From an optimization exercise on the open Yosys and OpenROAD flow, aimed at small area and a short achievable clock period; shortcuts taken in it are not production practice.
RTL that was checked went through simulation tests only; none was proved equivalent to the original.
Not every run is shown, and edits may drop behaviour that the tests do not exercise.
Function not checked in runs 8 to 11: the RTL went through the layout flow alone.

File: flow/config.mk
export PLATFORM = sky130hd
export DESIGN_NAME = tod_core
export DESIGN_NICKNAME = tod_core
export VERILOG_FILES = /design/flow/design.v
export SDC_FILE = /design/flow/constraint.sdc
export NUM_CORES = 4
export LEC_CHECK = 0
export CAP_MARGIN = 20
export CORE_MARGIN = 2
export CORE_UTILIZATION = 40
export SLEW_MARGIN = 20
File: flow/constraint.sdc
create_clock -name core_clock -period 18.0 [get_ports {clk}]
set_input_delay 3.6000 -clock core_clock [delete_from_list [all_inputs] [get_ports {clk}]]
set_output_delay 3.6000 -clock core_clock [all_outputs]
set_load 0.01 [all_outputs]
File: flow/design.v
module tod_core #(parameter TIME_WIDTH_SUB_NS=20, TIME_WIDTH_NS=32, TIME_WIDTH_SEC=48) (
    input clk,
    input rst_n,
    input set_init_time,  
    input set_offset_time,  
    input plus_offset_time,  
    input wire [TIME_WIDTH_SUB_NS-1:0] init_time_sub_ns,
    input wire [TIME_WIDTH_NS-1:0] init_time_ns,
    input wire [TIME_WIDTH_SEC-1:0] init_time_sec,
    input wire [TIME_WIDTH_SUB_NS-1:0] offset_time_sub_ns,
    input wire [TIME_WIDTH_NS-1:0] offset_time_ns,  
    input wire [TIME_WIDTH_SUB_NS-1:0] incr_time_sub_ns,
    input wire [TIME_WIDTH_NS-1:0] incr_time_ns,
    output reg [TIME_WIDTH_SUB_NS-1:0] time_sub_ns,
    output reg [TIME_WIDTH_NS-1:0] time_ns,
    output reg [TIME_WIDTH_SEC-1:0] time_sec
);
localparam W = TIME_WIDTH_SUB_NS + TIME_WIDTH_NS;    
localparam LW = TIME_WIDTH_SUB_NS + 9;                 
localparam HW = W - LW;                                
localparam [HW-1:0] KP = 23'd1953125;                  
localparam [HW-1:0] KM = -23'd1953125;
wire minus = set_offset_time & ~plus_offset_time;
wire [W-1:0] a = {time_ns, time_sub_ns};
wire [W-1:0] b = {incr_time_ns, incr_time_sub_ns};
wire [W-1:0] c = {W{set_offset_time}} & ({offset_time_ns, offset_time_sub_ns} ^ {W{minus}});
wire [W-1:0] x = a ^ b ^ c;
wire [W-1:0] y = {(a[W-2:0] & b[W-2:0]) | (a[W-2:0] & c[W-2:0]) | (b[W-2:0] & c[W-2:0]), 1'b0};
wire [LW-1:0] lo;
wire c9;
tod_add_lo u_lo (.a(x[LW-1:0]), .b(y[LW-1:0]), .cin(minus), .s(lo), .cout(c9));
wire [HW-1:0] xu = x[W-1:LW];
wire [HW-1:0] yu = y[W-1:LW];
wire [HW-1:0] xp = xu ^ yu ^ KP;
wire [HW-1:0] yp = {(xu[HW-2:0] & yu[HW-2:0]) | (xu[HW-2:0] & KP[HW-2:0]) | (yu[HW-2:0] & KP[HW-2:0]), 1'b0};
wire [HW-1:0] xm = xu ^ yu ^ KM;
wire [HW-1:0] ym = {(xu[HW-2:0] & yu[HW-2:0]) | (xu[HW-2:0] & KM[HW-2:0]) | (yu[HW-2:0] & KM[HW-2:0]), 1'b0};
wire [HW-1:0] u0, up, um;
wire co0, cop, com;
tod_add_hi u_h0 (.a(xu), .b(yu), .cin(c9), .s(u0), .cout(co0));
tod_add_hi u_hp (.a(xp), .b(yp), .cin(c9), .s(up), .cout(cop));
tod_add_hi u_hm (.a(xm), .b(ym), .cin(c9), .s(um), .cout(com));
wire sec_dec = u0[HW-1];                  
wire sec_adv = ~um[HW-1] & ~sec_dec;      
wire [HW-1:0] ns_hi = sec_dec ? up : (sec_adv ? um : u0);
wire [TIME_WIDTH_SEC-1:0] ones, zeros;
assign ones[0] = 1'b1;
assign zeros[0] = 1'b1;
genvar k;
generate for (k = 1; k < TIME_WIDTH_SEC; k = k + 1) begin : g_pre
    assign ones[k] = ones[k-1] & time_sec[k-1];
    assign zeros[k] = zeros[k-1] & ~time_sec[k-1];
end endgenerate
wire [TIME_WIDTH_SEC-1:0] sec_nxt = time_sec ^ (({TIME_WIDTH_SEC{sec_adv}} & ones) | ({TIME_WIDTH_SEC{sec_dec}} & zeros));
always @(posedge clk or negedge rst_n) begin
    if (!rst_n) begin
        time_sub_ns <= {TIME_WIDTH_SUB_NS{1'b0}};
        time_ns <= {TIME_WIDTH_NS{1'b0}};
        time_sec <= {TIME_WIDTH_SEC{1'b0}};
    end
    else if (set_init_time) begin
        time_sub_ns <= init_time_sub_ns;
        time_ns <= init_time_ns;
        time_sec <= init_time_sec;
    end
    else begin
        time_sub_ns <= lo[TIME_WIDTH_SUB_NS-1:0];
        time_ns <= {ns_hi, lo[LW-1:TIME_WIDTH_SUB_NS]};
        time_sec <= sec_nxt;
    end
end
endmodule
module tod_add_lo (input [28:0] a, input [28:0] b, input cin, output [28:0] s, output cout);
wire [29:0] g0 = {a & b, cin};
wire [29:0] p0 = {a ^ b, 1'b0};
wire g1_1 = g0[1] | (p0[1] & g0[0]);
wire p1_1 = p0[1] & p0[0];
wire g1_3 = g0[3] | (p0[3] & g0[2]);
wire p1_3 = p0[3] & p0[2];
wire g1_5 = g0[5] | (p0[5] & g0[4]);
wire p1_5 = p0[5] & p0[4];
wire g1_7 = g0[7] | (p0[7] & g0[6]);
wire p1_7 = p0[7] & p0[6];
wire g1_9 = g0[9] | (p0[9] & g0[8]);
wire p1_9 = p0[9] & p0[8];
wire g1_11 = g0[11] | (p0[11] & g0[10]);
wire p1_11 = p0[11] & p0[10];
wire g1_13 = g0[13] | (p0[13] & g0[12]);
wire p1_13 = p0[13] & p0[12];
wire g1_15 = g0[15] | (p0[15] & g0[14]);
wire p1_15 = p0[15] & p0[14];
wire g1_17 = g0[17] | (p0[17] & g0[16]);
wire p1_17 = p0[17] & p0[16];
wire g1_19 = g0[19] | (p0[19] & g0[18]);
wire p1_19 = p0[19] & p0[18];
wire g1_21 = g0[21] | (p0[21] & g0[20]);
wire p1_21 = p0[21] & p0[20];
wire g1_23 = g0[23] | (p0[23] & g0[22]);
wire p1_23 = p0[23] & p0[22];
wire g1_25 = g0[25] | (p0[25] & g0[24]);
wire p1_25 = p0[25] & p0[24];
wire g1_27 = g0[27] | (p0[27] & g0[26]);
wire p1_27 = p0[27] & p0[26];
wire g1_29 = g0[29] | (p0[29] & g0[28]);
wire p1_29 = p0[29] & p0[28];
wire g2_3 = g1_3 | (p1_3 & g1_1);
wire p2_3 = p1_3 & p1_1;
wire g2_7 = g1_7 | (p1_7 & g1_5);
wire p2_7 = p1_7 & p1_5;
wire g2_11 = g1_11 | (p1_11 & g1_9);
wire p2_11 = p1_11 & p1_9;
wire g2_15 = g1_15 | (p1_15 & g1_13);
wire p2_15 = p1_15 & p1_13;
wire g2_19 = g1_19 | (p1_19 & g1_17);
wire p2_19 = p1_19 & p1_17;
wire g2_23 = g1_23 | (p1_23 & g1_21);
wire p2_23 = p1_23 & p1_21;
wire g2_27 = g1_27 | (p1_27 & g1_25);
wire p2_27 = p1_27 & p1_25;
wire g3_7 = g2_7 | (p2_7 & g2_3);
wire p3_7 = p2_7 & p2_3;
wire g3_15 = g2_15 | (p2_15 & g2_11);
wire p3_15 = p2_15 & p2_11;
wire g3_23 = g2_23 | (p2_23 & g2_19);
wire p3_23 = p2_23 & p2_19;
wire g4_15 = g3_15 | (p3_15 & g3_7);
wire p4_15 = p3_15 & p3_7;
wire g5_23 = g3_23 | (p3_23 & g4_15);
wire p5_23 = p3_23 & p4_15;
wire g6_11 = g2_11 | (p2_11 & g3_7);
wire p6_11 = p2_11 & p3_7;
wire g6_19 = g2_19 | (p2_19 & g4_15);
wire p6_19 = p2_19 & p4_15;
wire g6_27 = g2_27 | (p2_27 & g5_23);
wire p6_27 = p2_27 & p5_23;
wire g7_5 = g1_5 | (p1_5 & g2_3);
wire p7_5 = p1_5 & p2_3;
wire g7_9 = g1_9 | (p1_9 & g3_7);
wire p7_9 = p1_9 & p3_7;
wire g7_13 = g1_13 | (p1_13 & g6_11);
wire p7_13 = p1_13 & p6_11;
wire g7_17 = g1_17 | (p1_17 & g4_15);
wire p7_17 = p1_17 & p4_15;
wire g7_21 = g1_21 | (p1_21 & g6_19);
wire p7_21 = p1_21 & p6_19;
wire g7_25 = g1_25 | (p1_25 & g5_23);
wire p7_25 = p1_25 & p5_23;
wire g7_29 = g1_29 | (p1_29 & g6_27);
wire p7_29 = p1_29 & p6_27;
wire g8_2 = g0[2] | (p0[2] & g1_1);
wire p8_2 = p0[2] & p1_1;
wire g8_4 = g0[4] | (p0[4] & g2_3);
wire p8_4 = p0[4] & p2_3;
wire g8_6 = g0[6] | (p0[6] & g7_5);
wire p8_6 = p0[6] & p7_5;
wire g8_8 = g0[8] | (p0[8] & g3_7);
wire p8_8 = p0[8] & p3_7;
wire g8_10 = g0[10] | (p0[10] & g7_9);
wire p8_10 = p0[10] & p7_9;
wire g8_12 = g0[12] | (p0[12] & g6_11);
wire p8_12 = p0[12] & p6_11;
wire g8_14 = g0[14] | (p0[14] & g7_13);
wire p8_14 = p0[14] & p7_13;
wire g8_16 = g0[16] | (p0[16] & g4_15);
wire p8_16 = p0[16] & p4_15;
wire g8_18 = g0[18] | (p0[18] & g7_17);
wire p8_18 = p0[18] & p7_17;
wire g8_20 = g0[20] | (p0[20] & g6_19);
wire p8_20 = p0[20] & p6_19;
wire g8_22 = g0[22] | (p0[22] & g7_21);
wire p8_22 = p0[22] & p7_21;
wire g8_24 = g0[24] | (p0[24] & g5_23);
wire p8_24 = p0[24] & p5_23;
wire g8_26 = g0[26] | (p0[26] & g7_25);
wire p8_26 = p0[26] & p7_25;
wire g8_28 = g0[28] | (p0[28] & g6_27);
wire p8_28 = p0[28] & p6_27;
wire [29:0] cy;
assign cy[0] = g0[0];
assign cy[1] = g1_1;
assign cy[2] = g8_2;
assign cy[3] = g2_3;
assign cy[4] = g8_4;
assign cy[5] = g7_5;
assign cy[6] = g8_6;
assign cy[7] = g3_7;
assign cy[8] = g8_8;
assign cy[9] = g7_9;
assign cy[10] = g8_10;
assign cy[11] = g6_11;
assign cy[12] = g8_12;
assign cy[13] = g7_13;
assign cy[14] = g8_14;
assign cy[15] = g4_15;
assign cy[16] = g8_16;
assign cy[17] = g7_17;
assign cy[18] = g8_18;
assign cy[19] = g6_19;
assign cy[20] = g8_20;
assign cy[21] = g7_21;
assign cy[22] = g8_22;
assign cy[23] = g5_23;
assign cy[24] = g8_24;
assign cy[25] = g7_25;
assign cy[26] = g8_26;
assign cy[27] = g6_27;
assign cy[28] = g8_28;
assign cy[29] = g7_29;
assign s = p0[29:1] ^ cy[28:0];
assign cout = cy[29];
endmodule
module tod_add_hi (input [22:0] a, input [22:0] b, input cin, output [22:0] s, output cout);
wire [22:0] g0 = a & b;
wire [22:0] p0 = a ^ b;
wire g1_1 = g0[1] | (p0[1] & g0[0]);
wire p1_1 = p0[1] & p0[0];
wire g1_3 = g0[3] | (p0[3] & g0[2]);
wire p1_3 = p0[3] & p0[2];
wire g1_5 = g0[5] | (p0[5] & g0[4]);
wire p1_5 = p0[5] & p0[4];
wire g1_7 = g0[7] | (p0[7] & g0[6]);
wire p1_7 = p0[7] & p0[6];
wire g1_9 = g0[9] | (p0[9] & g0[8]);
wire p1_9 = p0[9] & p0[8];
wire g1_11 = g0[11] | (p0[11] & g0[10]);
wire p1_11 = p0[11] & p0[10];
wire g1_13 = g0[13] | (p0[13] & g0[12]);
wire p1_13 = p0[13] & p0[12];
wire g1_15 = g0[15] | (p0[15] & g0[14]);
wire p1_15 = p0[15] & p0[14];
wire g1_17 = g0[17] | (p0[17] & g0[16]);
wire p1_17 = p0[17] & p0[16];
wire g1_19 = g0[19] | (p0[19] & g0[18]);
wire p1_19 = p0[19] & p0[18];
wire g1_21 = g0[21] | (p0[21] & g0[20]);
wire p1_21 = p0[21] & p0[20];
wire g2_3 = g1_3 | (p1_3 & g1_1);
wire p2_3 = p1_3 & p1_1;
wire g2_7 = g1_7 | (p1_7 & g1_5);
wire p2_7 = p1_7 & p1_5;
wire g2_11 = g1_11 | (p1_11 & g1_9);
wire p2_11 = p1_11 & p1_9;
wire g2_15 = g1_15 | (p1_15 & g1_13);
wire p2_15 = p1_15 & p1_13;
wire g2_19 = g1_19 | (p1_19 & g1_17);
wire p2_19 = p1_19 & p1_17;
wire g3_7 = g2_7 | (p2_7 & g2_3);
wire p3_7 = p2_7 & p2_3;
wire g3_15 = g2_15 | (p2_15 & g2_11);
wire p3_15 = p2_15 & p2_11;
wire g4_15 = g3_15 | (p3_15 & g3_7);
wire p4_15 = p3_15 & p3_7;
wire g5_11 = g2_11 | (p2_11 & g3_7);
wire p5_11 = p2_11 & p3_7;
wire g5_19 = g2_19 | (p2_19 & g4_15);
wire p5_19 = p2_19 & p4_15;
wire g6_5 = g1_5 | (p1_5 & g2_3);
wire p6_5 = p1_5 & p2_3;
wire g6_9 = g1_9 | (p1_9 & g3_7);
wire p6_9 = p1_9 & p3_7;
wire g6_13 = g1_13 | (p1_13 & g5_11);
wire p6_13 = p1_13 & p5_11;
wire g6_17 = g1_17 | (p1_17 & g4_15);
wire p6_17 = p1_17 & p4_15;
wire g6_21 = g1_21 | (p1_21 & g5_19);
wire p6_21 = p1_21 & p5_19;
wire g7_2 = g0[2] | (p0[2] & g1_1);
wire p7_2 = p0[2] & p1_1;
wire g7_4 = g0[4] | (p0[4] & g2_3);
wire p7_4 = p0[4] & p2_3;
wire g7_6 = g0[6] | (p0[6] & g6_5);
wire p7_6 = p0[6] & p6_5;
wire g7_8 = g0[8] | (p0[8] & g3_7);
wire p7_8 = p0[8] & p3_7;
wire g7_10 = g0[10] | (p0[10] & g6_9);
wire p7_10 = p0[10] & p6_9;
wire g7_12 = g0[12] | (p0[12] & g5_11);
wire p7_12 = p0[12] & p5_11;
wire g7_14 = g0[14] | (p0[14] & g6_13);
wire p7_14 = p0[14] & p6_13;
wire g7_16 = g0[16] | (p0[16] & g4_15);
wire p7_16 = p0[16] & p4_15;
wire g7_18 = g0[18] | (p0[18] & g6_17);
wire p7_18 = p0[18] & p6_17;
wire g7_20 = g0[20] | (p0[20] & g5_19);
wire p7_20 = p0[20] & p5_19;
wire g7_22 = g0[22] | (p0[22] & g6_21);
wire p7_22 = p0[22] & p6_21;
wire [23:0] cy;
assign cy[0] = cin;
assign cy[1] = g0[0] | (p0[0] & cin);
assign cy[2] = g1_1 | (p1_1 & cin);
assign cy[3] = g7_2 | (p7_2 & cin);
assign cy[4] = g2_3 | (p2_3 & cin);
assign cy[5] = g7_4 | (p7_4 & cin);
assign cy[6] = g6_5 | (p6_5 & cin);
assign cy[7] = g7_6 | (p7_6 & cin);
assign cy[8] = g3_7 | (p3_7 & cin);
assign cy[9] = g7_8 | (p7_8 & cin);
assign cy[10] = g6_9 | (p6_9 & cin);
assign cy[11] = g7_10 | (p7_10 & cin);
assign cy[12] = g5_11 | (p5_11 & cin);
assign cy[13] = g7_12 | (p7_12 & cin);
assign cy[14] = g6_13 | (p6_13 & cin);
assign cy[15] = g7_14 | (p7_14 & cin);
assign cy[16] = g4_15 | (p4_15 & cin);
assign cy[17] = g7_16 | (p7_16 & cin);
assign cy[18] = g6_17 | (p6_17 & cin);
assign cy[19] = g7_18 | (p7_18 & cin);
assign cy[20] = g5_19 | (p5_19 & cin);
assign cy[21] = g7_20 | (p7_20 & cin);
assign cy[22] = g6_21 | (p6_21 & cin);
assign cy[23] = g7_22 | (p7_22 & cin);
assign s = p0 ^ cy[22:0];
assign cout = cy[23];
endmodule
File: flow/flow/run.sh
#!/bin/bash
# The standard layout (standard.sh), with three changes to how it is made:
# - synthesis maps all logic with flow/abc.script, an area-oriented ABC script (see flow/synth.tcl);
# - the port buffers use the smallest buffer cell instead of buffer_ports' default;
# - repair_timing works towards a setup slack of 10 ns at the design's clock period.
# The output of every step goes to standard.log here (ORFS's own per-step logs stay in orfs/logs).
set -euo pipefail
export FLOW_ABC_SCRIPT=$PWD/flow/abc.script
bash standard.sh SYNTH_SCRIPT=$PWD/flow/synth.tcl "BUFFER_PORTS_ARGS=-buffer_cell sky130_fd_sc_hd__buf_1" SETUP_SLACK_MARGIN=10 finish > standard.log 2>&1
File: flow/flow/abc.script
&get -n
&st
&dch
&nf -a
&put
File: flow/flow/synth.tcl
# synth_recipe.tcl (the standard synthesis) with two changes: ABC maps with
# flow/abc.script in place of ORFS's abc_speed.script, and full and half adders
# are not extracted into fa/ha cells first (ABC maps that logic with the rest).
# Everything else, including the register names and cells, is as in the
# standard synthesis.
proc synth {args} { yosys synth -nofsm -noshare {*}$args }
proc extract_fa {args} { }
proc abc {args} {
  set i [lsearch -exact $args -script]
  if { $i >= 0 } {
    set args [lreplace $args [expr {$i + 1}] [expr {$i + 1}] $::env(FLOW_ABC_SCRIPT)]
  }
  yosys abc {*}$args
}
source $::env(SCRIPTS_DIR)/synth.tcl
# left out here: clear keep_hierarchy, flatten, clean up, hide names made inside functions, write 1_2_yosys.v
File: flow/standard.sh
#!/bin/bash
# synth_recipe.tcl (not shown) runs the flow's synth.tcl, then flattens the netlist and writes it again
# the make line also repeats each setting of config.mk as NAME=value (left out here)
make -C /OpenROAD-flow-scripts/flow DESIGN_CONFIG=/design/flow/config.mk WORK_HOME=/design/flow/orfs CLKGATE_MAP_FILE= SYNTH_SCRIPT=/design/flow/synth_recipe.tcl "${@:-finish}"
==> run_1/final_worst_path.png <==
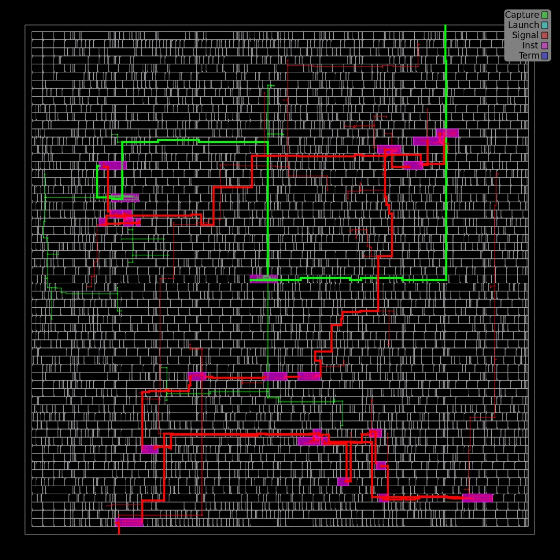
final worst slack: 10.15 ns
Setup TNS Final: 0 ns

==> run_1/gate_families.png <==
Bar = 50 um.
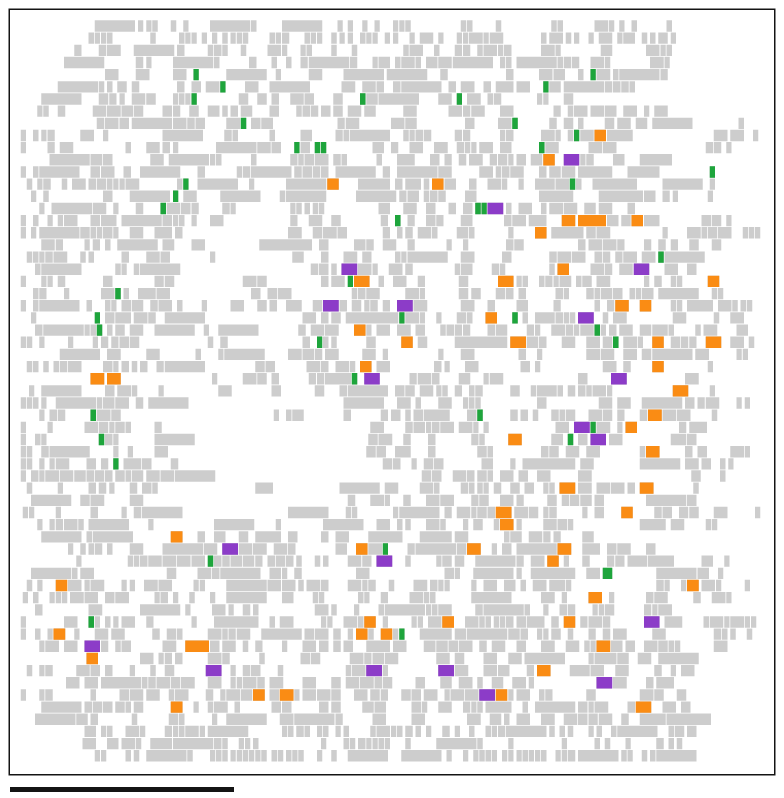
| family | color | cells | most used |
|---|---|---|---|
| adder and majority cells | purple | 20 | maj3_1 |
| inverters | green | 44 | clkinv_1 |
| AND-OR and OR-AND gates | orange | 57 | o21a_1 |
most common cell after layout, fill and taps aside: sky130_fd_sc_hd__buf_1
multi-input gate share of the layout cell area: 0.635
number of standard cells in the layout, taps in and fillers out: 2246

==> run_1/wire_density.png <==
Bar = 50 um. 34 x 34 tiles, from black (low) to pale yellow (high), scaled to the fullest tile. Values are wire area over tile area, all layers added.
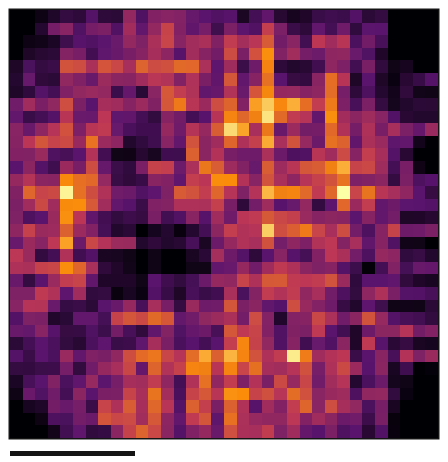
nearly empty tiles: 5.0%
tiles over half the peak: 20%
fullest tile: 0.62
mean over tiles: 0.21
detailed-route wire length: 37600 um
vias after detailed routing: 12100
global router's overall resource usage: 0.252
Routed wire per std cell: 16.7 um

==> summary.txt, run 1 <==
Min-Delay Path Class: flip-flop to flip-flop
Run status: no timing/DRC/antenna violations
Most numerous cell types in the synthesized netlist: sky130_fd_sc_hd__nand2_1, sky130_fd_sc_hd__xnor2_1, sky130_fd_sc_hd__o21ai_0
Crit start category: input pin
Netlist Area Pre-Place: 11100 um2
Post-synthesis cell count: 1509
Buffers plus inverters on the worst setup path: 4
GR Util met1: 0.328
Time the worst path needs with I/O delays and setup: 7.85 ns
Dpl hpwl: 26100 um
FF-to-FF Start: time_sec[0]
Clock tree from TritonCTS: yes
Post-route DRC violation count: 0
Inst Count DP: 2203
Endpoint required time on the critical path: 18.25 ns
Startpoint of the worst setup timing path: plus_offset_time
Number of CTS-inserted buffers: 9
Met3 routed WL: 2280 um
Kind of cell with the highest combined delay on the critical path: compound AO/OA/AOI/OAI gates
Via density per instance: 5.38
# IOs: 309
Sequential Area: 2500 um2
Maximum net fanout on the critical path: 24
## run 1: flip-flops by register name, summed over array words and instances (netlist names)
signal and flops:
time_sec 48, time_ns 32, time_sub_ns 20
## run 1: metrics by stage
| stage | setup WS, ns | hold WS (ns) | cell area, um2 |
|---|---|---|---|
| 3_3_place_gp | 8.05 | 0.600 | 12900 |
| 2_1_floorplan | 10.00 | 0.607 | 11200 |
| 5_1_grt | 9.98 | 0.626 | 13900 |
| 6_report | 10.15 | 0.610 | 13900 |
| 4_1_cts | 10.00 | 0.608 | 13700 |
| 3_5_place_dp | 7.91 | 0.601 | 12900 |
## run 1: how the worst min path moves through the flow
| stage | startpoint | end | slack (ns) | cells after the start |
|---|---|---|---|---|
| 4_1_cts | time_sec[47] | time_sec[47] | 0.61 | 2 |
| 3_3_place_gp | time_sec[47] | time_sec[47] | 0.60 | 2 |
| 2_1_floorplan | time_sec[47] | time_sec[47] | 0.61 | 2 |
| 5_1_grt | time_sec[47] | time_sec[47] | 0.63 | 2 |
| 6_report | time_sec[47] | time_sec[47] | 0.61 | 2 |
| 3_5_place_dp | time_sec[47] | time_sec[47] | 0.60 | 2 |
==> run_1/density.png <==
Bar = 50 um. 17 x 17 tiles, from black (low) to pale yellow (high), 0 to 100% covered.
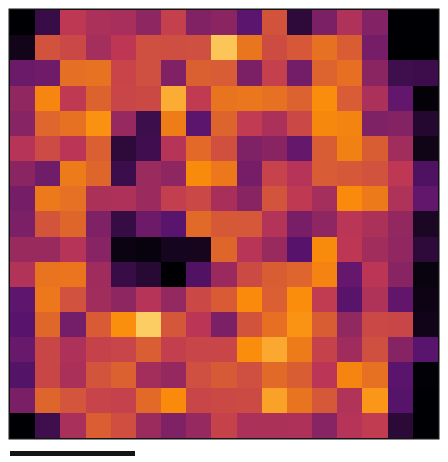

==> run 2: changes to the inputs <==
--- a/flow/config.mk
+++ b/flow/config.mk
@@ -7,5 +7,5 @@
 export LEC_CHECK = 0
 export CAP_MARGIN = 20
 export CORE_MARGIN = 2
-export CORE_UTILIZATION = 40
+export CORE_UTILIZATION = 60
 export SLEW_MARGIN = 20
==> run_2/density.png <==
Bar = 50 um. 14 x 14 tiles, from black (low) to pale yellow (high), 0 to 100% covered.
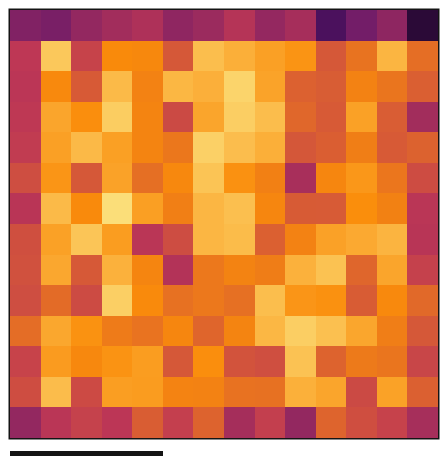
mean over tiles: 67%
tiles over 75% full: 35%
fullest tile: 93%
final core utilization: 0.747
starting density of the core: 0.616
area inside the core boundary: 18100 um2

==> run 2 against run 1 <==
Net effect:
- synthesized cell count stayed put
- critical path depth is 3 lower
- routed wire length is 4.4% lower
- non-clock buffer count is 7 lower
- via count is 2.2% higher
- still clean on timing, DRC and antenna
- worst hold slack worse by 0.018 ns
- clock skew hardly changed
- setup slack worse by 0.074 ns
- largest cell class unchanged
==> summary.txt, run 2 <==
Inst Count DP: 2052 (was 2203)
Buffers plus inverters on the worst setup path: 2 (was 4)
Crit start category: input pin (unchanged)
Run status: no timing/DRC/antenna violations (unchanged)
Endpoint required time on the critical path: 18.22 ns (was 18.25 ns)
Startpoint of the lowest-slack hold path: time_sec[47] (unchanged)
Startpoint of the worst setup timing path: plus_offset_time (unchanged)
GR Util met1: 0.434 (was 0.328)
Post-route DRC violation count: 0 (unchanged)
Vias after detailed routing: 12300 (was 12100)
Top reg by flops: time_sec (unchanged)
Netlist Area Pre-Place: 11100 um2 (unchanged)
Detailed-route wire length: 35900 um (was 37600 um)
Top Registers: time_sec (48), time_ns (32), time_sub_ns (20) (unchanged)
Global router's overall resource usage: 0.343 (was 0.252)
Clock tree from TritonCTS: yes (unchanged)
Cell depth of the worst hold path: 2 (unchanged)
Setup TNS Final: 0 ns (unchanged)
CP max stage cell: sky130_fd_sc_hd__or3_1 (was sky130_fd_sc_hd__maj3_1)
Met3 routed WL: 3120 um (was 2280 um)
Kind of cell with the highest combined delay on the critical path: compound AO/OA/AOI/OAI gates (unchanged)
Insertion delay of the later-clocked pin in the worst-skew pair: 0.37 ns (about the same)
Most numerous cell types in the synthesized netlist: sky130_fd_sc_hd__nand2_1, sky130_fd_sc_hd__xnor2_1, sky130_fd_sc_hd__o21ai_0 (unchanged)
Number of flip-flops under the largest register name: 48 (unchanged)
Post-synthesis cell count: 1509 (unchanged)
Pre-CTS setup slack: 8.28 ns (was 7.91 ns)
Min-Delay Path Class: flip-flop to flip-flop (unchanged)
Most common cell after layout, fill and taps aside: sky130_fd_sc_hd__buf_1 (unchanged)
FF-to-FF Start: time_sec[0] (unchanged)
==> run_2/final_worst_path.png <==
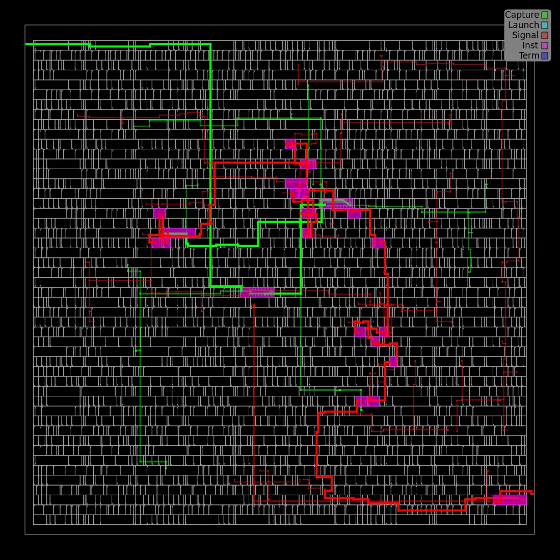
number of standard cells in the layout, taps in and fillers out: 2092
final worst slack: 10.08 ns
time the worst path needs with I/O delays and setup: 7.92 ns

## run 2: cell type report
class                           instances  area, um2  share of cell area
Clock inverter                          6       46.3             0.00343
Antenna cell                            2       5.00            0.000371
Clock buffer                           10        239              0.0177
Tap cell                              229        287              0.0212
Timing Repair Buffer                  332       1480               0.110
Multi-Input combinational cell       1369       8780               0.650
Sequential cell                       100       2500               0.185
Inverter                               44        168              0.0124
## run 2: repair_timing
action	in CTS	in global routing
buffers inserted	4	9
resized for setup	22	39
cloned	4	5
setup endpoints to repair	71	70
pin swaps	4	5
## run 2: worst paths after layout
kind                                   endpoint  slack, ns
min in group asynchronous       time_sub_ns[18]       3.25
max in group asynchronous          time_sec[37]      13.43
worst min-delay path               time_sec[47]       0.59
worst max register to register     time_sec[47]      11.29
worst max-delay path               time_sec[47]      10.08
worst min register to register     time_sec[47]       0.59
## run 2: stage by stage
step / instance area, um2 / utilization / hold WS [ns]
2_1_floorplan: 11200 / - / 0.607
3_3_place_gp: 12700 / 0.703 / 0.577
3_5_place_dp: 12700 / 0.703 / 0.593
4_1_cts: 13200 / 0.731 / 0.602
5_1_grt: 13500 / 0.747 / 0.624
6_report: 13500 / 0.747 / 0.593
==> run_2/pdn.png <==
Bar = 50 um. Pins as bars on the die edge.
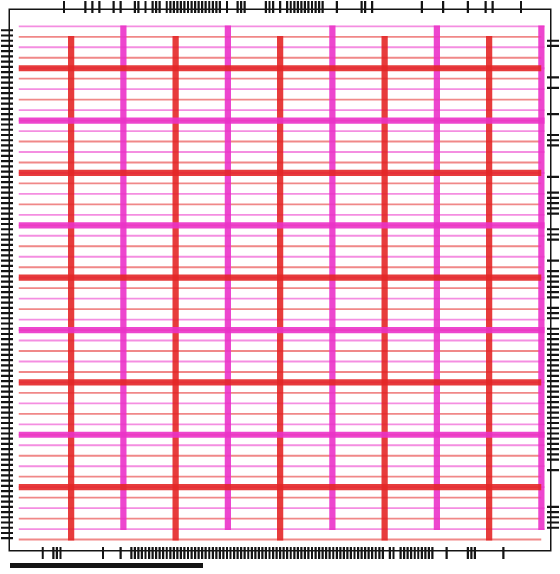

==> run 3: changes to the inputs <==
==> flow/flow/run.sh (replaced) <==
#!/bin/bash
# The standard layout (standard.sh), with three changes to how it is made:
# - synthesis maps all logic with flow/abc.script, an area-oriented ABC script (see flow/synth.tcl);
# - the port buffers use the smallest buffer cell instead of buffer_ports' default;
# - repair_timing works towards a setup slack of 8 ns at the design's clock period.
# The output of every step goes to standard.log here (ORFS's own per-step logs stay in orfs/logs).
set -euo pipefail
export FLOW_ABC_SCRIPT=$PWD/flow/abc.script
bash standard.sh SYNTH_SCRIPT=$PWD/flow/synth.tcl "BUFFER_PORTS_ARGS=-buffer_cell sky130_fd_sc_hd__buf_1" SETUP_SLACK_MARGIN=8 finish > standard.log 2>&1
--- a/flow/config.mk
+++ b/flow/config.mk
@@ -7,5 +7,5 @@
 export LEC_CHECK = 0
 export CAP_MARGIN = 20
 export CORE_MARGIN = 2
-export CORE_UTILIZATION = 60
+export CORE_UTILIZATION = 40
 export SLEW_MARGIN = 20
==> run_3/pdn.png <==
Bar = 50 um. Pins as bars on the die edge.
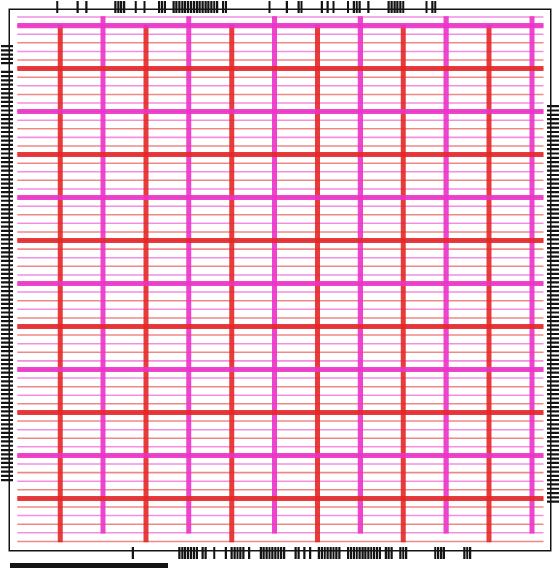
| net | color |
|---|---|
| VSS | red |
| VDD | magenta |
rows: 61
met4 straps: 12
met1 rails: 62
met5 straps: 12
area inside the core boundary: 27600 um2
die outline width: 171 um

==> run 3 against run 2 <==
Net effect:
- cell area decreased by 2.1%
- synthesized cell count unchanged
- clock skew grew 0.0056 ns
- largest cell class unchanged
- flip-flop and latch count stayed put
- routed wire length is 0.52% lower
- worst hold slack gained 0.00077 ns
- cell count increased by 6.2%
==> summary.txt, run 3 <==
Min-Delay Path Class: flip-flop to flip-flop (unchanged)
Pre-CTS setup slack: 7.43 ns (was 8.28 ns)
Number of CTS-inserted buffers: 9 (unchanged)
Inst Count DP: 2205 (was 2052)
Via density per instance: 5.36 (was 5.90)
Run status: no timing/DRC/antenna violations (unchanged)
Multi-input gate share of the layout cell area: 0.644 (was 0.650)
Worst-case register-to-register setup slack: 11.39 ns (was 11.29 ns)
FF-to-FF Start: time_sec[0] (unchanged)
Setup TNS Final: 0 ns (unchanged)
Netlist Area Pre-Place: 11100 um2 (unchanged)
Insertion delay of the later-clocked pin in the worst-skew pair: 0.38 ns (was 0.37 ns)
Count of inserted tapcells: 378 (was 229)
Cell kind with the greatest summed area: multi-input gates (unchanged)
Non-clock buffer count in the final layout: 318 (was 332)
Endpoint required time on the critical path: 18.26 ns (was 18.22 ns)
GR Util met1: 0.305 (was 0.434)
Vias after detailed routing: 11900 (was 12300)
Crit start category: input pin (unchanged)
Final Hold Slack: 0.593 ns (about the same)
Global router's overall resource usage: 0.239 (was 0.343)
Starting density of the core: 0.403 (was 0.616)
Final core utilization: 0.479 (was 0.747)
Most common cell after layout, fill and taps aside: sky130_fd_sc_hd__buf_1 (unchanged)
Most numerous cell types in the synthesized netlist: sky130_fd_sc_hd__nand2_1, sky130_fd_sc_hd__xnor2_1, sky130_fd_sc_hd__o21ai_0 (unchanged)
Final non-filler cell area: 13200 um2 (was 13500 um2)
Multi-input combinational cell area: 8510 um2 (was 8780 um2)
Clock tree from TritonCTS: yes (unchanged)
Capturing element of the worst setup path: time_sec[17] (was time_sec[47])
Post-synthesis cell count: 1509 (unchanged)
Reg2reg end: time_sec[47] (unchanged)
Number of flip-flops under the largest register name: 48 (unchanged)
Routed wire per std cell: 16.1 um (was 17.2 um)
Top Registers: time_sec (48), time_ns (32), time_sub_ns (20) (unchanged)
Number of buffers inserted by post-CTS setup repair: 0 (was 4)
Cts repair resizes: 1 (was 22)
Layout non-clock buf frac: 0.0951 (was 0.110)
Placed inst area: 12900 um2 (was 12700 um2)
==> run_3/final_worst_path.png <==
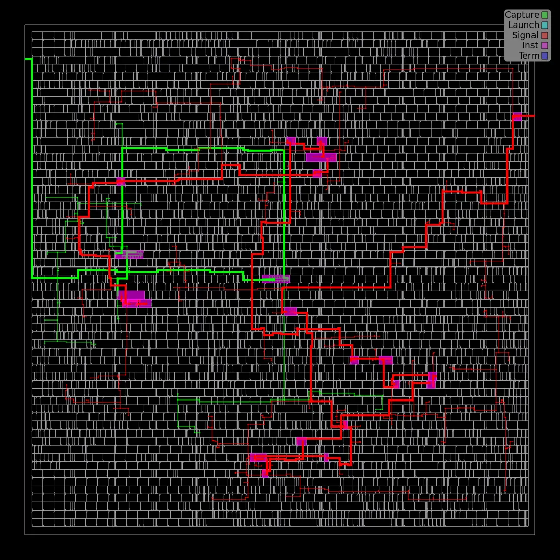
time the worst path needs with I/O delays and setup: 9.56 ns
number of standard cells in the layout, taps in and fillers out: 2222
final worst slack: 8.44 ns

-- run 3: worst max-delay path: stages --
cell	delay [ns]
sky130_fd_sc_hd__buf_4	0.44
sky130_fd_sc_hd__buf_6	0.41
sky130_fd_sc_hd__clkinv_1	0.32
sky130_fd_sc_hd__nor2_1	0.26
sky130_fd_sc_hd__nand3_1	0.16
sky130_fd_sc_hd__maj3_1	0.41
sky130_fd_sc_hd__a21oi_1	0.33
sky130_fd_sc_hd__a31o_1	0.31
sky130_fd_sc_hd__a211oi_1	0.14
sky130_fd_sc_hd__o21a_1	0.27
sky130_fd_sc_hd__o21ai_0	0.43
sky130_fd_sc_hd__a31oi_2	0.16
sky130_fd_sc_hd__buf_4	0.24
sky130_fd_sc_hd__o31ai_1	0.41
sky130_fd_sc_hd__a31o_1	0.36
sky130_fd_sc_hd__xnor2_4	0.16
sky130_fd_sc_hd__and2_2	0.44
sky130_fd_sc_hd__buf_4	0.36
sky130_fd_sc_hd__a21oi_1	0.12
sky130_fd_sc_hd__xnor2_1	0.13
sky130_fd_sc_hd__mux2_1	0.30
==> run_3/gate_families.png <==
Bar = 50 um.
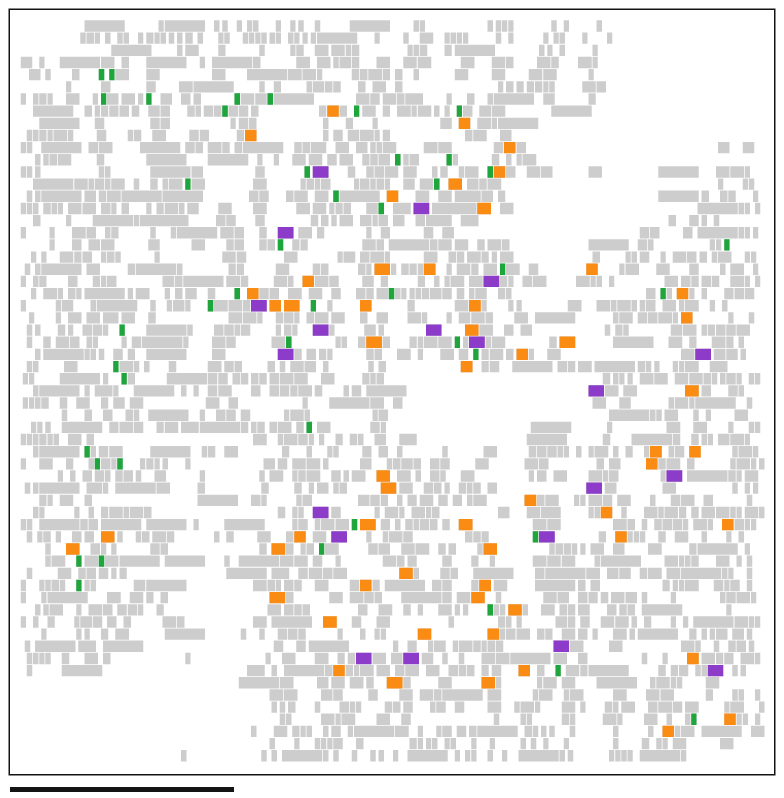

==> run 4: changes to the inputs <==
==> flow/flow/run.sh (replaced) <==
#!/bin/bash
# The standard layout (standard.sh), with three changes to how it is made:
# - synthesis maps all logic with flow/abc.script, an area-oriented ABC script (see flow/synth.tcl);
# - the port buffers use the smallest buffer cell instead of buffer_ports' default;
# - repair_timing works towards a setup slack of 11 ns at the design's clock period.
# The output of every step goes to standard.log here (ORFS's own per-step logs stay in orfs/logs).
set -euo pipefail
export FLOW_ABC_SCRIPT=$PWD/flow/abc.script
bash standard.sh SYNTH_SCRIPT=$PWD/flow/synth.tcl "BUFFER_PORTS_ARGS=-buffer_cell sky130_fd_sc_hd__buf_1" SETUP_SLACK_MARGIN=11 finish > standard.log 2>&1
==> run_4/gate_families.png <==
Bar = 50 um.
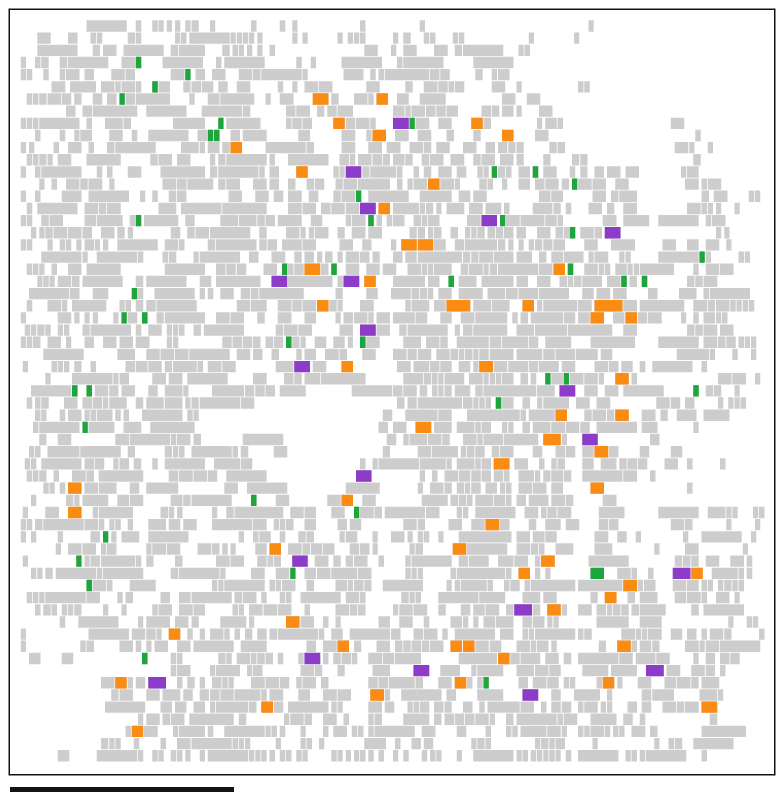
| family | color | cells | most used |
|---|---|---|---|
| inverters | green | 44 | clkinv_1 |
| AND-OR and OR-AND gates | orange | 57 | o21a_1 |
| adder and majority cells | purple | 20 | maj3_1 |
multi-input gate share of the layout cell area: 0.628
number of standard cells in the layout, taps in and fillers out: 2327

==> run 4 against run 3 <==
Net effect:
- critical endpoint unchanged
- die area unchanged
- highest routed layer is now met4
- area after synthesis unchanged
- flip-flop and latch count unchanged
==> summary.txt, run 4 <==
Run status: no timing/DRC/antenna violations (unchanged)
Area inside the core boundary: 27600 um2 (unchanged)
Crit start category: input pin (unchanged)
Detailed-route wire length: 42500 um (was 35700 um)
Post-route DRC violation count: 0 (unchanged)
Inst Count DP: 2202 (was 2205)
Most numerous cell types in the synthesized netlist: sky130_fd_sc_hd__nand2_1, sky130_fd_sc_hd__xnor2_1, sky130_fd_sc_hd__o21ai_0 (unchanged)
Cell kind with the greatest summed area: multi-input gates (unchanged)
Netlist Area Pre-Place: 11100 um2 (unchanged)
Pre-CTS setup slack: 7.89 ns (was 7.43 ns)
Final Hold Slack: 0.622 ns (was 0.593 ns)
Clock tree from TritonCTS: yes (unchanged)
Clock buffers and inverters, area share: 0.0207 (was 0.0236)
Critical Path, Cell by Cell: clkbuf_16 -> buf_16 -> buf_12 -> xor2_4 -> o31a_1 -> or3_4 -> and2_4 -> a32o_2 -> a22oi_2 -> nand2_1 -> a211oi_2 -> nor2_1 -> nor4_2 -> o31ai_4 -> a31o_4 -> xnor2_4 -> buf_12 -> buf_12 -> or3_4 -> nor2_4 -> a21oi_2 -> xnor2_1 -> mux2_4 (was buf_4 -> buf_6 -> clkinv_1 -> nor2_1 -> nand3_1 -> maj3_1 -> a21oi_1 -> a31o_1 -> a211oi_1 -> o21a_1 -> o21ai_0 -> a31oi_2 -> buf_4 -> o31ai_1 -> a31o_1 -> xnor2_4 -> and2_2 -> buf_4 -> a21oi_1 -> xnor2_1 -> mux2_1)
Global router's overall resource usage: 0.282 (was 0.239)
Dpl hpwl: 26900 um (was 27000 um)
Cell type with the highest occurrence count on the critical path: sky130_fd_sc_hd__buf_12 (was sky130_fd_sc_hd__buf_4)
Buffers plus inverters on the worst setup path: 5 (unchanged)
FF-to-FF Start: time_sec[0] (unchanged)
Most common cell after layout, fill and taps aside: sky130_fd_sc_hd__buf_1 (unchanged)
Worst stage delay on the critical path: 0.36 ns (was 0.44 ns)
Count of inserted tapcells: 378 (unchanged)
Insertion delay of the later-clocked pin in the worst-skew pair: 0.37 ns (was 0.38 ns)
Number of diodes added for antenna fixing: 2 (was 1)
Worst Hold Endpoint: time_sec[27] (was time_sec[47])
Final worst slack: 10.27 ns (was 8.44 ns)
Count of inverters other than clock inverters in the layout: 44 (unchanged)
Worst-case register-to-register setup slack: 10.59 ns (was 11.39 ns)
Kind of cell with the highest combined delay on the critical path: simple AND/OR/NAND/NOR gates (was compound AO/OA/AOI/OAI gates)
GR Util met1: 0.355 (was 0.305)
Reg2reg end: time_sec[47] (unchanged)
Startpoint of the worst setup timing path: plus_offset_time (was set_offset_time)
Routed wire per std cell: 18.3 um (was 16.1 um)
==> run_4/density.png <==
Bar = 50 um. 17 x 17 tiles, from black (low) to pale yellow (high), 0 to 100% covered.
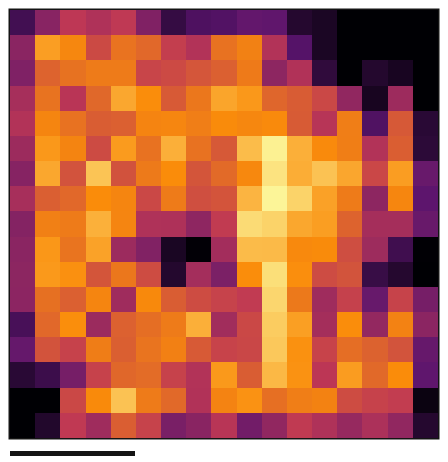
starting density of the core: 0.403
final core utilization: 0.578

==> run 4: cell count changes in the layout (fill, tap and decap cells not counted), moves of 10 or more <==
cell                      change
sky130_fd_sc_hd__o21ai_0     -87
sky130_fd_sc_hd__o21ai_1     +64
sky130_fd_sc_hd__a21oi_1     -21
sky130_fd_sc_hd__nor3_2      +11
sky130_fd_sc_hd__and2_4      +10
sky130_fd_sc_hd__nor3_1      -15
sky130_fd_sc_hd__a21oi_2     +18
sky130_fd_sc_hd__xnor2_2     +24
sky130_fd_sc_hd__buf_6       +14
sky130_fd_sc_hd__xnor2_1     -27
sky130_fd_sc_hd__nand2_1     -10
sky130_fd_sc_hd__buf_4       +51
sky130_fd_sc_hd__o21ai_2     +20
==> run 4: worst max path at each step <==
stage                    to  slack [ns]
6_report       time_sec[17]       10.27
2_1_floorplan  time_sec[17]       10.07
3_5_place_dp    time_ns[16]        7.89
5_1_grt        time_sec[17]       10.12
4_1_cts        time_sec[17]       10.36
3_3_place_gp    time_ns[16]        7.97
==> run 4: stage by stage <==
stage	cell area, um2	utilization
after floorplan	11300	-
after CTS	15100	0.545
after global routing	16000	0.578
after global placement	13000	0.470
final	16000	0.578
after detailed placement	13000	0.470
==> run_4/final_worst_path.png <==
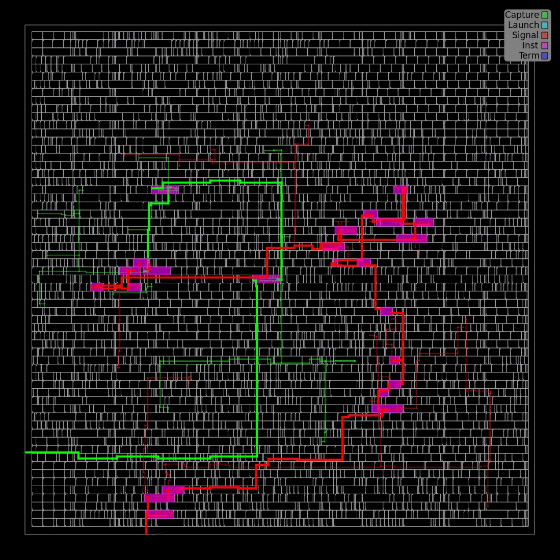

==> run 5: changes to the inputs <==
==> flow/flow/run.sh (replaced) <==
#!/bin/bash
# The standard layout (standard.sh), with three changes to how it is made:
# - synthesis maps all logic with flow/abc.script, an area-oriented ABC script (see flow/synth.tcl);
# - the port buffers use the smallest buffer cell instead of buffer_ports' default;
# - repair_timing works towards a setup slack of 9.5 ns at the design's clock period.
# The output of every step goes to standard.log here (ORFS's own per-step logs stay in orfs/logs).
set -euo pipefail
export FLOW_ABC_SCRIPT=$PWD/flow/abc.script
bash standard.sh SYNTH_SCRIPT=$PWD/flow/synth.tcl "BUFFER_PORTS_ARGS=-buffer_cell sky130_fd_sc_hd__buf_1" SETUP_SLACK_MARGIN=9.5 finish > standard.log 2>&1
==> run_5/final_worst_path.png <==
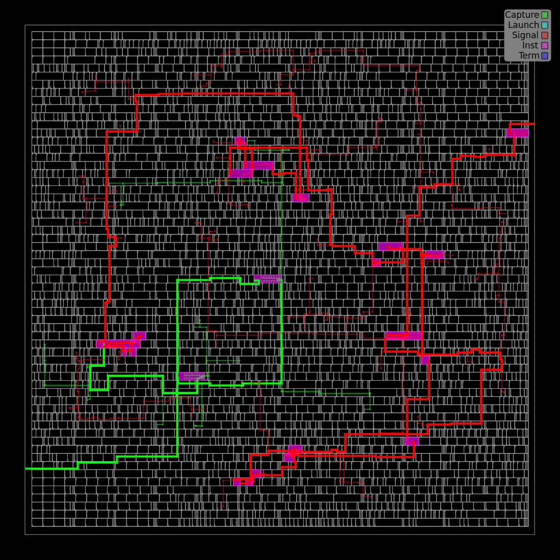
time the worst path needs with I/O delays and setup: 8.25 ns
final core utilization: 0.489

==> run 5 against run 4 <==
Net effect:
- highest routed layer is now met5
- utilization shrank 8.9 points
- sequential share of layout area up 2.9 points
- clock skew decreased by 0.0034 ns
- routed wire length fell by 14%
- maximum frequency down 6.3%
- worst hold slack better by 0.013 ns
- via count shrank 6.1%
- critical path depth shrank 2
- cell count shrank 4.0%
- clock-buffer cell count is the same
==> summary.txt, run 5 <==
Capturing element of the worst setup path: time_sec[17] (unchanged)
Cell type with the highest occurrence count on the critical path: sky130_fd_sc_hd__or3_1 (was sky130_fd_sc_hd__buf_12)
Number of storage elements in the synthesis netlist: 100 (unchanged)
Post-synthesis compound-gate area fraction: 0.229 (unchanged)
Top cells by area, synth: sky130_fd_sc_hd__dfrtp_1, sky130_fd_sc_hd__xnor2_1, sky130_fd_sc_hd__xor2_1 (unchanged)
Die outline width: 171 um (unchanged)
Worst Hold Endpoint: time_sec[33] (was time_sec[27])
Via density per instance: 5.35 (was 5.47)
Setup TNS Final: 0 ns (unchanged)
Post-synthesis cell count: 1509 (unchanged)
Insertion delay of the later-clocked pin in the worst-skew pair: 0.37 ns (about the same)
Pre-CTS setup slack: 7.46 ns (was 7.89 ns)
Cell depth of the worst hold path: 2 (unchanged)
Reg2reg end: time_sec[47] (unchanged)
Post-route DRC violation count: 0 (unchanged)
Top reg by flops: time_sec (unchanged)
Final hold vios: 0 (unchanged)
Worst-case register-to-register setup slack: 11.31 ns (was 10.59 ns)
FF-to-FF Start: time_sec[0] (unchanged)
Global router's overall resource usage: 0.242 (was 0.282)
Total stage count of the critical path: 21 (was 23)
Number of flip-flops under the largest register name: 48 (unchanged)
Top Registers: time_sec (48), time_ns (32), time_sub_ns (20) (unchanged)
Detailed-route wire length: 36400 um (was 42500 um)
Run status: no timing/DRC/antenna violations (unchanged)
Starting density of the core: 0.403 (unchanged)
Final Hold Slack: 0.635 ns (was 0.622 ns)
Number of CTS-inserted buffers: 9 (unchanged)
Startpoint of the worst setup timing path: set_offset_time (was plus_offset_time)
Final non-filler cell area: 13500 um2 (was 16000 um2)
Worst stage delay on the critical path: 0.40 ns (was 0.36 ns)
# IOs: 309 (unchanged)
Worst Setup Path Type: input pin to flip-flop (unchanged)
Netlist Area Pre-Place: 11100 um2 (unchanged)
Buffers plus inverters on the worst setup path: 4 (was 5)
Number of warning messages in the yosys log: 1 (unchanged)
Number of antenna violations at the first check in global routing: 7 (was 1)
Most numerous cell types in the synthesized netlist: sky130_fd_sc_hd__nand2_1, sky130_fd_sc_hd__xnor2_1, sky130_fd_sc_hd__o21ai_0 (unchanged)
Critical Path, Cell by Cell: buf_12 -> bufbuf_16 -> and3_1 -> or3_1 -> maj3_1 -> o31ai_2 -> a31o_1 -> a211oi_2 -> o21a_1 -> o21ai_4 -> a31oi_4 -> buf_4 -> o31ai_4 -> a31o_2 -> xnor2_4 -> buf_8 -> or3_1 -> nor2_1 -> a21oi_1 -> xnor2_1 -> mux2_1 (was clkbuf_16 -> buf_16 -> buf_12 -> xor2_4 -> o31a_1 -> or3_4 -> and2_4 -> a32o_2 -> a22oi_2 -> nand2_1 -> a211oi_2 -> nor2_1 -> nor4_2 -> o31ai_4 -> a31o_4 -> xnor2_4 -> buf_12 -> buf_12 -> or3_4 -> nor2_4 -> a21oi_2 -> xnor2_1 -> mux2_4)
Number of standard cells in the layout, taps in and fillers out: 2235 (was 2327)
Clock tree from TritonCTS: yes (unchanged)
Final worst path period share: 0.458 (was 0.430)
Kind of cell with the highest combined delay on the critical path: compound AO/OA/AOI/OAI gates (was simple AND/OR/NAND/NOR gates)
Crit start category: input pin (unchanged)
Maximum net fanout on the critical path: 36 (was 7)
Vias after detailed routing: 12000 (was 12700)
Routed wire per std cell: 16.3 um (was 18.3 um)
Min-Delay Path Class: flip-flop to flip-flop (unchanged)
Endpoint required time on the critical path: 18.24 ns (was 18.25 ns)
Startpoint of the lowest-slack hold path: time_sec[33] (was time_sec[27])
Area inside the core boundary: 27600 um2 (unchanged)
CP max stage cell: sky130_fd_sc_hd__or3_1 (was sky130_fd_sc_hd__or3_4)
Height of the die: 171 um (unchanged)
Placed inst area: 12900 um2 (was 13000 um2)
Final worst slack: 9.75 ns (was 10.27 ns)
Dpl hpwl: 26100 um (was 26900 um)
==> run_5/density.png <==
Bar = 50 um. 17 x 17 tiles, from black (low) to pale yellow (high), 0 to 100% covered.
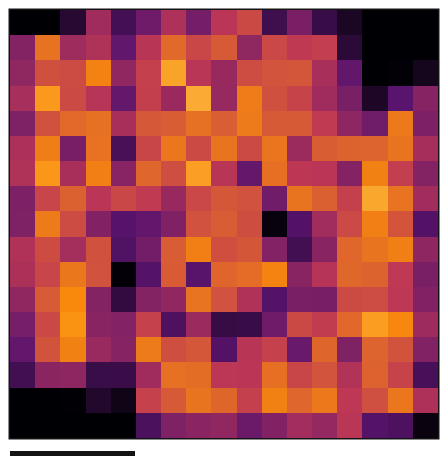
nearly empty tiles: 6.6%
fullest tile: 82%
mean over tiles: 45%

==> run 5: changes by cell type in the layout (fill, tap and decap cells not counted), moves of 20 or more <==
cell	delta
sky130_fd_sc_hd__xnor2_2	-24
sky130_fd_sc_hd__a21oi_1	+20
sky130_fd_sc_hd__o21ai_0	+84
sky130_fd_sc_hd__o21ai_1	-62
sky130_fd_sc_hd__xnor2_1	+27
sky130_fd_sc_hd__buf_4	-46
sky130_fd_sc_hd__o21ai_2	-20
==> run 5: per-layer routing <==
metal	global-route usage	routed length (um)	share of wire	up-vias
met1	0.318	16400	0.45	5459
li1	-	-	-	6023
met5	0	27	0.00074	-
met3	0.0618	3270	0.090	54
met4	0.0630	634	0.017	4
met2	0.394	16000	0.44	415
==> run 5: final cells by class <==
class	count	area (um2)	area share
timing repair buffer	326	1410	0.104
antenna	5	12.5	0.000927
clock buffer	9	225	0.0167
clock inverter	7	98.8	0.00732
sequential	100	2500	0.185
multi-input combinational	1366	8610	0.638
tap	378	473	0.0350
inverter	44	166	0.0123
==> run 5: what timing repair did <==
item / CTS / global route
gates cloned: 2 / 2
endpoints found under the setup margin: 71 / 68
setup buffers: 3 / 5
gates resized for setup: 22 / 14
pin swaps: 1 / 2
==> run_5/wire_density.png <==
Bar = 50 um. 34 x 34 tiles, from black (low) to pale yellow (high), scaled to the fullest tile. Values are wire area over tile area, all layers added.
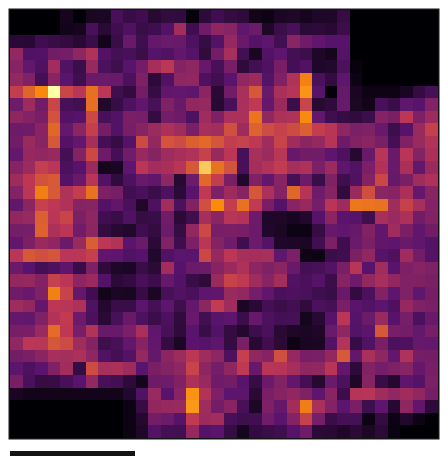

==> run 6: changes to the inputs <==
==> flow/flow/run.sh (replaced) <==
#!/bin/bash
# The standard layout (standard.sh), with three changes to how it is made:
# - synthesis maps all logic with flow/abc.script, an area-oriented ABC script (see flow/synth.tcl);
# - the port buffers use the smallest buffer cell instead of buffer_ports' default;
# - repair_timing works towards a setup slack of 10.5 ns at the design's clock period.
# The output of every step goes to standard.log here (ORFS's own per-step logs stay in orfs/logs).
set -euo pipefail
export FLOW_ABC_SCRIPT=$PWD/flow/abc.script
bash standard.sh SYNTH_SCRIPT=$PWD/flow/synth.tcl "BUFFER_PORTS_ARGS=-buffer_cell sky130_fd_sc_hd__buf_1" SETUP_SLACK_MARGIN=10.5 finish > standard.log 2>&1
==> run_6/wire_density.png <==
Bar = 50 um. 34 x 34 tiles, from black (low) to pale yellow (high), scaled to the fullest tile. Values are wire area over tile area, all layers added.
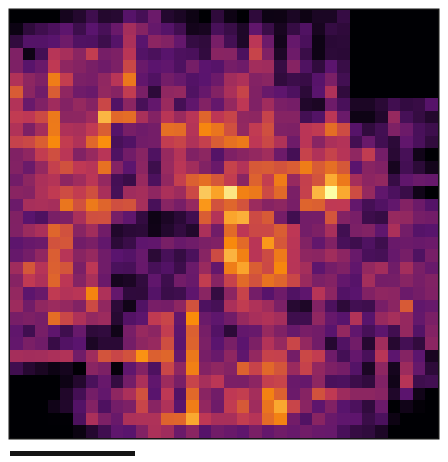
mean over tiles: 0.23
nearly empty tiles: 7.9%
fullest tile: 0.71
detailed-route wire length: 41300 um
vias after detailed routing: 12500
global router's overall resource usage: 0.268
Routed wire per std cell: 18.0 um

==> run 6 against run 5 <==
Net effect:
- first-iteration DRC count is 11% higher
- synthesized cell count did not move
- sequential share of layout area fell by 2.2 points
- cell area up 14%
- worst hold slack worse by 0.045 ns
- largest cell class unchanged
==> summary.txt, run 6 <==
Run status: no timing/DRC/antenna violations (unchanged)
# IOs: 309 (unchanged)
Reg2reg end: time_sec[47] (unchanged)
Layout non-clock buf frac: 0.139 (was 0.104)
Number of flip-flops under the largest register name: 48 (unchanged)
Dpl hpwl: 25800 um (was 26100 um)
CP max stage cell: sky130_fd_sc_hd__or3_4 (was sky130_fd_sc_hd__or3_1)
Placed inst area: 13000 um2 (was 12900 um2)
Layer with the highest usage after global routing: met2 (unchanged)
Top reg by flops: time_sec (unchanged)
Min-Delay Path Class: flip-flop to flip-flop (unchanged)
Top Registers: time_sec (48), time_ns (32), time_sub_ns (20) (unchanged)
Final hold vios: 0 (unchanged)
Count of multi-input gates: 1373 (was 1366)
Sequential Area: 2500 um2 (unchanged)
Endpoint required time on the critical path: 18.26 ns (was 18.24 ns)
Post-route DRC violation count: 0 (unchanged)
Count of inserted tapcells: 378 (unchanged)
Number of storage elements in the synthesis netlist: 100 (unchanged)
Clock buffer count in the final layout: 9 (unchanged)
GR Util met1: 0.337 (was 0.318)
Most numerous cell types in the synthesized netlist: sky130_fd_sc_hd__nand2_1, sky130_fd_sc_hd__xnor2_1, sky130_fd_sc_hd__o21ai_0 (unchanged)
Cell depth of the worst hold path: 2 (unchanged)
Netlist Area Pre-Place: 11100 um2 (unchanged)
Met1 Wirelength: 17800 um (was 16400 um)
Met2 wire length: 19200 um (was 16000 um)
Die outline width: 171 um (unchanged)
Multi-input gate share of the layout cell area: 0.633 (was 0.638)
Worst-case register-to-register setup slack: 10.95 ns (was 11.31 ns)
Number of CTS-inserted buffers: 9 (unchanged)
Worst stage delay on the critical path: 0.38 ns (was 0.40 ns)
Number of standard cells in the layout, taps in and fillers out: 2296 (was 2235)
Count of inverters other than clock inverters in the layout: 44 (unchanged)
Final non-filler cell area: 15400 um2 (was 13500 um2)
Critical Path, Cell by Cell: clkbuf_16 -> buf_16 -> xnor2_4 -> and3_4 -> or3_4 -> maj3_2 -> o31ai_2 -> a31o_1 -> a211oi_4 -> o21a_2 -> o21ai_4 -> a31oi_4 -> o31ai_4 -> a31o_4 -> xnor2_4 -> buf_12 -> or3_4 -> nor2_4 -> a21oi_2 -> xnor2_1 -> mux2_4 (was buf_12 -> bufbuf_16 -> and3_1 -> or3_1 -> maj3_1 -> o31ai_2 -> a31o_1 -> a211oi_2 -> o21a_1 -> o21ai_4 -> a31oi_4 -> buf_4 -> o31ai_4 -> a31o_2 -> xnor2_4 -> buf_8 -> or3_1 -> nor2_1 -> a21oi_1 -> xnor2_1 -> mux2_1)
Startpoint of the lowest-slack hold path: time_sec[47] (was time_sec[33])
Maximum net fanout on the critical path: 6 (was 36)
Startpoint of the worst setup timing path: plus_offset_time (was set_offset_time)
==> run_6/density.png <==
Bar = 50 um. 17 x 17 tiles, from black (low) to pale yellow (high), 0 to 100% covered.
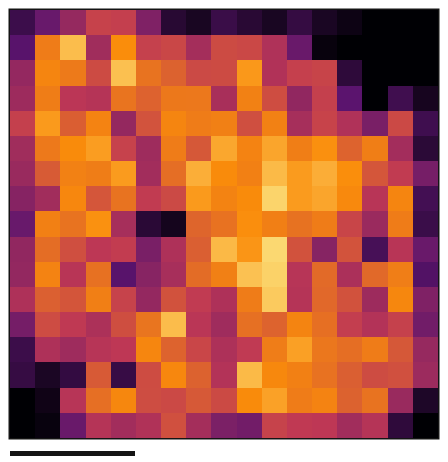
densest ninth of the die: center
fullest tile: 92%
mean over tiles: 51%
nearly empty tiles: 4.8%
emptiest ninth of the die: north-east
tiles over 75% full: 11%
final core utilization: 0.556

run 6: timing repair:
item,4_1_cts,5_1_grt
gates resized for setup,126,140
setup endpoints to repair,74,70
buffers inserted,30,25
pin swaps,34,43
cloned,15,4
run 6: kinds of logic (layout without fill, tap and decap cells):
kind of cell | after synthesis | after routing | synth area share
simple gates | 597 | 604 | 0.257
compound gates | 423 | 424 | 0.229
xor+xnor | 321 | 321 | 0.252
flops | 100 | 100 | 0.225
buf+inv | 44 | 441 | 0.0148
fa+ha+maj | 20 | 20 | 0.0180
mux | 4 | 4 | 0.00393
other cells | 0 | 4 | 0
run 6: metrics by stage:
step | hold WS (ns) | worst slack [ns] | utilization
2_1_floorplan | 0.607 | 10.07 | -
3_3_place_gp | 0.569 | 8.36 | 0.470
3_5_place_dp | 0.584 | 8.23 | 0.470
4_1_cts | 0.597 | 10.40 | 0.521
5_1_grt | 0.597 | 10.24 | 0.556
6_report | 0.590 | 10.39 | 0.556
==> run_6/gate_families.png <==
Bar = 50 um.
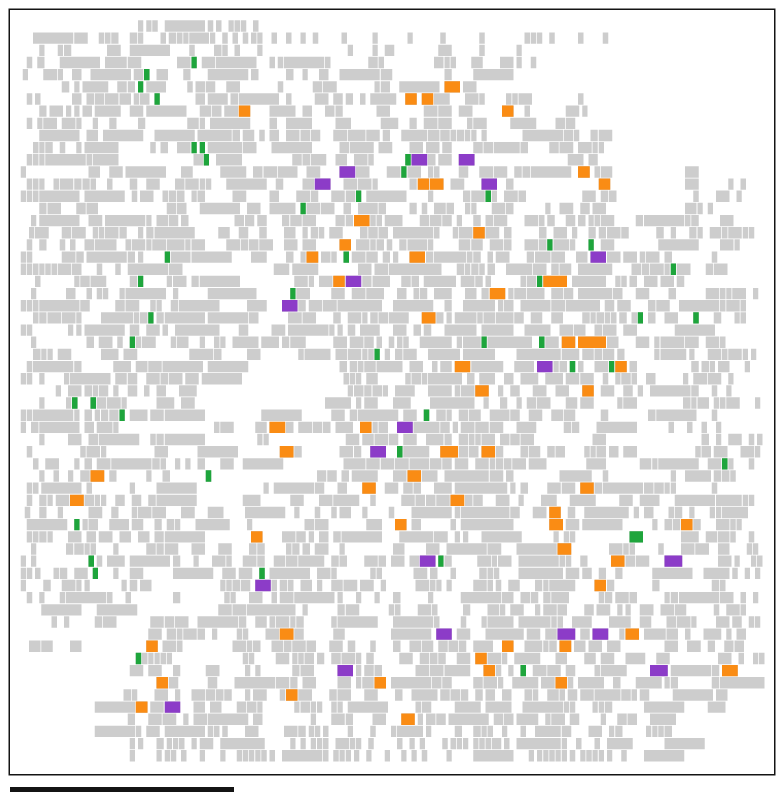

==> run 7: changes to the inputs <==
==> flow/flow/run.sh (replaced) <==
#!/bin/bash
# The standard layout (standard.sh), with three changes to how it is made:
# - synthesis maps the logic with flow/abc.script (an area-oriented ABC script; see flow/synth.tcl);
# - the port buffers use the smallest buffer cell instead of buffer_ports' default;
# - repair_timing works towards a setup slack of 8 ns at the design's clock period.
# The output of every step goes to standard.log here (ORFS's own per-step logs stay in orfs/logs).
set -euo pipefail
export FLOW_ABC_SCRIPT=$PWD/flow/abc.script
bash standard.sh SYNTH_SCRIPT=$PWD/flow/synth.tcl "BUFFER_PORTS_ARGS=-buffer_cell sky130_fd_sc_hd__buf_1" SETUP_SLACK_MARGIN=8 finish > standard.log 2>&1
==> flow/flow/synth.tcl (replaced) <==
# synth_recipe.tcl (the standard synthesis) with one change: ABC maps with
# flow/abc.script in place of ORFS's abc_speed.script. Everything else,
# including the register names and cells, is as in the standard synthesis.
proc synth {args} { yosys synth -nofsm -noshare {*}$args }
proc abc {args} {
  set i [lsearch -exact $args -script]
  if { $i >= 0 } {
    set args [lreplace $args [expr {$i + 1}] [expr {$i + 1}] $::env(FLOW_ABC_SCRIPT)]
  }
  yosys abc {*}$args
}
source $::env(SCRIPTS_DIR)/synth.tcl
# left out here: clear keep_hierarchy, flatten, clean up, hide names made inside functions, write 1_2_yosys.v
==> run_7/gate_families.png <==
Bar = 50 um.
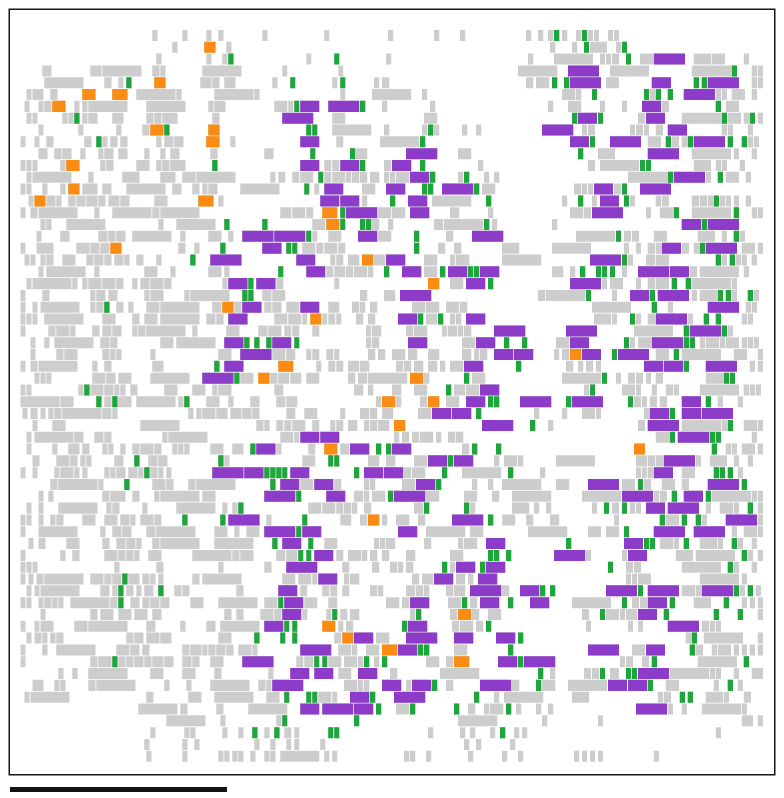
| family | color | cells | most used |
|---|---|---|---|
| AND-OR and OR-AND gates | orange | 34 | a21o_1 |
| inverters | green | 281 | clkinv_1 |
| adder and majority cells | purple | 192 | ha_1 |
multi-input gate share of the layout cell area: 0.597
number of standard cells in the layout, taps in and fillers out: 2180

==> run_7/wire_density.png <==
Bar = 50 um. 35 x 35 tiles, from black (low) to pale yellow (high), scaled to the fullest tile. Values are wire area over tile area, all layers added.
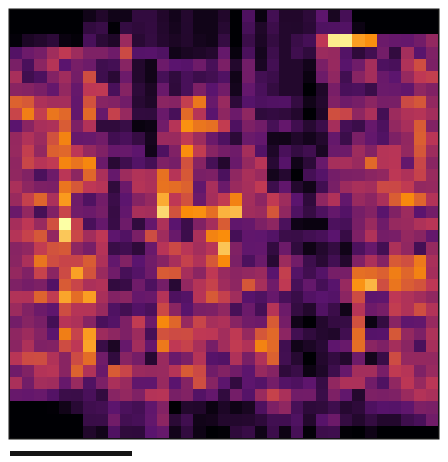
fullest tile: 0.58
mean over tiles: 0.18
tiles over half the peak: 16%
nearly empty tiles: 5.1%
Routed wire per std cell: 16.0 um
vias after detailed routing: 11000
global router's overall resource usage: 0.229
detailed-route wire length: 34800 um

==> run 7 against run 6 <==
Net effect:
- still clean
- non-clock buffer count decreased by 63
- sequential share of layout area increased by 1.8 points
- clock skew decreased by 0.0044 ns
- highest routed layer is now met5
==> summary.txt, run 7 <==
Most common cell after layout, fill and taps aside: sky130_fd_sc_hd__buf_1 (unchanged)
Number of antenna violations at the first check in global routing: 2 (was 4)
Final core utilization: 0.479 (was 0.556)
Critical Path, Cell by Cell: clkbuf_4 -> xnor2_1 -> nand2_1 -> fa_1 -> clkinv_1 -> ha_1 -> nand3_1 -> a211oi_1 -> o211ai_1 -> a21oi_1 -> o21ai_0 -> a21oi_1 -> or2_0 -> clkinv_1 -> fa_1 -> xnor2_1 -> a221oi_1 -> o21ai_0 (was clkbuf_16 -> buf_16 -> xnor2_4 -> and3_4 -> or3_4 -> maj3_2 -> o31ai_2 -> a31o_1 -> a211oi_4 -> o21a_2 -> o21ai_4 -> a31oi_4 -> o31ai_4 -> a31o_4 -> xnor2_4 -> buf_12 -> or3_4 -> nor2_4 -> a21oi_2 -> xnor2_1 -> mux2_4)
Number of buffers inserted by post-CTS setup repair: 0 (was 30)
Area inside the core boundary: 28900 um2 (was 27600 um2)
Reg2reg end: time_ns[10] (was time_sec[47])
Layer with the highest usage after global routing: met2 (unchanged)
Run status: no timing/DRC/antenna violations (unchanged)
Met2 usage: 0.391 (was 0.451)
Number of storage elements in the synthesis netlist: 100 (unchanged)
Startpoint of the lowest-slack hold path: time_sec[46] (was time_sec[47])
Final worst path period share: 0.520 (was 0.423)
Via density per instance: 5.03 (was 5.45)
Capturing element of the worst setup path: time_ns[10] (was time_sec[17])
Inst Count DP: 2163 (was 2202)
Clock tree from TritonCTS: yes (unchanged)
Met3 Track Usage GR: 0.0526 (was 0.0557)
Post-route DRC violation count: 0 (unchanged)
Starting density of the core: 0.409 (was 0.403)
Worst Setup Path Type: input pin to flip-flop (unchanged)
Top cells by area, synth: sky130_fd_sc_hd__dfrtp_1, sky130_fd_sc_hd__fa_1, sky130_fd_sc_hd__ha_1 (was sky130_fd_sc_hd__dfrtp_1, sky130_fd_sc_hd__xnor2_1, sky130_fd_sc_hd__xor2_1)
Worst Hold Endpoint: time_sec[46] (was time_sec[47])
Height of the die: 176 um (was 171 um)
Placed inst area: 13500 um2 (was 13000 um2)
Cts repair resizes: 0 (was 126)
==> run 7: cell families after synthesis <==
group,Yosys count,share of synthesized area
simple gates,388,0.150
compound gates,314,0.156
buf+inv,281,0.0893
fa+ha+maj,192,0.252
xor+xnor,167,0.124
flops,100,0.212
mux,19,0.0178
==> run 7: layout make-up <==
type	count	area, um2
Clock inverter	6	56.3
Fill cell	2991	15000
Clock buffer	10	229
Timing Repair Buffer	318	1240
Tap cell	384	480
Sequential cell	100	2500
Antenna cell	1	2.50
Inverter	281	1050
Multi-Input combinational cell	1080	8260
==> run 7: per-stage QoR <==
stage	setup slack [ns]
global placement	8.28
floorplan	9.90
detailed placement	8.19
global route	8.12
CTS	8.55
finish	8.63
==> run 7: per-layer routing <==
layer	vias to the layer above	routed length (um)
li1	5477	-
met1	5116	15500
met2	332	16200
met3	33	2580
met4	2	488
met5	-	18
==> run_7/pdn.png <==
Bar = 50 um. Pins as bars on the die edge.
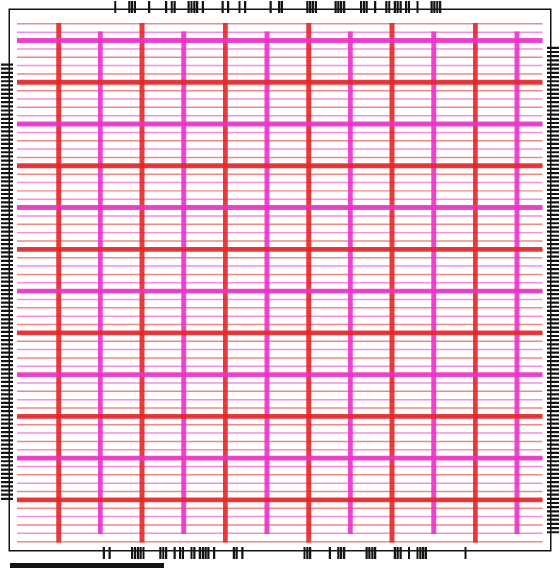

==> run 8: changes to the inputs <==
--- a/flow/design.v
+++ b/flow/design.v
@@ -31,18 +31,16 @@
 tod_add_lo u_lo (.a(x[LW-1:0]), .b(y[LW-1:0]), .cin(minus), .s(lo), .cout(c9));
 wire [HW-1:0] xu = x[W-1:LW];
 wire [HW-1:0] yu = y[W-1:LW];
-wire [HW-1:0] xp = xu ^ yu ^ KP;
-wire [HW-1:0] yp = {(xu[HW-2:0] & yu[HW-2:0]) | (xu[HW-2:0] & KP[HW-2:0]) | (yu[HW-2:0] & KP[HW-2:0]), 1'b0};
-wire [HW-1:0] xm = xu ^ yu ^ KM;
-wire [HW-1:0] ym = {(xu[HW-2:0] & yu[HW-2:0]) | (xu[HW-2:0] & KM[HW-2:0]) | (yu[HW-2:0] & KM[HW-2:0]), 1'b0};
-wire [HW-1:0] u0, up, um;
-wire co0, cop, com;
+wire low = minus & ({1'b0, time_ns[29:28]} + {1'b0, incr_time_ns[29:28]} <= {1'b0, offset_time_ns[29:28]});
+wire [HW-1:0] ks = low ? KP : KM;         
+wire [HW-1:0] xk = xu ^ yu ^ ks;
+wire [HW-1:0] yk = {(xu[HW-2:0] & yu[HW-2:0]) | (xu[HW-2:0] & ks[HW-2:0]) | (yu[HW-2:0] & ks[HW-2:0]), 1'b0};
+wire [HW-1:0] u0, uk;
+wire co0, cok;
 tod_add_hi u_h0 (.a(xu), .b(yu), .cin(c9), .s(u0), .cout(co0));
-tod_add_hi u_hp (.a(xp), .b(yp), .cin(c9), .s(up), .cout(cop));
-tod_add_hi u_hm (.a(xm), .b(ym), .cin(c9), .s(um), .cout(com));
-wire sec_dec = u0[HW-1];                  
-wire sec_adv = ~um[HW-1] & ~sec_dec;      
-wire [HW-1:0] ns_hi = sec_dec ? up : (sec_adv ? um : u0);
+tod_add_hi u_hk (.a(xk), .b(yk), .cin(c9), .s(uk), .cout(cok));
+wire sec_dec = low & u0[HW-1];            
+wire sec_adv = ~low & ~uk[HW-1];          
 wire [TIME_WIDTH_SEC-1:0] ones, zeros;
 assign ones[0] = 1'b1;
 assign zeros[0] = 1'b1;
@@ -51,21 +49,23 @@
     assign ones[k] = ones[k-1] & time_sec[k-1];
     assign zeros[k] = zeros[k-1] & ~time_sec[k-1];
 end endgenerate
-wire [TIME_WIDTH_SEC-1:0] sec_nxt = time_sec ^ (({TIME_WIDTH_SEC{sec_adv}} & ones) | ({TIME_WIDTH_SEC{sec_dec}} & zeros));
+wire ld = set_init_time;
+wire adv_n = sec_adv & ~ld;
+wire dec_n = sec_dec & ~ld;
+wire [TIME_WIDTH_SEC-1:0] sec_q = ld ? init_time_sec : time_sec;
+wire [TIME_WIDTH_SEC-1:0] sec_nxt = sec_q ^ (({TIME_WIDTH_SEC{adv_n}} & ones) | ({TIME_WIDTH_SEC{dec_n}} & zeros));
+wire use_k = (sec_dec | sec_adv) & ~ld;
+wire use_0 = ~(sec_dec | sec_adv) & ~ld;
+wire [HW-1:0] ns_hi_nxt = ({HW{use_k}} & uk) | ({HW{use_0}} & u0) | ({HW{ld}} & init_time_ns[TIME_WIDTH_NS-1:9]);
 always @(posedge clk or negedge rst_n) begin
     if (!rst_n) begin
         time_sub_ns <= {TIME_WIDTH_SUB_NS{1'b0}};
         time_ns <= {TIME_WIDTH_NS{1'b0}};
         time_sec <= {TIME_WIDTH_SEC{1'b0}};
     end
-    else if (set_init_time) begin
-        time_sub_ns <= init_time_sub_ns;
-        time_ns <= init_time_ns;
-        time_sec <= init_time_sec;
-    end
     else begin
-        time_sub_ns <= lo[TIME_WIDTH_SUB_NS-1:0];
-        time_ns <= {ns_hi, lo[LW-1:TIME_WIDTH_SUB_NS]};
+        time_sub_ns <= ld ? init_time_sub_ns : lo[TIME_WIDTH_SUB_NS-1:0];
+        time_ns <= {ns_hi_nxt, ld ? init_time_ns[8:0] : lo[LW-1:TIME_WIDTH_SUB_NS]};
         time_sec <= sec_nxt;
     end
 end
==> flow/flow/run.sh (replaced) <==
#!/bin/bash
# The standard layout (standard.sh), with three changes to how it is made:
# - synthesis maps all logic with flow/abc.script, an area-oriented ABC script (see flow/synth.tcl);
# - the port buffers use the smallest buffer cell instead of buffer_ports' default;
# - repair_timing works towards a setup slack of 9.8 ns at the design's clock period.
# The output of every step goes to standard.log here (ORFS's own per-step logs stay in orfs/logs).
set -euo pipefail
export FLOW_ABC_SCRIPT=$PWD/flow/abc.script
bash standard.sh SYNTH_SCRIPT=$PWD/flow/synth.tcl "BUFFER_PORTS_ARGS=-buffer_cell sky130_fd_sc_hd__buf_1" SETUP_SLACK_MARGIN=9.8 finish > standard.log 2>&1
==> flow/flow/abc.script (replaced) <==
&get -n
&st
&dch -f
&nf -a
&put
==> flow/flow/synth.tcl (replaced) <==
# synth_recipe.tcl (the standard synthesis) with two changes: ABC maps with
# flow/abc.script in place of ORFS's abc_speed.script, and full and half adders
# are not extracted into fa/ha cells first (ABC maps that logic with the rest).
# Everything else, including the register names and cells, is as in the
# standard synthesis.
proc synth {args} { yosys synth -nofsm -noshare {*}$args }
proc extract_fa {args} { }
proc abc {args} {
  set i [lsearch -exact $args -script]
  if { $i >= 0 } {
    set args [lreplace $args [expr {$i + 1}] [expr {$i + 1}] $::env(FLOW_ABC_SCRIPT)]
  }
  yosys abc {*}$args
}
source $::env(SCRIPTS_DIR)/synth.tcl
# left out here: clear keep_hierarchy, flatten, clean up, hide names made inside functions, write 1_2_yosys.v
--- a/flow/config.mk
+++ b/flow/config.mk
@@ -7,5 +7,6 @@
 export LEC_CHECK = 0
 export CAP_MARGIN = 20
 export CORE_MARGIN = 2
-export CORE_UTILIZATION = 40
+export CORE_UTILIZATION = 55
+export CTS_BUF_LIST = sky130_fd_sc_hd__clkbuf_4 sky130_fd_sc_hd__clkbuf_8
 export SLEW_MARGIN = 20
==> run_8/pdn.png <==
Bar = 50 um. Pins as bars on the die edge.
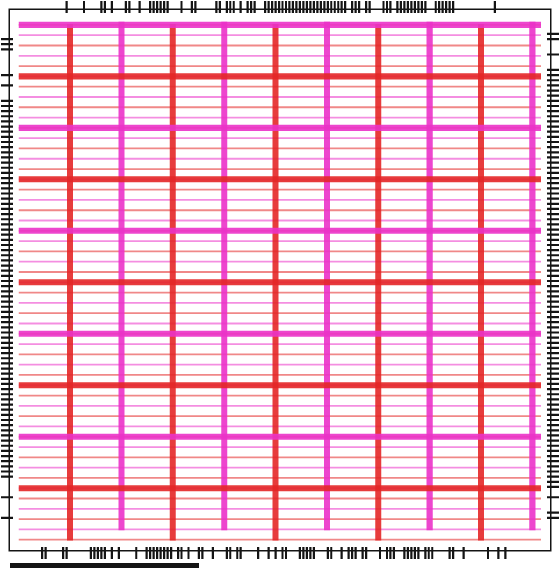
area inside the core boundary: 18800 um2

==> run 8 against run 7 <==
Net effect:
- still clean on timing, DRC and antenna
- area after synthesis decreased by 11%
- worst hold slack got worse by 0.022 ns
- critical path depth unchanged
- setup slack improved by 1.4 ns
- via count decreased by 1.9%
- sequential share of layout area increased by 1.8 points
- routed wire length decreased by 13%
- utilization increased by 19 points
- cell area decreased by 9.2%
- maximum frequency increased by 18%
- critical path type unchanged
- largest cell class unchanged
==> summary.txt, run 8 <==
Crit start category: input pin (unchanged)
Detailed-route wire length: 30400 um (was 34800 um)
Min-Delay Path Class: flip-flop to flip-flop (unchanged)
Met2 usage: 0.498 (was 0.391)
Top Registers: time_sec (48), time_ns (32), time_sub_ns (20) (unchanged)
Final worst path period share: 0.440 (was 0.520)
# IOs: 309 (unchanged)
Uppermost metal layer occupied by signal nets: met4 (was met5)
Number of diodes added for antenna fixing: 0 (was 1)
Final Hold Slack: 0.624 ns (was 0.646 ns)
Cell type with the highest occurrence count on the critical path: sky130_fd_sc_hd__nor2_1
GR Util met1: 0.364 (was 0.298)
Run status: no timing/DRC/antenna violations (unchanged)
Worst-case register-to-register setup slack: 10.53 ns (was 12.55 ns)
Number of buffers inserted by post-CTS setup repair: 0 (unchanged)
Inst Count DP: 1903 (was 2163)
Endpoint required time on the critical path: 18.24 ns (was 18.21 ns)
Dominant combinational cell family by area after synthesis: XOR/XNOR gates (was adder cells)
Met3 Track Usage GR: 0.0496 (was 0.0526)
Pre-CTS setup slack: 8.62 ns (was 8.19 ns)
Setup TNS Final: 0 ns (unchanged)
Insertion delay of the later-clocked pin in the worst-skew pair: 0.41 ns (was 0.36 ns)
Post-synthesis compound-gate area fraction: 0.195 (was 0.156)
CP max stage cell: sky130_fd_sc_hd__nor2_1 (was sky130_fd_sc_hd__clkbuf_4)
Fill cell count: 1707 (was 2991)
Via density per instance: 5.59 (was 5.03)
Basic-gate share of the synthesized area counting and, or, nand and nor cells: 0.241 (was 0.150)
Height of the die: 143 um (was 176 um)
Final hold vios: 0 (unchanged)
Time the worst path needs with I/O delays and setup: 7.92 ns (was 9.37 ns)
Most numerous cell types in the synthesized netlist: sky130_fd_sc_hd__xnor2_1, sky130_fd_sc_hd__nand2_1, sky130_fd_sc_hd__nor2_1 (was sky130_fd_sc_hd__clkinv_1, sky130_fd_sc_hd__nand2_1, sky130_fd_sc_hd__xnor2_1)
Met1 Wirelength: 13500 um (was 15500 um)
==> run_8/density.png <==
Bar = 50 um. 14 x 14 tiles, from black (low) to pale yellow (high), 0 to 100% covered.
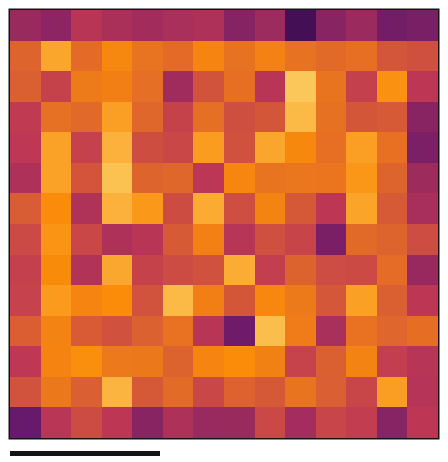
fullest tile: 88%
tiles over 75% full: 15%
mean over tiles: 60%
starting density of the core: 0.563
final core utilization: 0.669

-- run 8: layout make-up --
type | instances | area (um2) | share of cell area
Clock buffer | 11 | 145 | 0.0116
Multi-Input combinational cell | 1224 | 8120 | 0.646
Timing Repair Buffer | 321 | 1340 | 0.107
Inverter | 27 | 104 | 0.00827
Clock inverter | 5 | 61.3 | 0.00488
Sequential cell | 100 | 2500 | 0.199
Tap cell | 234 | 293 | 0.0233
-- run 8: final timing paths --
kind | cells past startpoint | end | start
worst max-delay path | 18 | time_ns[30] | plus_offset_time
worst min-delay path | 2 | time_sec[39] | time_sec[39]
worst max register to register | 17 | time_sec[47] | time_sec[0]
worst min register to register | 2 | time_sec[39] | time_sec[39]
max in group asynchronous | 2 | time_sub_ns[12] | rst_n
min in group asynchronous | 1 | time_sec[9] | rst_n
==> run_8/wire_density.png <==
Bar = 50 um. 29 x 29 tiles, from black (low) to pale yellow (high), scaled to the fullest tile. Values are wire area over tile area, all layers added.
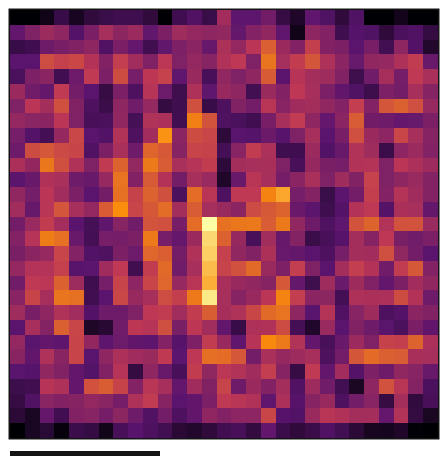

==> run 9: changes to the inputs <==
--- a/flow/design.v
+++ b/flow/design.v
@@ -41,6 +41,7 @@
 tod_add_hi u_hk (.a(xk), .b(yk), .cin(c9), .s(uk), .cout(cok));
 wire sec_dec = low & u0[HW-1];            
 wire sec_adv = ~low & ~uk[HW-1];          
+wire [HW-1:0] ns_hi = (sec_dec | sec_adv) ? uk : u0;
 wire [TIME_WIDTH_SEC-1:0] ones, zeros;
 assign ones[0] = 1'b1;
 assign zeros[0] = 1'b1;
==> flow/flow/run.sh (replaced) <==
#!/bin/bash
# The standard layout (standard.sh), with three changes to how it is made:
# - synthesis maps all logic with flow/abc.script, an area-oriented ABC script (see flow/synth.tcl);
# - the port buffers use the smallest buffer cell instead of buffer_ports' default;
# - repair_timing works towards a setup slack of 10 ns at the design's clock period.
# The output of every step goes to standard.log here (ORFS's own per-step logs stay in orfs/logs).
set -euo pipefail
export FLOW_ABC_SCRIPT=$PWD/flow/abc.script
bash standard.sh SYNTH_SCRIPT=$PWD/flow/synth.tcl "BUFFER_PORTS_ARGS=-buffer_cell sky130_fd_sc_hd__buf_1" SETUP_SLACK_MARGIN=10 finish > standard.log 2>&1
==> run_9/wire_density.png <==
Bar = 50 um. 29 x 29 tiles, from black (low) to pale yellow (high), scaled to the fullest tile. Values are wire area over tile area, all layers added.
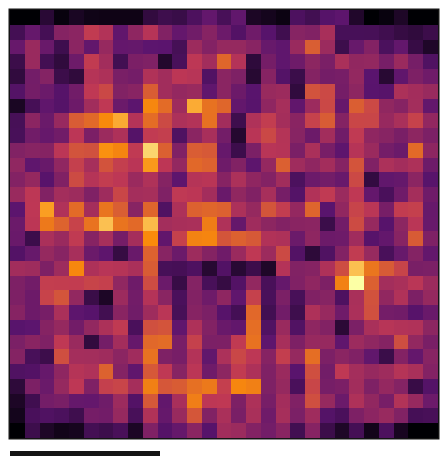
nearly empty tiles: 1.0%
densest ninth of the die: west
mean over tiles: 0.26
global router's overall resource usage: 0.304
vias after detailed routing: 11100

==> run 9 against run 8 <==
Net effect:
- first-iteration DRC count grew 24%
- flip-flop and latch count is the same
- register-to-register slack lost 0.02 ns
- critical path depth is the same
- largest cell class unchanged
- global-route usage grew 1.8 points
- clock-buffer cell count shrank 1
- non-clock buffer count grew 4
- cell area grew 2.2%
- worst hold slack gained 0.010 ns
- still clean on timing, DRC and antenna
==> summary.txt, run 9 <==
Met1 Wirelength: 14400 um (was 13500 um)
Uppermost metal layer occupied by signal nets: met4 (unchanged)
Crit start category: input pin (unchanged)
Top cells by area, synth: sky130_fd_sc_hd__dfrtp_1, sky130_fd_sc_hd__xnor2_1, sky130_fd_sc_hd__xor2_1 (unchanged)
Adder and majority cell fraction of the synthesized area: 0.0199 (unchanged)
Most numerous cell types in the synthesized netlist: sky130_fd_sc_hd__xnor2_1, sky130_fd_sc_hd__nand2_1, sky130_fd_sc_hd__nor2_1 (unchanged)
Worst-case register-to-register setup slack: 10.51 ns (was 10.53 ns)
Clock tree from TritonCTS: yes (unchanged)
Placed inst area: 12100 um2 (unchanged)
Final hold vios: 0 (unchanged)
Post-synthesis cell count: 1349 (unchanged)
Die outline width: 143 um (unchanged)
Met2 wire length: 15100 um (was 14400 um)
Inst Count DP: 1899 (was 1903)
Met3 Track Usage GR: 0.0443 (was 0.0496)
Maximum net fanout on the critical path: 21 (was 27)
Starting density of the core: 0.563 (unchanged)
Time the worst path needs with I/O delays and setup: 7.75 ns (was 7.92 ns)
Routed wire per std cell: 17.0 um (was 15.8 um)
Number of storage elements in the synthesis netlist: 100 (unchanged)
Basic-gate share of the synthesized area counting and, or, nand and nor cells: 0.241 (unchanged)
Final non-filler cell area: 12800 um2 (was 12600 um2)
Post-synthesis compound-gate area fraction: 0.195 (unchanged)
Height of the die: 143 um (unchanged)
Insertion delay of the later-clocked pin in the worst-skew pair: 0.42 ns (was 0.41 ns)
Startpoint of the worst setup timing path: plus_offset_time (unchanged)
Cell type with the highest occurrence count on the critical path: sky130_fd_sc_hd__xnor2_1 (was sky130_fd_sc_hd__nor2_1)
Area inside the core boundary: 18800 um2 (unchanged)
Kind of cell with the highest combined delay on the critical path: compound AO/OA/AOI/OAI gates (unchanged)
CP max stage cell: sky130_fd_sc_hd__maj3_1 (was sky130_fd_sc_hd__nor2_1)
Final worst path period share: 0.430 (was 0.440)
Cts repair resizes: 23 (was 12)
Netlist Area Pre-Place: 10600 um2 (unchanged)
Worst reg-to-reg path cell count: 17 (unchanged)
Number of antenna violations at the first check in global routing: 3 (was 0)
Most common cell after layout, fill and taps aside: sky130_fd_sc_hd__buf_1 (unchanged)
Detailed-route wire length: 32700 um (was 30400 um)
Min-Delay Path Class: flip-flop to flip-flop (unchanged)
Total stage count of the critical path: 18 (unchanged)
Final Hold Slack: 0.634 ns (was 0.624 ns)
Worst Setup Path Type: input pin to flip-flop (unchanged)
Run status: no timing/DRC/antenna violations (unchanged)
Buffers plus inverters on the worst setup path: 2 (unchanged)
Dominant combinational cell family by area after synthesis: XOR/XNOR gates (unchanged)
Post-synthesis share of cell area spent on xor and xnor gates: 0.252 (unchanged)
Final core utilization: 0.684 (was 0.669)
Final worst slack: 10.25 ns (was 10.08 ns)
Number of flip-flops under the largest register name: 48 (unchanged)
==> run_9/gate_families.png <==
Bar = 50 um.
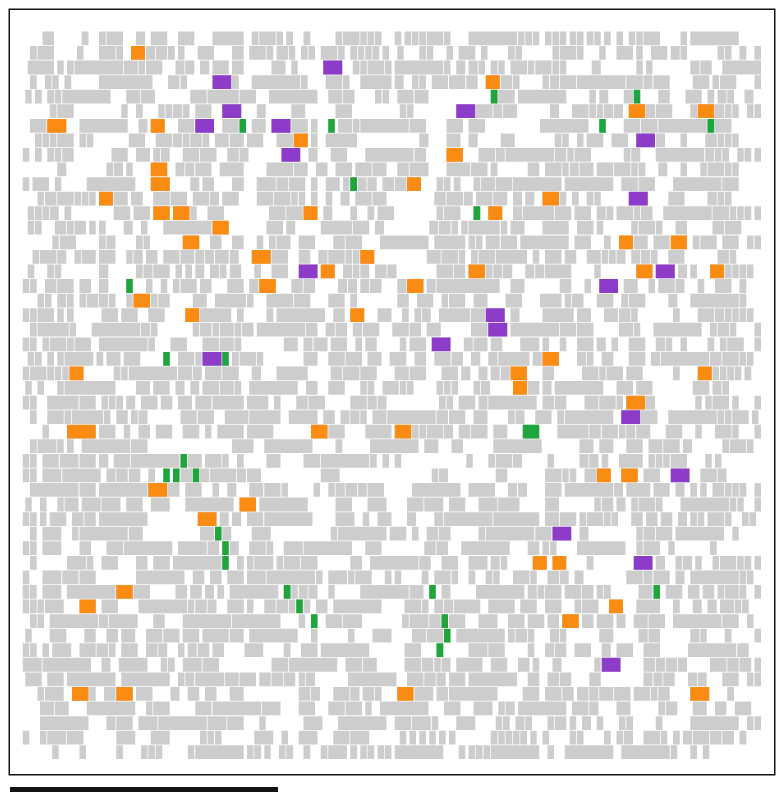
multi-input gate share of the layout cell area: 0.647
number of standard cells in the layout, taps in and fillers out: 1931

## run 9: changes by cell type in the layout (fill, tap and decap cells not counted), moves of 3 or more
cell / before / now
sky130_fd_sc_hd__buf_4: 6 / 10
sky130_fd_sc_hd__buf_6: 3 / 0
sky130_fd_sc_hd__diode_2: 0 / 3
sky130_fd_sc_hd__nor2b_1: 20 / 17
sky130_fd_sc_hd__nor4b_1: 7 / 4
sky130_fd_sc_hd__nor4b_2: 1 / 4
sky130_fd_sc_hd__xnor2_1: 210 / 200
sky130_fd_sc_hd__xnor2_2: 4 / 14
## run 9: layout make-up
cell class	count	area, um2	area share
Timing Repair Buffer	325	1420	0.110
Antenna cell	3	7.51	0.000585
Inverter	27	106	0.00828
Tap cell	234	293	0.0228
Clock buffer	10	138	0.0107
Multi-Input combinational cell	1226	8310	0.647
Clock inverter	6	63.8	0.00497
Sequential cell	100	2500	0.195
## run 9: kinds of logic (layout without fill, tap and decap cells)
kind of cell	after synthesis	count (layout)
simple gates	528	530
fa+ha+maj	21	21
xor+xnor	303	303
compound gates	322	324
other cells	0	3
mux	48	48
buf+inv	27	368
flops	100	100
==> run_9/pdn.png <==
Bar = 50 um. Pins as bars on the die edge.
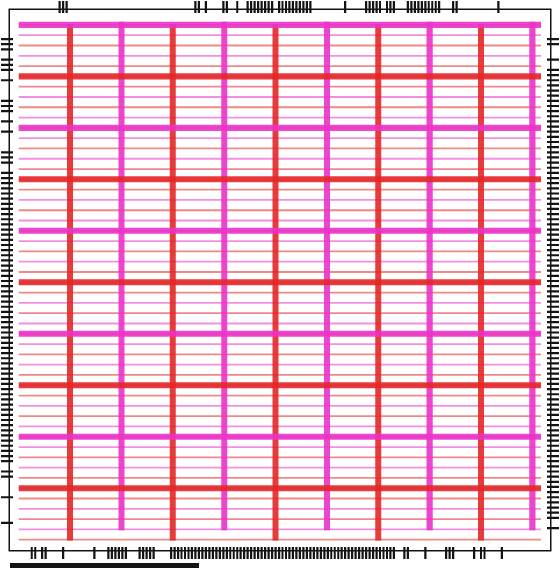

==> run 10: changes to the inputs <==
--- a/flow/design.v
+++ b/flow/design.v
@@ -235,83 +235,105 @@
 wire p1_19 = p0[19] & p0[18];
 wire g1_21 = g0[21] | (p0[21] & g0[20]);
 wire p1_21 = p0[21] & p0[20];
+wire g2_2 = g0[2] | (p0[2] & g1_1);
+wire p2_2 = p0[2] & p1_1;
 wire g2_3 = g1_3 | (p1_3 & g1_1);
 wire p2_3 = p1_3 & p1_1;
+wire g2_6 = g0[6] | (p0[6] & g1_5);
+wire p2_6 = p0[6] & p1_5;
 wire g2_7 = g1_7 | (p1_7 & g1_5);
 wire p2_7 = p1_7 & p1_5;
+wire g2_10 = g0[10] | (p0[10] & g1_9);
+wire p2_10 = p0[10] & p1_9;
 wire g2_11 = g1_11 | (p1_11 & g1_9);
 wire p2_11 = p1_11 & p1_9;
+wire g2_14 = g0[14] | (p0[14] & g1_13);
+wire p2_14 = p0[14] & p1_13;
 wire g2_15 = g1_15 | (p1_15 & g1_13);
 wire p2_15 = p1_15 & p1_13;
+wire g2_18 = g0[18] | (p0[18] & g1_17);
+wire p2_18 = p0[18] & p1_17;
 wire g2_19 = g1_19 | (p1_19 & g1_17);
 wire p2_19 = p1_19 & p1_17;
+wire g2_22 = g0[22] | (p0[22] & g1_21);
+wire p2_22 = p0[22] & p1_21;
+wire g3_4 = g0[4] | (p0[4] & g2_3);
+wire p3_4 = p0[4] & p2_3;
+wire g3_5 = g1_5 | (p1_5 & g2_3);
+wire p3_5 = p1_5 & p2_3;
+wire g3_6 = g2_6 | (p2_6 & g2_3);
+wire p3_6 = p2_6 & p2_3;
 wire g3_7 = g2_7 | (p2_7 & g2_3);
 wire p3_7 = p2_7 & p2_3;
+wire g3_12 = g0[12] | (p0[12] & g2_11);
+wire p3_12 = p0[12] & p2_11;
+wire g3_13 = g1_13 | (p1_13 & g2_11);
+wire p3_13 = p1_13 & p2_11;
+wire g3_14 = g2_14 | (p2_14 & g2_11);
+wire p3_14 = p2_14 & p2_11;
 wire g3_15 = g2_15 | (p2_15 & g2_11);
 wire p3_15 = p2_15 & p2_11;
+wire g3_20 = g0[20] | (p0[20] & g2_19);
+wire p3_20 = p0[20] & p2_19;
+wire g3_21 = g1_21 | (p1_21 & g2_19);
+wire p3_21 = p1_21 & p2_19;
+wire g3_22 = g2_22 | (p2_22 & g2_19);
+wire p3_22 = p2_22 & p2_19;
+wire g4_8 = g0[8] | (p0[8] & g3_7);
+wire p4_8 = p0[8] & p3_7;
+wire g4_9 = g1_9 | (p1_9 & g3_7);
+wire p4_9 = p1_9 & p3_7;
+wire g4_10 = g2_10 | (p2_10 & g3_7);
+wire p4_10 = p2_10 & p3_7;
+wire g4_11 = g2_11 | (p2_11 & g3_7);
+wire p4_11 = p2_11 & p3_7;
+wire g4_12 = g3_12 | (p3_12 & g3_7);
+wire p4_12 = p3_12 & p3_7;
+wire g4_13 = g3_13 | (p3_13 & g3_7);
+wire p4_13 = p3_13 & p3_7;
+wire g4_14 = g3_14 | (p3_14 & g3_7);
+wire p4_14 = p3_14 & p3_7;
 wire g4_15 = g3_15 | (p3_15 & g3_7);
 wire p4_15 = p3_15 & p3_7;
-wire g5_11 = g2_11 | (p2_11 & g3_7);
-wire p5_11 = p2_11 & p3_7;
+wire g5_16 = g0[16] | (p0[16] & g4_15);
+wire p5_16 = p0[16] & p4_15;
+wire g5_17 = g1_17 | (p1_17 & g4_15);
+wire p5_17 = p1_17 & p4_15;
+wire g5_18 = g2_18 | (p2_18 & g4_15);
+wire p5_18 = p2_18 & p4_15;
 wire g5_19 = g2_19 | (p2_19 & g4_15);
 wire p5_19 = p2_19 & p4_15;
-wire g6_5 = g1_5 | (p1_5 & g2_3);
-wire p6_5 = p1_5 & p2_3;
-wire g6_9 = g1_9 | (p1_9 & g3_7);
-wire p6_9 = p1_9 & p3_7;
-wire g6_13 = g1_13 | (p1_13 & g5_11);
-wire p6_13 = p1_13 & p5_11;
-wire g6_17 = g1_17 | (p1_17 & g4_15);
-wire p6_17 = p1_17 & p4_15;
-wire g6_21 = g1_21 | (p1_21 & g5_19);
-wire p6_21 = p1_21 & p5_19;
-wire g7_2 = g0[2] | (p0[2] & g1_1);
-wire p7_2 = p0[2] & p1_1;
-wire g7_4 = g0[4] | (p0[4] & g2_3);
-wire p7_4 = p0[4] & p2_3;
-wire g7_6 = g0[6] | (p0[6] & g6_5);
-wire p7_6 = p0[6] & p6_5;
-wire g7_8 = g0[8] | (p0[8] & g3_7);
-wire p7_8 = p0[8] & p3_7;
-wire g7_10 = g0[10] | (p0[10] & g6_9);
-wire p7_10 = p0[10] & p6_9;
-wire g7_12 = g0[12] | (p0[12] & g5_11);
-wire p7_12 = p0[12] & p5_11;
-wire g7_14 = g0[14] | (p0[14] & g6_13);
-wire p7_14 = p0[14] & p6_13;
-wire g7_16 = g0[16] | (p0[16] & g4_15);
-wire p7_16 = p0[16] & p4_15;
-wire g7_18 = g0[18] | (p0[18] & g6_17);
-wire p7_18 = p0[18] & p6_17;
-wire g7_20 = g0[20] | (p0[20] & g5_19);
-wire p7_20 = p0[20] & p5_19;
-wire g7_22 = g0[22] | (p0[22] & g6_21);
-wire p7_22 = p0[22] & p6_21;
+wire g5_20 = g3_20 | (p3_20 & g4_15);
+wire p5_20 = p3_20 & p4_15;
+wire g5_21 = g3_21 | (p3_21 & g4_15);
+wire p5_21 = p3_21 & p4_15;
+wire g5_22 = g3_22 | (p3_22 & g4_15);
+wire p5_22 = p3_22 & p4_15;
 wire [23:0] cy;
 assign cy[0] = cin;
 assign cy[1] = g0[0] | (p0[0] & cin);
 assign cy[2] = g1_1 | (p1_1 & cin);
-assign cy[3] = g7_2 | (p7_2 & cin);
+assign cy[3] = g2_2 | (p2_2 & cin);
 assign cy[4] = g2_3 | (p2_3 & cin);
-assign cy[5] = g7_4 | (p7_4 & cin);
-assign cy[6] = g6_5 | (p6_5 & cin);
-assign cy[7] = g7_6 | (p7_6 & cin);
+assign cy[5] = g3_4 | (p3_4 & cin);
+assign cy[6] = g3_5 | (p3_5 & cin);
+assign cy[7] = g3_6 | (p3_6 & cin);
 assign cy[8] = g3_7 | (p3_7 & cin);
-assign cy[9] = g7_8 | (p7_8 & cin);
-assign cy[10] = g6_9 | (p6_9 & cin);
-assign cy[11] = g7_10 | (p7_10 & cin);
-assign cy[12] = g5_11 | (p5_11 & cin);
-assign cy[13] = g7_12 | (p7_12 & cin);
-assign cy[14] = g6_13 | (p6_13 & cin);
-assign cy[15] = g7_14 | (p7_14 & cin);
+assign cy[9] = g4_8 | (p4_8 & cin);
+assign cy[10] = g4_9 | (p4_9 & cin);
+assign cy[11] = g4_10 | (p4_10 & cin);
+assign cy[12] = g4_11 | (p4_11 & cin);
+assign cy[13] = g4_12 | (p4_12 & cin);
+assign cy[14] = g4_13 | (p4_13 & cin);
+assign cy[15] = g4_14 | (p4_14 & cin);
 assign cy[16] = g4_15 | (p4_15 & cin);
-assign cy[17] = g7_16 | (p7_16 & cin);
-assign cy[18] = g6_17 | (p6_17 & cin);
-assign cy[19] = g7_18 | (p7_18 & cin);
+assign cy[17] = g5_16 | (p5_16 & cin);
+assign cy[18] = g5_17 | (p5_17 & cin);
+assign cy[19] = g5_18 | (p5_18 & cin);
 assign cy[20] = g5_19 | (p5_19 & cin);
-assign cy[21] = g7_20 | (p7_20 & cin);
-assign cy[22] = g6_21 | (p6_21 & cin);
-assign cy[23] = g7_22 | (p7_22 & cin);
+assign cy[21] = g5_20 | (p5_20 & cin);
+assign cy[22] = g5_21 | (p5_21 & cin);
+assign cy[23] = g5_22 | (p5_22 & cin);
 assign s = p0 ^ cy[22:0];
 assign cout = cy[23];
 endmodule
==> run_10/pdn.png <==
Bar = 50 um. Pins as bars on the die edge.
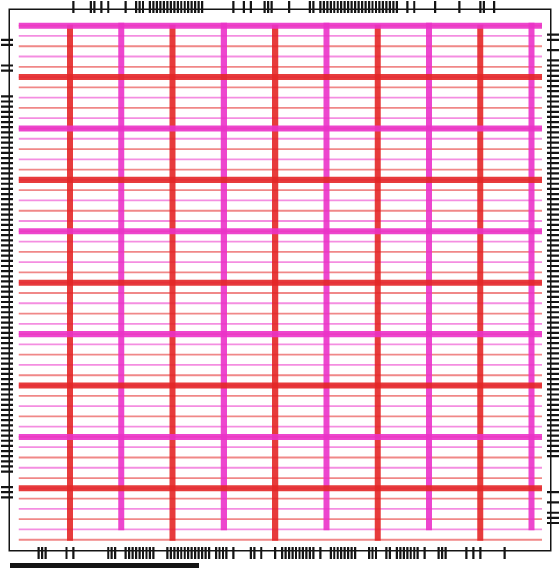
| net | color |
|---|---|
| VSS | red |
| VDD | magenta |
met1 rails: 51
met5 straps: 10
rows: 50
met4 straps: 10
signal pins: 309
area inside the core boundary: 18800 um2
die outline width: 143 um
height of the die: 143 um

==> run 10 against run 9 <==
Net effect:
- critical endpoint is now time_sec[15]
- highest routed layer unchanged
- die area rose by 0.30%
- routed wire length fell by 7.9%
==> summary.txt, run 10 <==
# IOs: 309 (unchanged)
Time the worst path needs with I/O delays and setup: 7.79 ns (was 7.75 ns)
Routed wire per std cell: 15.3 um (was 17.0 um)
Via density per instance: 5.57 (was 5.76)
Most common cell after layout, fill and taps aside: sky130_fd_sc_hd__buf_1 (unchanged)
Buffers plus inverters on the worst setup path: 2 (unchanged)
Uppermost metal layer occupied by signal nets: met4 (unchanged)
Run status: no timing/DRC/antenna violations (unchanged)
Critical Path, Cell by Cell: clkbuf_4 -> buf_16 -> xnor2_2 -> a21oi_1 -> nand3b_1 -> maj3_1 -> maj3_1 -> o21ai_2 -> a21oi_2 -> o21ai_2 -> a21oi_1 -> o31a_4 -> o311ai_4 -> xnor2_2 -> nor2_4 -> nand2_4 -> nor3_1 -> a41oi_2 -> xor2_1 (was clkbuf_8 -> xnor2_1 -> a21oi_1 -> nand3b_1 -> maj3_1 -> o21ai_0 -> a21o_1 -> a31oi_2 -> o21ai_1 -> a21oi_2 -> o31a_1 -> o41ai_2 -> xnor2_1 -> nand2_1 -> nor2_1 -> buf_4 -> a32oi_1 -> xor2_1)
Final hold vios: 0 (unchanged)
Fill cell count: 1736 (was 1703)
Clock buffers and inverters, area share: 0.0148 (was 0.0157)
Met1 Wirelength: 13200 um (was 14400 um)
Endpoint required time on the critical path: 18.29 ns (about the same)
Worst Setup Path Type: input pin to flip-flop (unchanged)
Top Registers: time_sec (48), time_ns (32), time_sub_ns (20) (unchanged)
FF-to-FF Start: time_sec[0] (unchanged)
Final Hold Slack: 0.627 ns (was 0.634 ns)
Worst Hold Endpoint: time_sec[39] (was time_sec[47])
Capturing element of the worst setup path: time_sec[15] (was time_sec[47])
Clock tree from TritonCTS: yes (unchanged)
==> run_10/gate_families.png <==
Bar = 50 um.
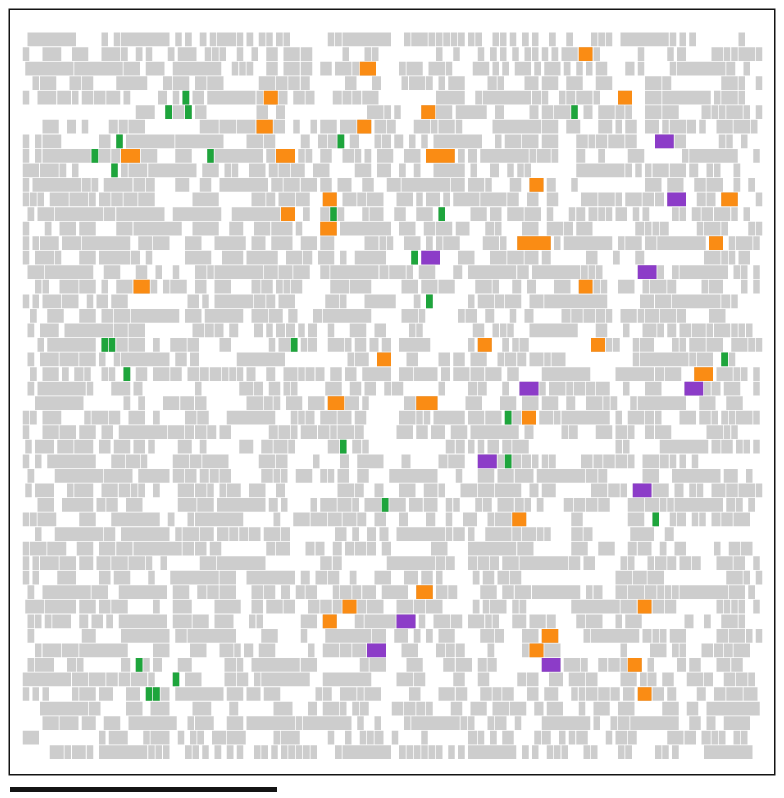
| family | color | cells | most used |
|---|---|---|---|
| AND-OR and OR-AND gates | orange | 35 | o21a_1 |
| inverters | green | 27 | clkinv_1 |
| adder and majority cells | purple | 11 | maj3_1 |
multi-input gate share of the layout cell area: 0.648
number of standard cells in the layout, taps in and fillers out: 1967

run 10: cell count changes after synthesis, sizes merged, moves of 13 or more:
cell / delta
and3: +16
xor2: +20
and2: +13
o21ai: +14
xnor2: -43
or3: +17
nand2: -15
run 10: per-layer routing:
layer,track usage,vias to the layer above
met2,0.499,317
met1,0.357,4995
met4,0.0834,0
li1,-,5605
met3,0.0480,31
met5,0,-
run 10: logic make-up (layout without fill, tap and decap cells):
family,count (synthesis),count (layout),share of synthesized area
XOR/XNOR,280,280,0.233
adder cells (fa/ha/maj),11,11,0.0104
multiplexers,49,49,0.0462
flip-flops,100,100,0.236
AO/OA/AOI/OAI,353,353,0.208
AND/OR/NAND/NOR,545,547,0.257
buffers and inverters,27,367,0.00956
run 10: what timing repair did:
action                                  CTS  global route
buffers inserted                          1             6
pin swaps                                 2             6
endpoints found under the hold margin     0             0
endpoints found under the setup margin   71            70
cloned                                    2             1
gates resized for setup                  20            18
run 10: stage by stage:
stage,instance area [um2],setup slack (ns)
3_3_place_gp,12300,8.62
2_1_floorplan,10700,10.00
5_1_grt,12800,9.96
3_5_place_dp,12300,8.48
4_1_cts,12600,9.98
6_report,12800,10.21
==> run_10/density.png <==
Bar = 50 um. 14 x 14 tiles, from black (low) to pale yellow (high), 0 to 100% covered.
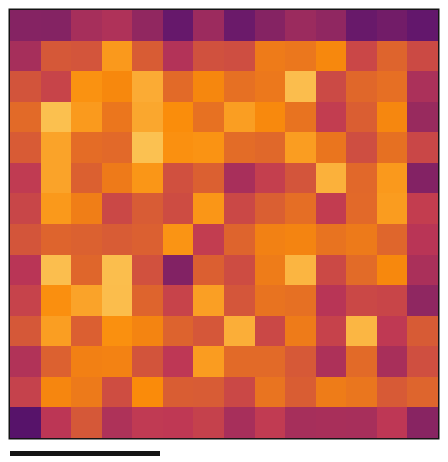

==> run 11: changes to the inputs <==
--- a/flow/design.v
+++ b/flow/design.v
@@ -31,7 +31,7 @@
 tod_add_lo u_lo (.a(x[LW-1:0]), .b(y[LW-1:0]), .cin(minus), .s(lo), .cout(c9));
 wire [HW-1:0] xu = x[W-1:LW];
 wire [HW-1:0] yu = y[W-1:LW];
-wire low = minus & ({1'b0, time_ns[29:28]} + {1'b0, incr_time_ns[29:28]} <= {1'b0, offset_time_ns[29:28]});
+wire low = minus & ({1'b0, time_ns[31:28]} + {1'b0, incr_time_ns[31:28]} <= {1'b0, offset_time_ns[31:28]});
 wire [HW-1:0] ks = low ? KP : KM;         
 wire [HW-1:0] xk = xu ^ yu ^ ks;
 wire [HW-1:0] yk = {(xu[HW-2:0] & yu[HW-2:0]) | (xu[HW-2:0] & ks[HW-2:0]) | (yu[HW-2:0] & ks[HW-2:0]), 1'b0};
@@ -50,23 +50,21 @@
     assign ones[k] = ones[k-1] & time_sec[k-1];
     assign zeros[k] = zeros[k-1] & ~time_sec[k-1];
 end endgenerate
-wire ld = set_init_time;
-wire adv_n = sec_adv & ~ld;
-wire dec_n = sec_dec & ~ld;
-wire [TIME_WIDTH_SEC-1:0] sec_q = ld ? init_time_sec : time_sec;
-wire [TIME_WIDTH_SEC-1:0] sec_nxt = sec_q ^ (({TIME_WIDTH_SEC{adv_n}} & ones) | ({TIME_WIDTH_SEC{dec_n}} & zeros));
-wire use_k = (sec_dec | sec_adv) & ~ld;
-wire use_0 = ~(sec_dec | sec_adv) & ~ld;
-wire [HW-1:0] ns_hi_nxt = ({HW{use_k}} & uk) | ({HW{use_0}} & u0) | ({HW{ld}} & init_time_ns[TIME_WIDTH_NS-1:9]);
+wire [TIME_WIDTH_SEC-1:0] sec_nxt = time_sec ^ (({TIME_WIDTH_SEC{sec_adv}} & ones) | ({TIME_WIDTH_SEC{sec_dec}} & zeros));
 always @(posedge clk or negedge rst_n) begin
     if (!rst_n) begin
         time_sub_ns <= {TIME_WIDTH_SUB_NS{1'b0}};
         time_ns <= {TIME_WIDTH_NS{1'b0}};
         time_sec <= {TIME_WIDTH_SEC{1'b0}};
     end
+    else if (set_init_time) begin
+        time_sub_ns <= init_time_sub_ns;
+        time_ns <= init_time_ns;
+        time_sec <= init_time_sec;
+    end
     else begin
-        time_sub_ns <= ld ? init_time_sub_ns : lo[TIME_WIDTH_SUB_NS-1:0];
-        time_ns <= {ns_hi_nxt, ld ? init_time_ns[8:0] : lo[LW-1:TIME_WIDTH_SUB_NS]};
+        time_sub_ns <= lo[TIME_WIDTH_SUB_NS-1:0];
+        time_ns <= {ns_hi, lo[LW-1:TIME_WIDTH_SUB_NS]};
         time_sec <= sec_nxt;
     end
 end
--- a/flow/config.mk
+++ b/flow/config.mk
@@ -7,6 +7,5 @@
 export LEC_CHECK = 0
 export CAP_MARGIN = 20
 export CORE_MARGIN = 2
-export CORE_UTILIZATION = 55
-export CTS_BUF_LIST = sky130_fd_sc_hd__clkbuf_4 sky130_fd_sc_hd__clkbuf_8
+export CORE_UTILIZATION = 40
 export SLEW_MARGIN = 20
==> run_11/density.png <==
Bar = 50 um. 17 x 17 tiles, from black (low) to pale yellow (high), 0 to 100% covered.
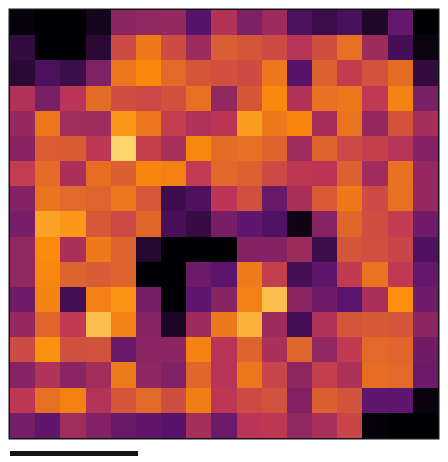
mean over tiles: 46%
nearly empty tiles: 5.2%
tiles over 75% full: 3.8%
fullest tile: 91%
final core utilization: 0.512
area inside the core boundary: 26100 um2
starting density of the core: 0.408

==> run 11 against run 10 <==
Net effect:
- worst hold slack got worse by 0.011 ns
- routed wire length up 21%
- critical endpoint is now time_sec[21]
==> summary.txt, run 11 <==
Run status: no timing/DRC/antenna violations (unchanged)
Startpoint of the lowest-slack hold path: time_sec[40] (was time_sec[39])
Met3 Track Usage GR: 0.0625 (was 0.0480)
Post-synthesis compound-gate area fraction: 0.227 (was 0.208)
Startpoint of the worst setup timing path: plus_offset_time (unchanged)
Setup TNS Final: 0 ns (unchanged)
Met1 Wirelength: 15700 um (was 13200 um)
Crit start category: input pin (unchanged)
Fraction of synthesized area in multiplexers: 0.00200 (was 0.0462)
Maximum net fanout on the critical path: 20 (was 27)
Number of antenna violations at the first check in global routing: 4 (was 0)
Time the worst path needs with I/O delays and setup: 7.74 ns (was 7.79 ns)
Post-route DRC violation count: 0 (unchanged)
Post-synthesis share of cell area spent on xor and xnor gates: 0.243 (was 0.233)
Multi-input combinational cell area: 8470 um2 (was 8270 um2)
Min-Delay Path Class: flip-flop to flip-flop (unchanged)
Cell depth of the worst hold path: 2 (unchanged)
Capturing element of the worst setup path: time_sec[21] (was time_sec[15])
Pre-CTS setup slack: 8.08 ns (was 8.48 ns)
Basic-gate share of the synthesized area counting and, or, nand and nor cells: 0.272 (was 0.257)
Endpoint required time on the critical path: 18.23 ns (was 18.29 ns)
Kind of cell with the highest combined delay on the critical path: compound AO/OA/AOI/OAI gates (unchanged)
Uppermost metal layer occupied by signal nets: met5 (was met4)
Cell type with the highest occurrence count on the critical path: sky130_fd_sc_hd__xnor2_1
Final worst path period share: 0.430 (was 0.433)
Total stage count of the critical path: 21 (was 19)
Number of flip-flops under the largest register name: 48 (unchanged)
Worst reg-to-reg path cell count: 18 (was 17)
Dominant combinational cell family by area after synthesis: simple AND/OR/NAND/NOR gates (unchanged)
Vias after detailed routing: 11600 (was 10900)
Insertion delay of the later-clocked pin in the worst-skew pair: 0.37 ns (was 0.39 ns)
Buffers plus inverters on the worst setup path: 3 (was 2)
Most common cell after layout, fill and taps aside: sky130_fd_sc_hd__buf_1 (unchanged)
Clock tree from TritonCTS: yes (unchanged)
Critical Path, Cell by Cell: buf_8 -> buf_16 -> xnor2_1 -> nand2_1 -> xnor2_1 -> xnor2_1 -> o311ai_0 -> a21oi_1 -> o21ai_4 -> a31o_1 -> a21o_1 -> a21oi_4 -> o211ai_1 -> buf_4 -> a31oi_1 -> xor2_2 -> or2_2 -> or3_1 -> o41ai_2 -> xnor2_1 -> o21ai_0 (was clkbuf_4 -> buf_16 -> xnor2_2 -> a21oi_1 -> nand3b_1 -> maj3_1 -> maj3_1 -> o21ai_2 -> a21oi_2 -> o21ai_2 -> a21oi_1 -> o31a_4 -> o311ai_4 -> xnor2_2 -> nor2_4 -> nand2_4 -> nor3_1 -> a41oi_2 -> xor2_1)
Number of CTS-inserted buffers: 9 (unchanged)
Via density per instance: 5.41 (was 5.57)
Routed wire per std cell: 16.9 um (was 15.3 um)
Number of standard cells in the layout, taps in and fillers out: 2152 (was 1967)
Dpl hpwl: 25800 um (was 22000 um)
==> run_11/pdn.png <==
Bar = 50 um. Pins as bars on the die edge.
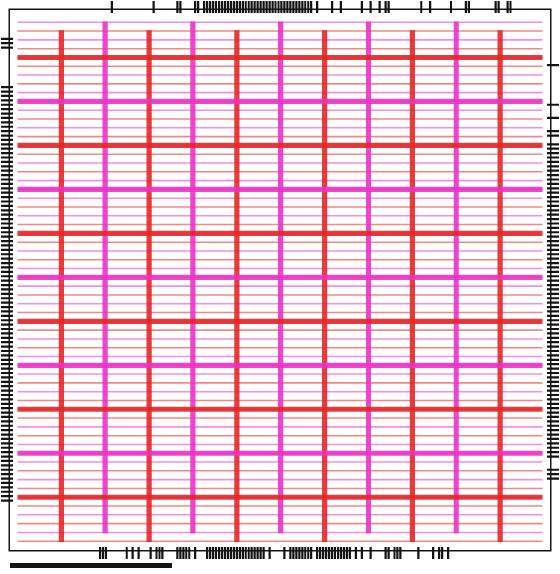
| net | color |
|---|---|
| VDD | magenta |
| VSS | red |
rows: 59
met1 rails: 60
met4 straps: 11
height of the die: 167 um
die outline width: 167 um

## run 11: layout make-up
type / count / share of cell area
flip-flops and latches: 100 / 0.188
clock inverters: 7 / 0.00572
well taps: 335 / 0.0314
multi-input cells: 1328 / 0.635
repair buffers: 336 / 0.112
diodes: 2 / 0.000375
inverters: 35 / 0.0101
clock buffers: 9 / 0.0169
## run 11: kinds of logic after synthesis
| logic type | Yosys count |
|---|---|
| DFF | 100 |
| adders and majority gates | 9 |
| buffers and inverters | 35 |
| AOI/OAI and AO/OA | 397 |
| xor gates and xnor gates | 295 |
| and+or+nand+nor | 617 |
| muxes | 2 |
## run 11: per-stage QoR
stage | instance area, um2 | utilization
2_1_floorplan | 10700 | -
3_3_place_gp | 12300 | 0.472
3_5_place_dp | 12300 | 0.472
4_1_cts | 12900 | 0.494
5_1_grt | 13300 | 0.512
6_report | 13300 | 0.512
## run 11: timing repair
item | CTS | global route
setup buffers | 11 | 10
gates resized for setup | 32 | 62
gates cloned | 5 | 5
pin swaps | 7 | 10
endpoints found under the setup margin | 71 | 70
endpoints found under the hold margin | 0 | 0

==> screenshots <==
Critical path on the layout.
picture 1
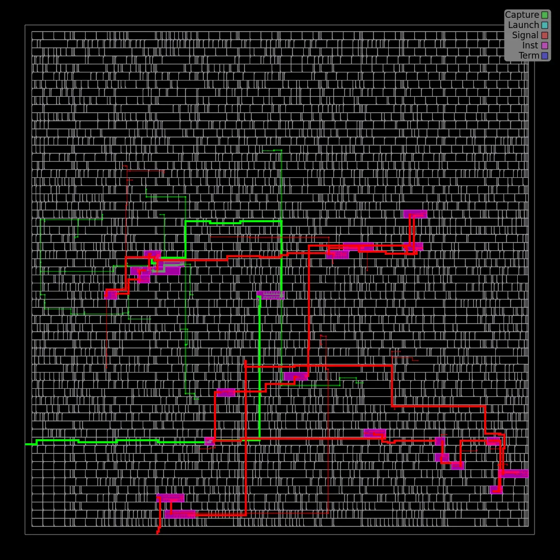
picture 2
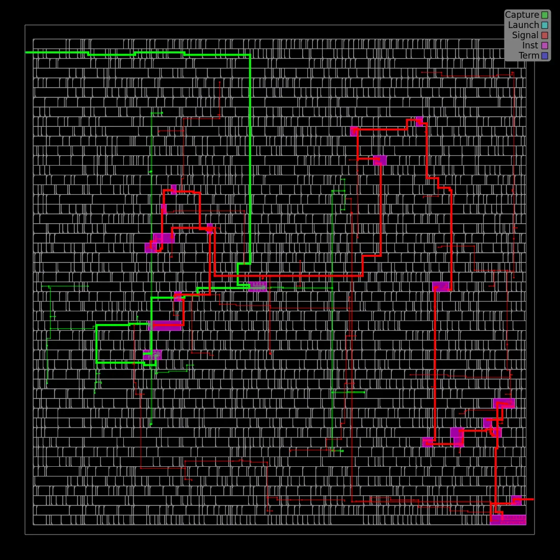
| from | picture |
|---|---|
| run 6 | picture 1 |
| run 8 | picture 2 |
- highest utilization: picture 2
- most cells: picture 1

[re-timing with driven ports]
The flow's constraints put no driver on any port. The routed layouts listed below were extracted and timed again, unchanged, in two steps.
Step 1 (the two cells are an assumption about what drives the block):
set clk [get_ports {clk}]
set_driving_cell -lib_cell sky130_fd_sc_hd__clkbuf_16 $clk
set_driving_cell -lib_cell sky130_fd_sc_hd__buf_2 [delete_from_list [all_inputs] $clk]
Step 2 adds t to the input delays and takes it off the output delays; t is the mean of the earliest and latest rising clock arrival at the registers after step 1. Input paths then give back, and output paths get back, about the clock's delay inside the block.
Three values: ideal ports, drivers, drivers and shift; two values: the first two.
run	shift t [ns]	slack for setup (ns)	worst setup path after step 2	worst data-port slew with drivers (ns)	cell pins on the clock port's net
run 1	0.413	10.152 / 10.101 / 9.688	input to register	0.15	1
run 2	0.411	10.078 / 9.981 / 9.569	input to register	0.17	1
run 3	0.423	8.438 / 8.464 / 8.040	input to register	0.08	1
run 4	0.412	10.269 / 10.277 / 9.864	input to register	0.10	1
run 5	0.406	9.752 / 9.738 / 9.331	input to register	0.15	1
run 6	0.408	10.389 / 10.390 / 9.981	input to register	0.12	1
run 7	0.406	8.633 / 8.657 / 8.250	input to register	0.08	1
run 8	0.441	10.075 / 10.098 / 9.657	input to register	0.08	1
run 9	0.453	10.252 / 10.269 / 9.817	input to register	0.10	1
run 10	0.430	10.214 / 10.235 / 9.804	input to register	0.07	1
run 11	0.404	10.259 / 10.254 / 9.850	input to register	0.10	1
After both steps every run listed still meets setup and hold. For run 2, which loses most, drivers alone change the setup slack by -0.097 ns; drivers and shift together by -0.509 ns.
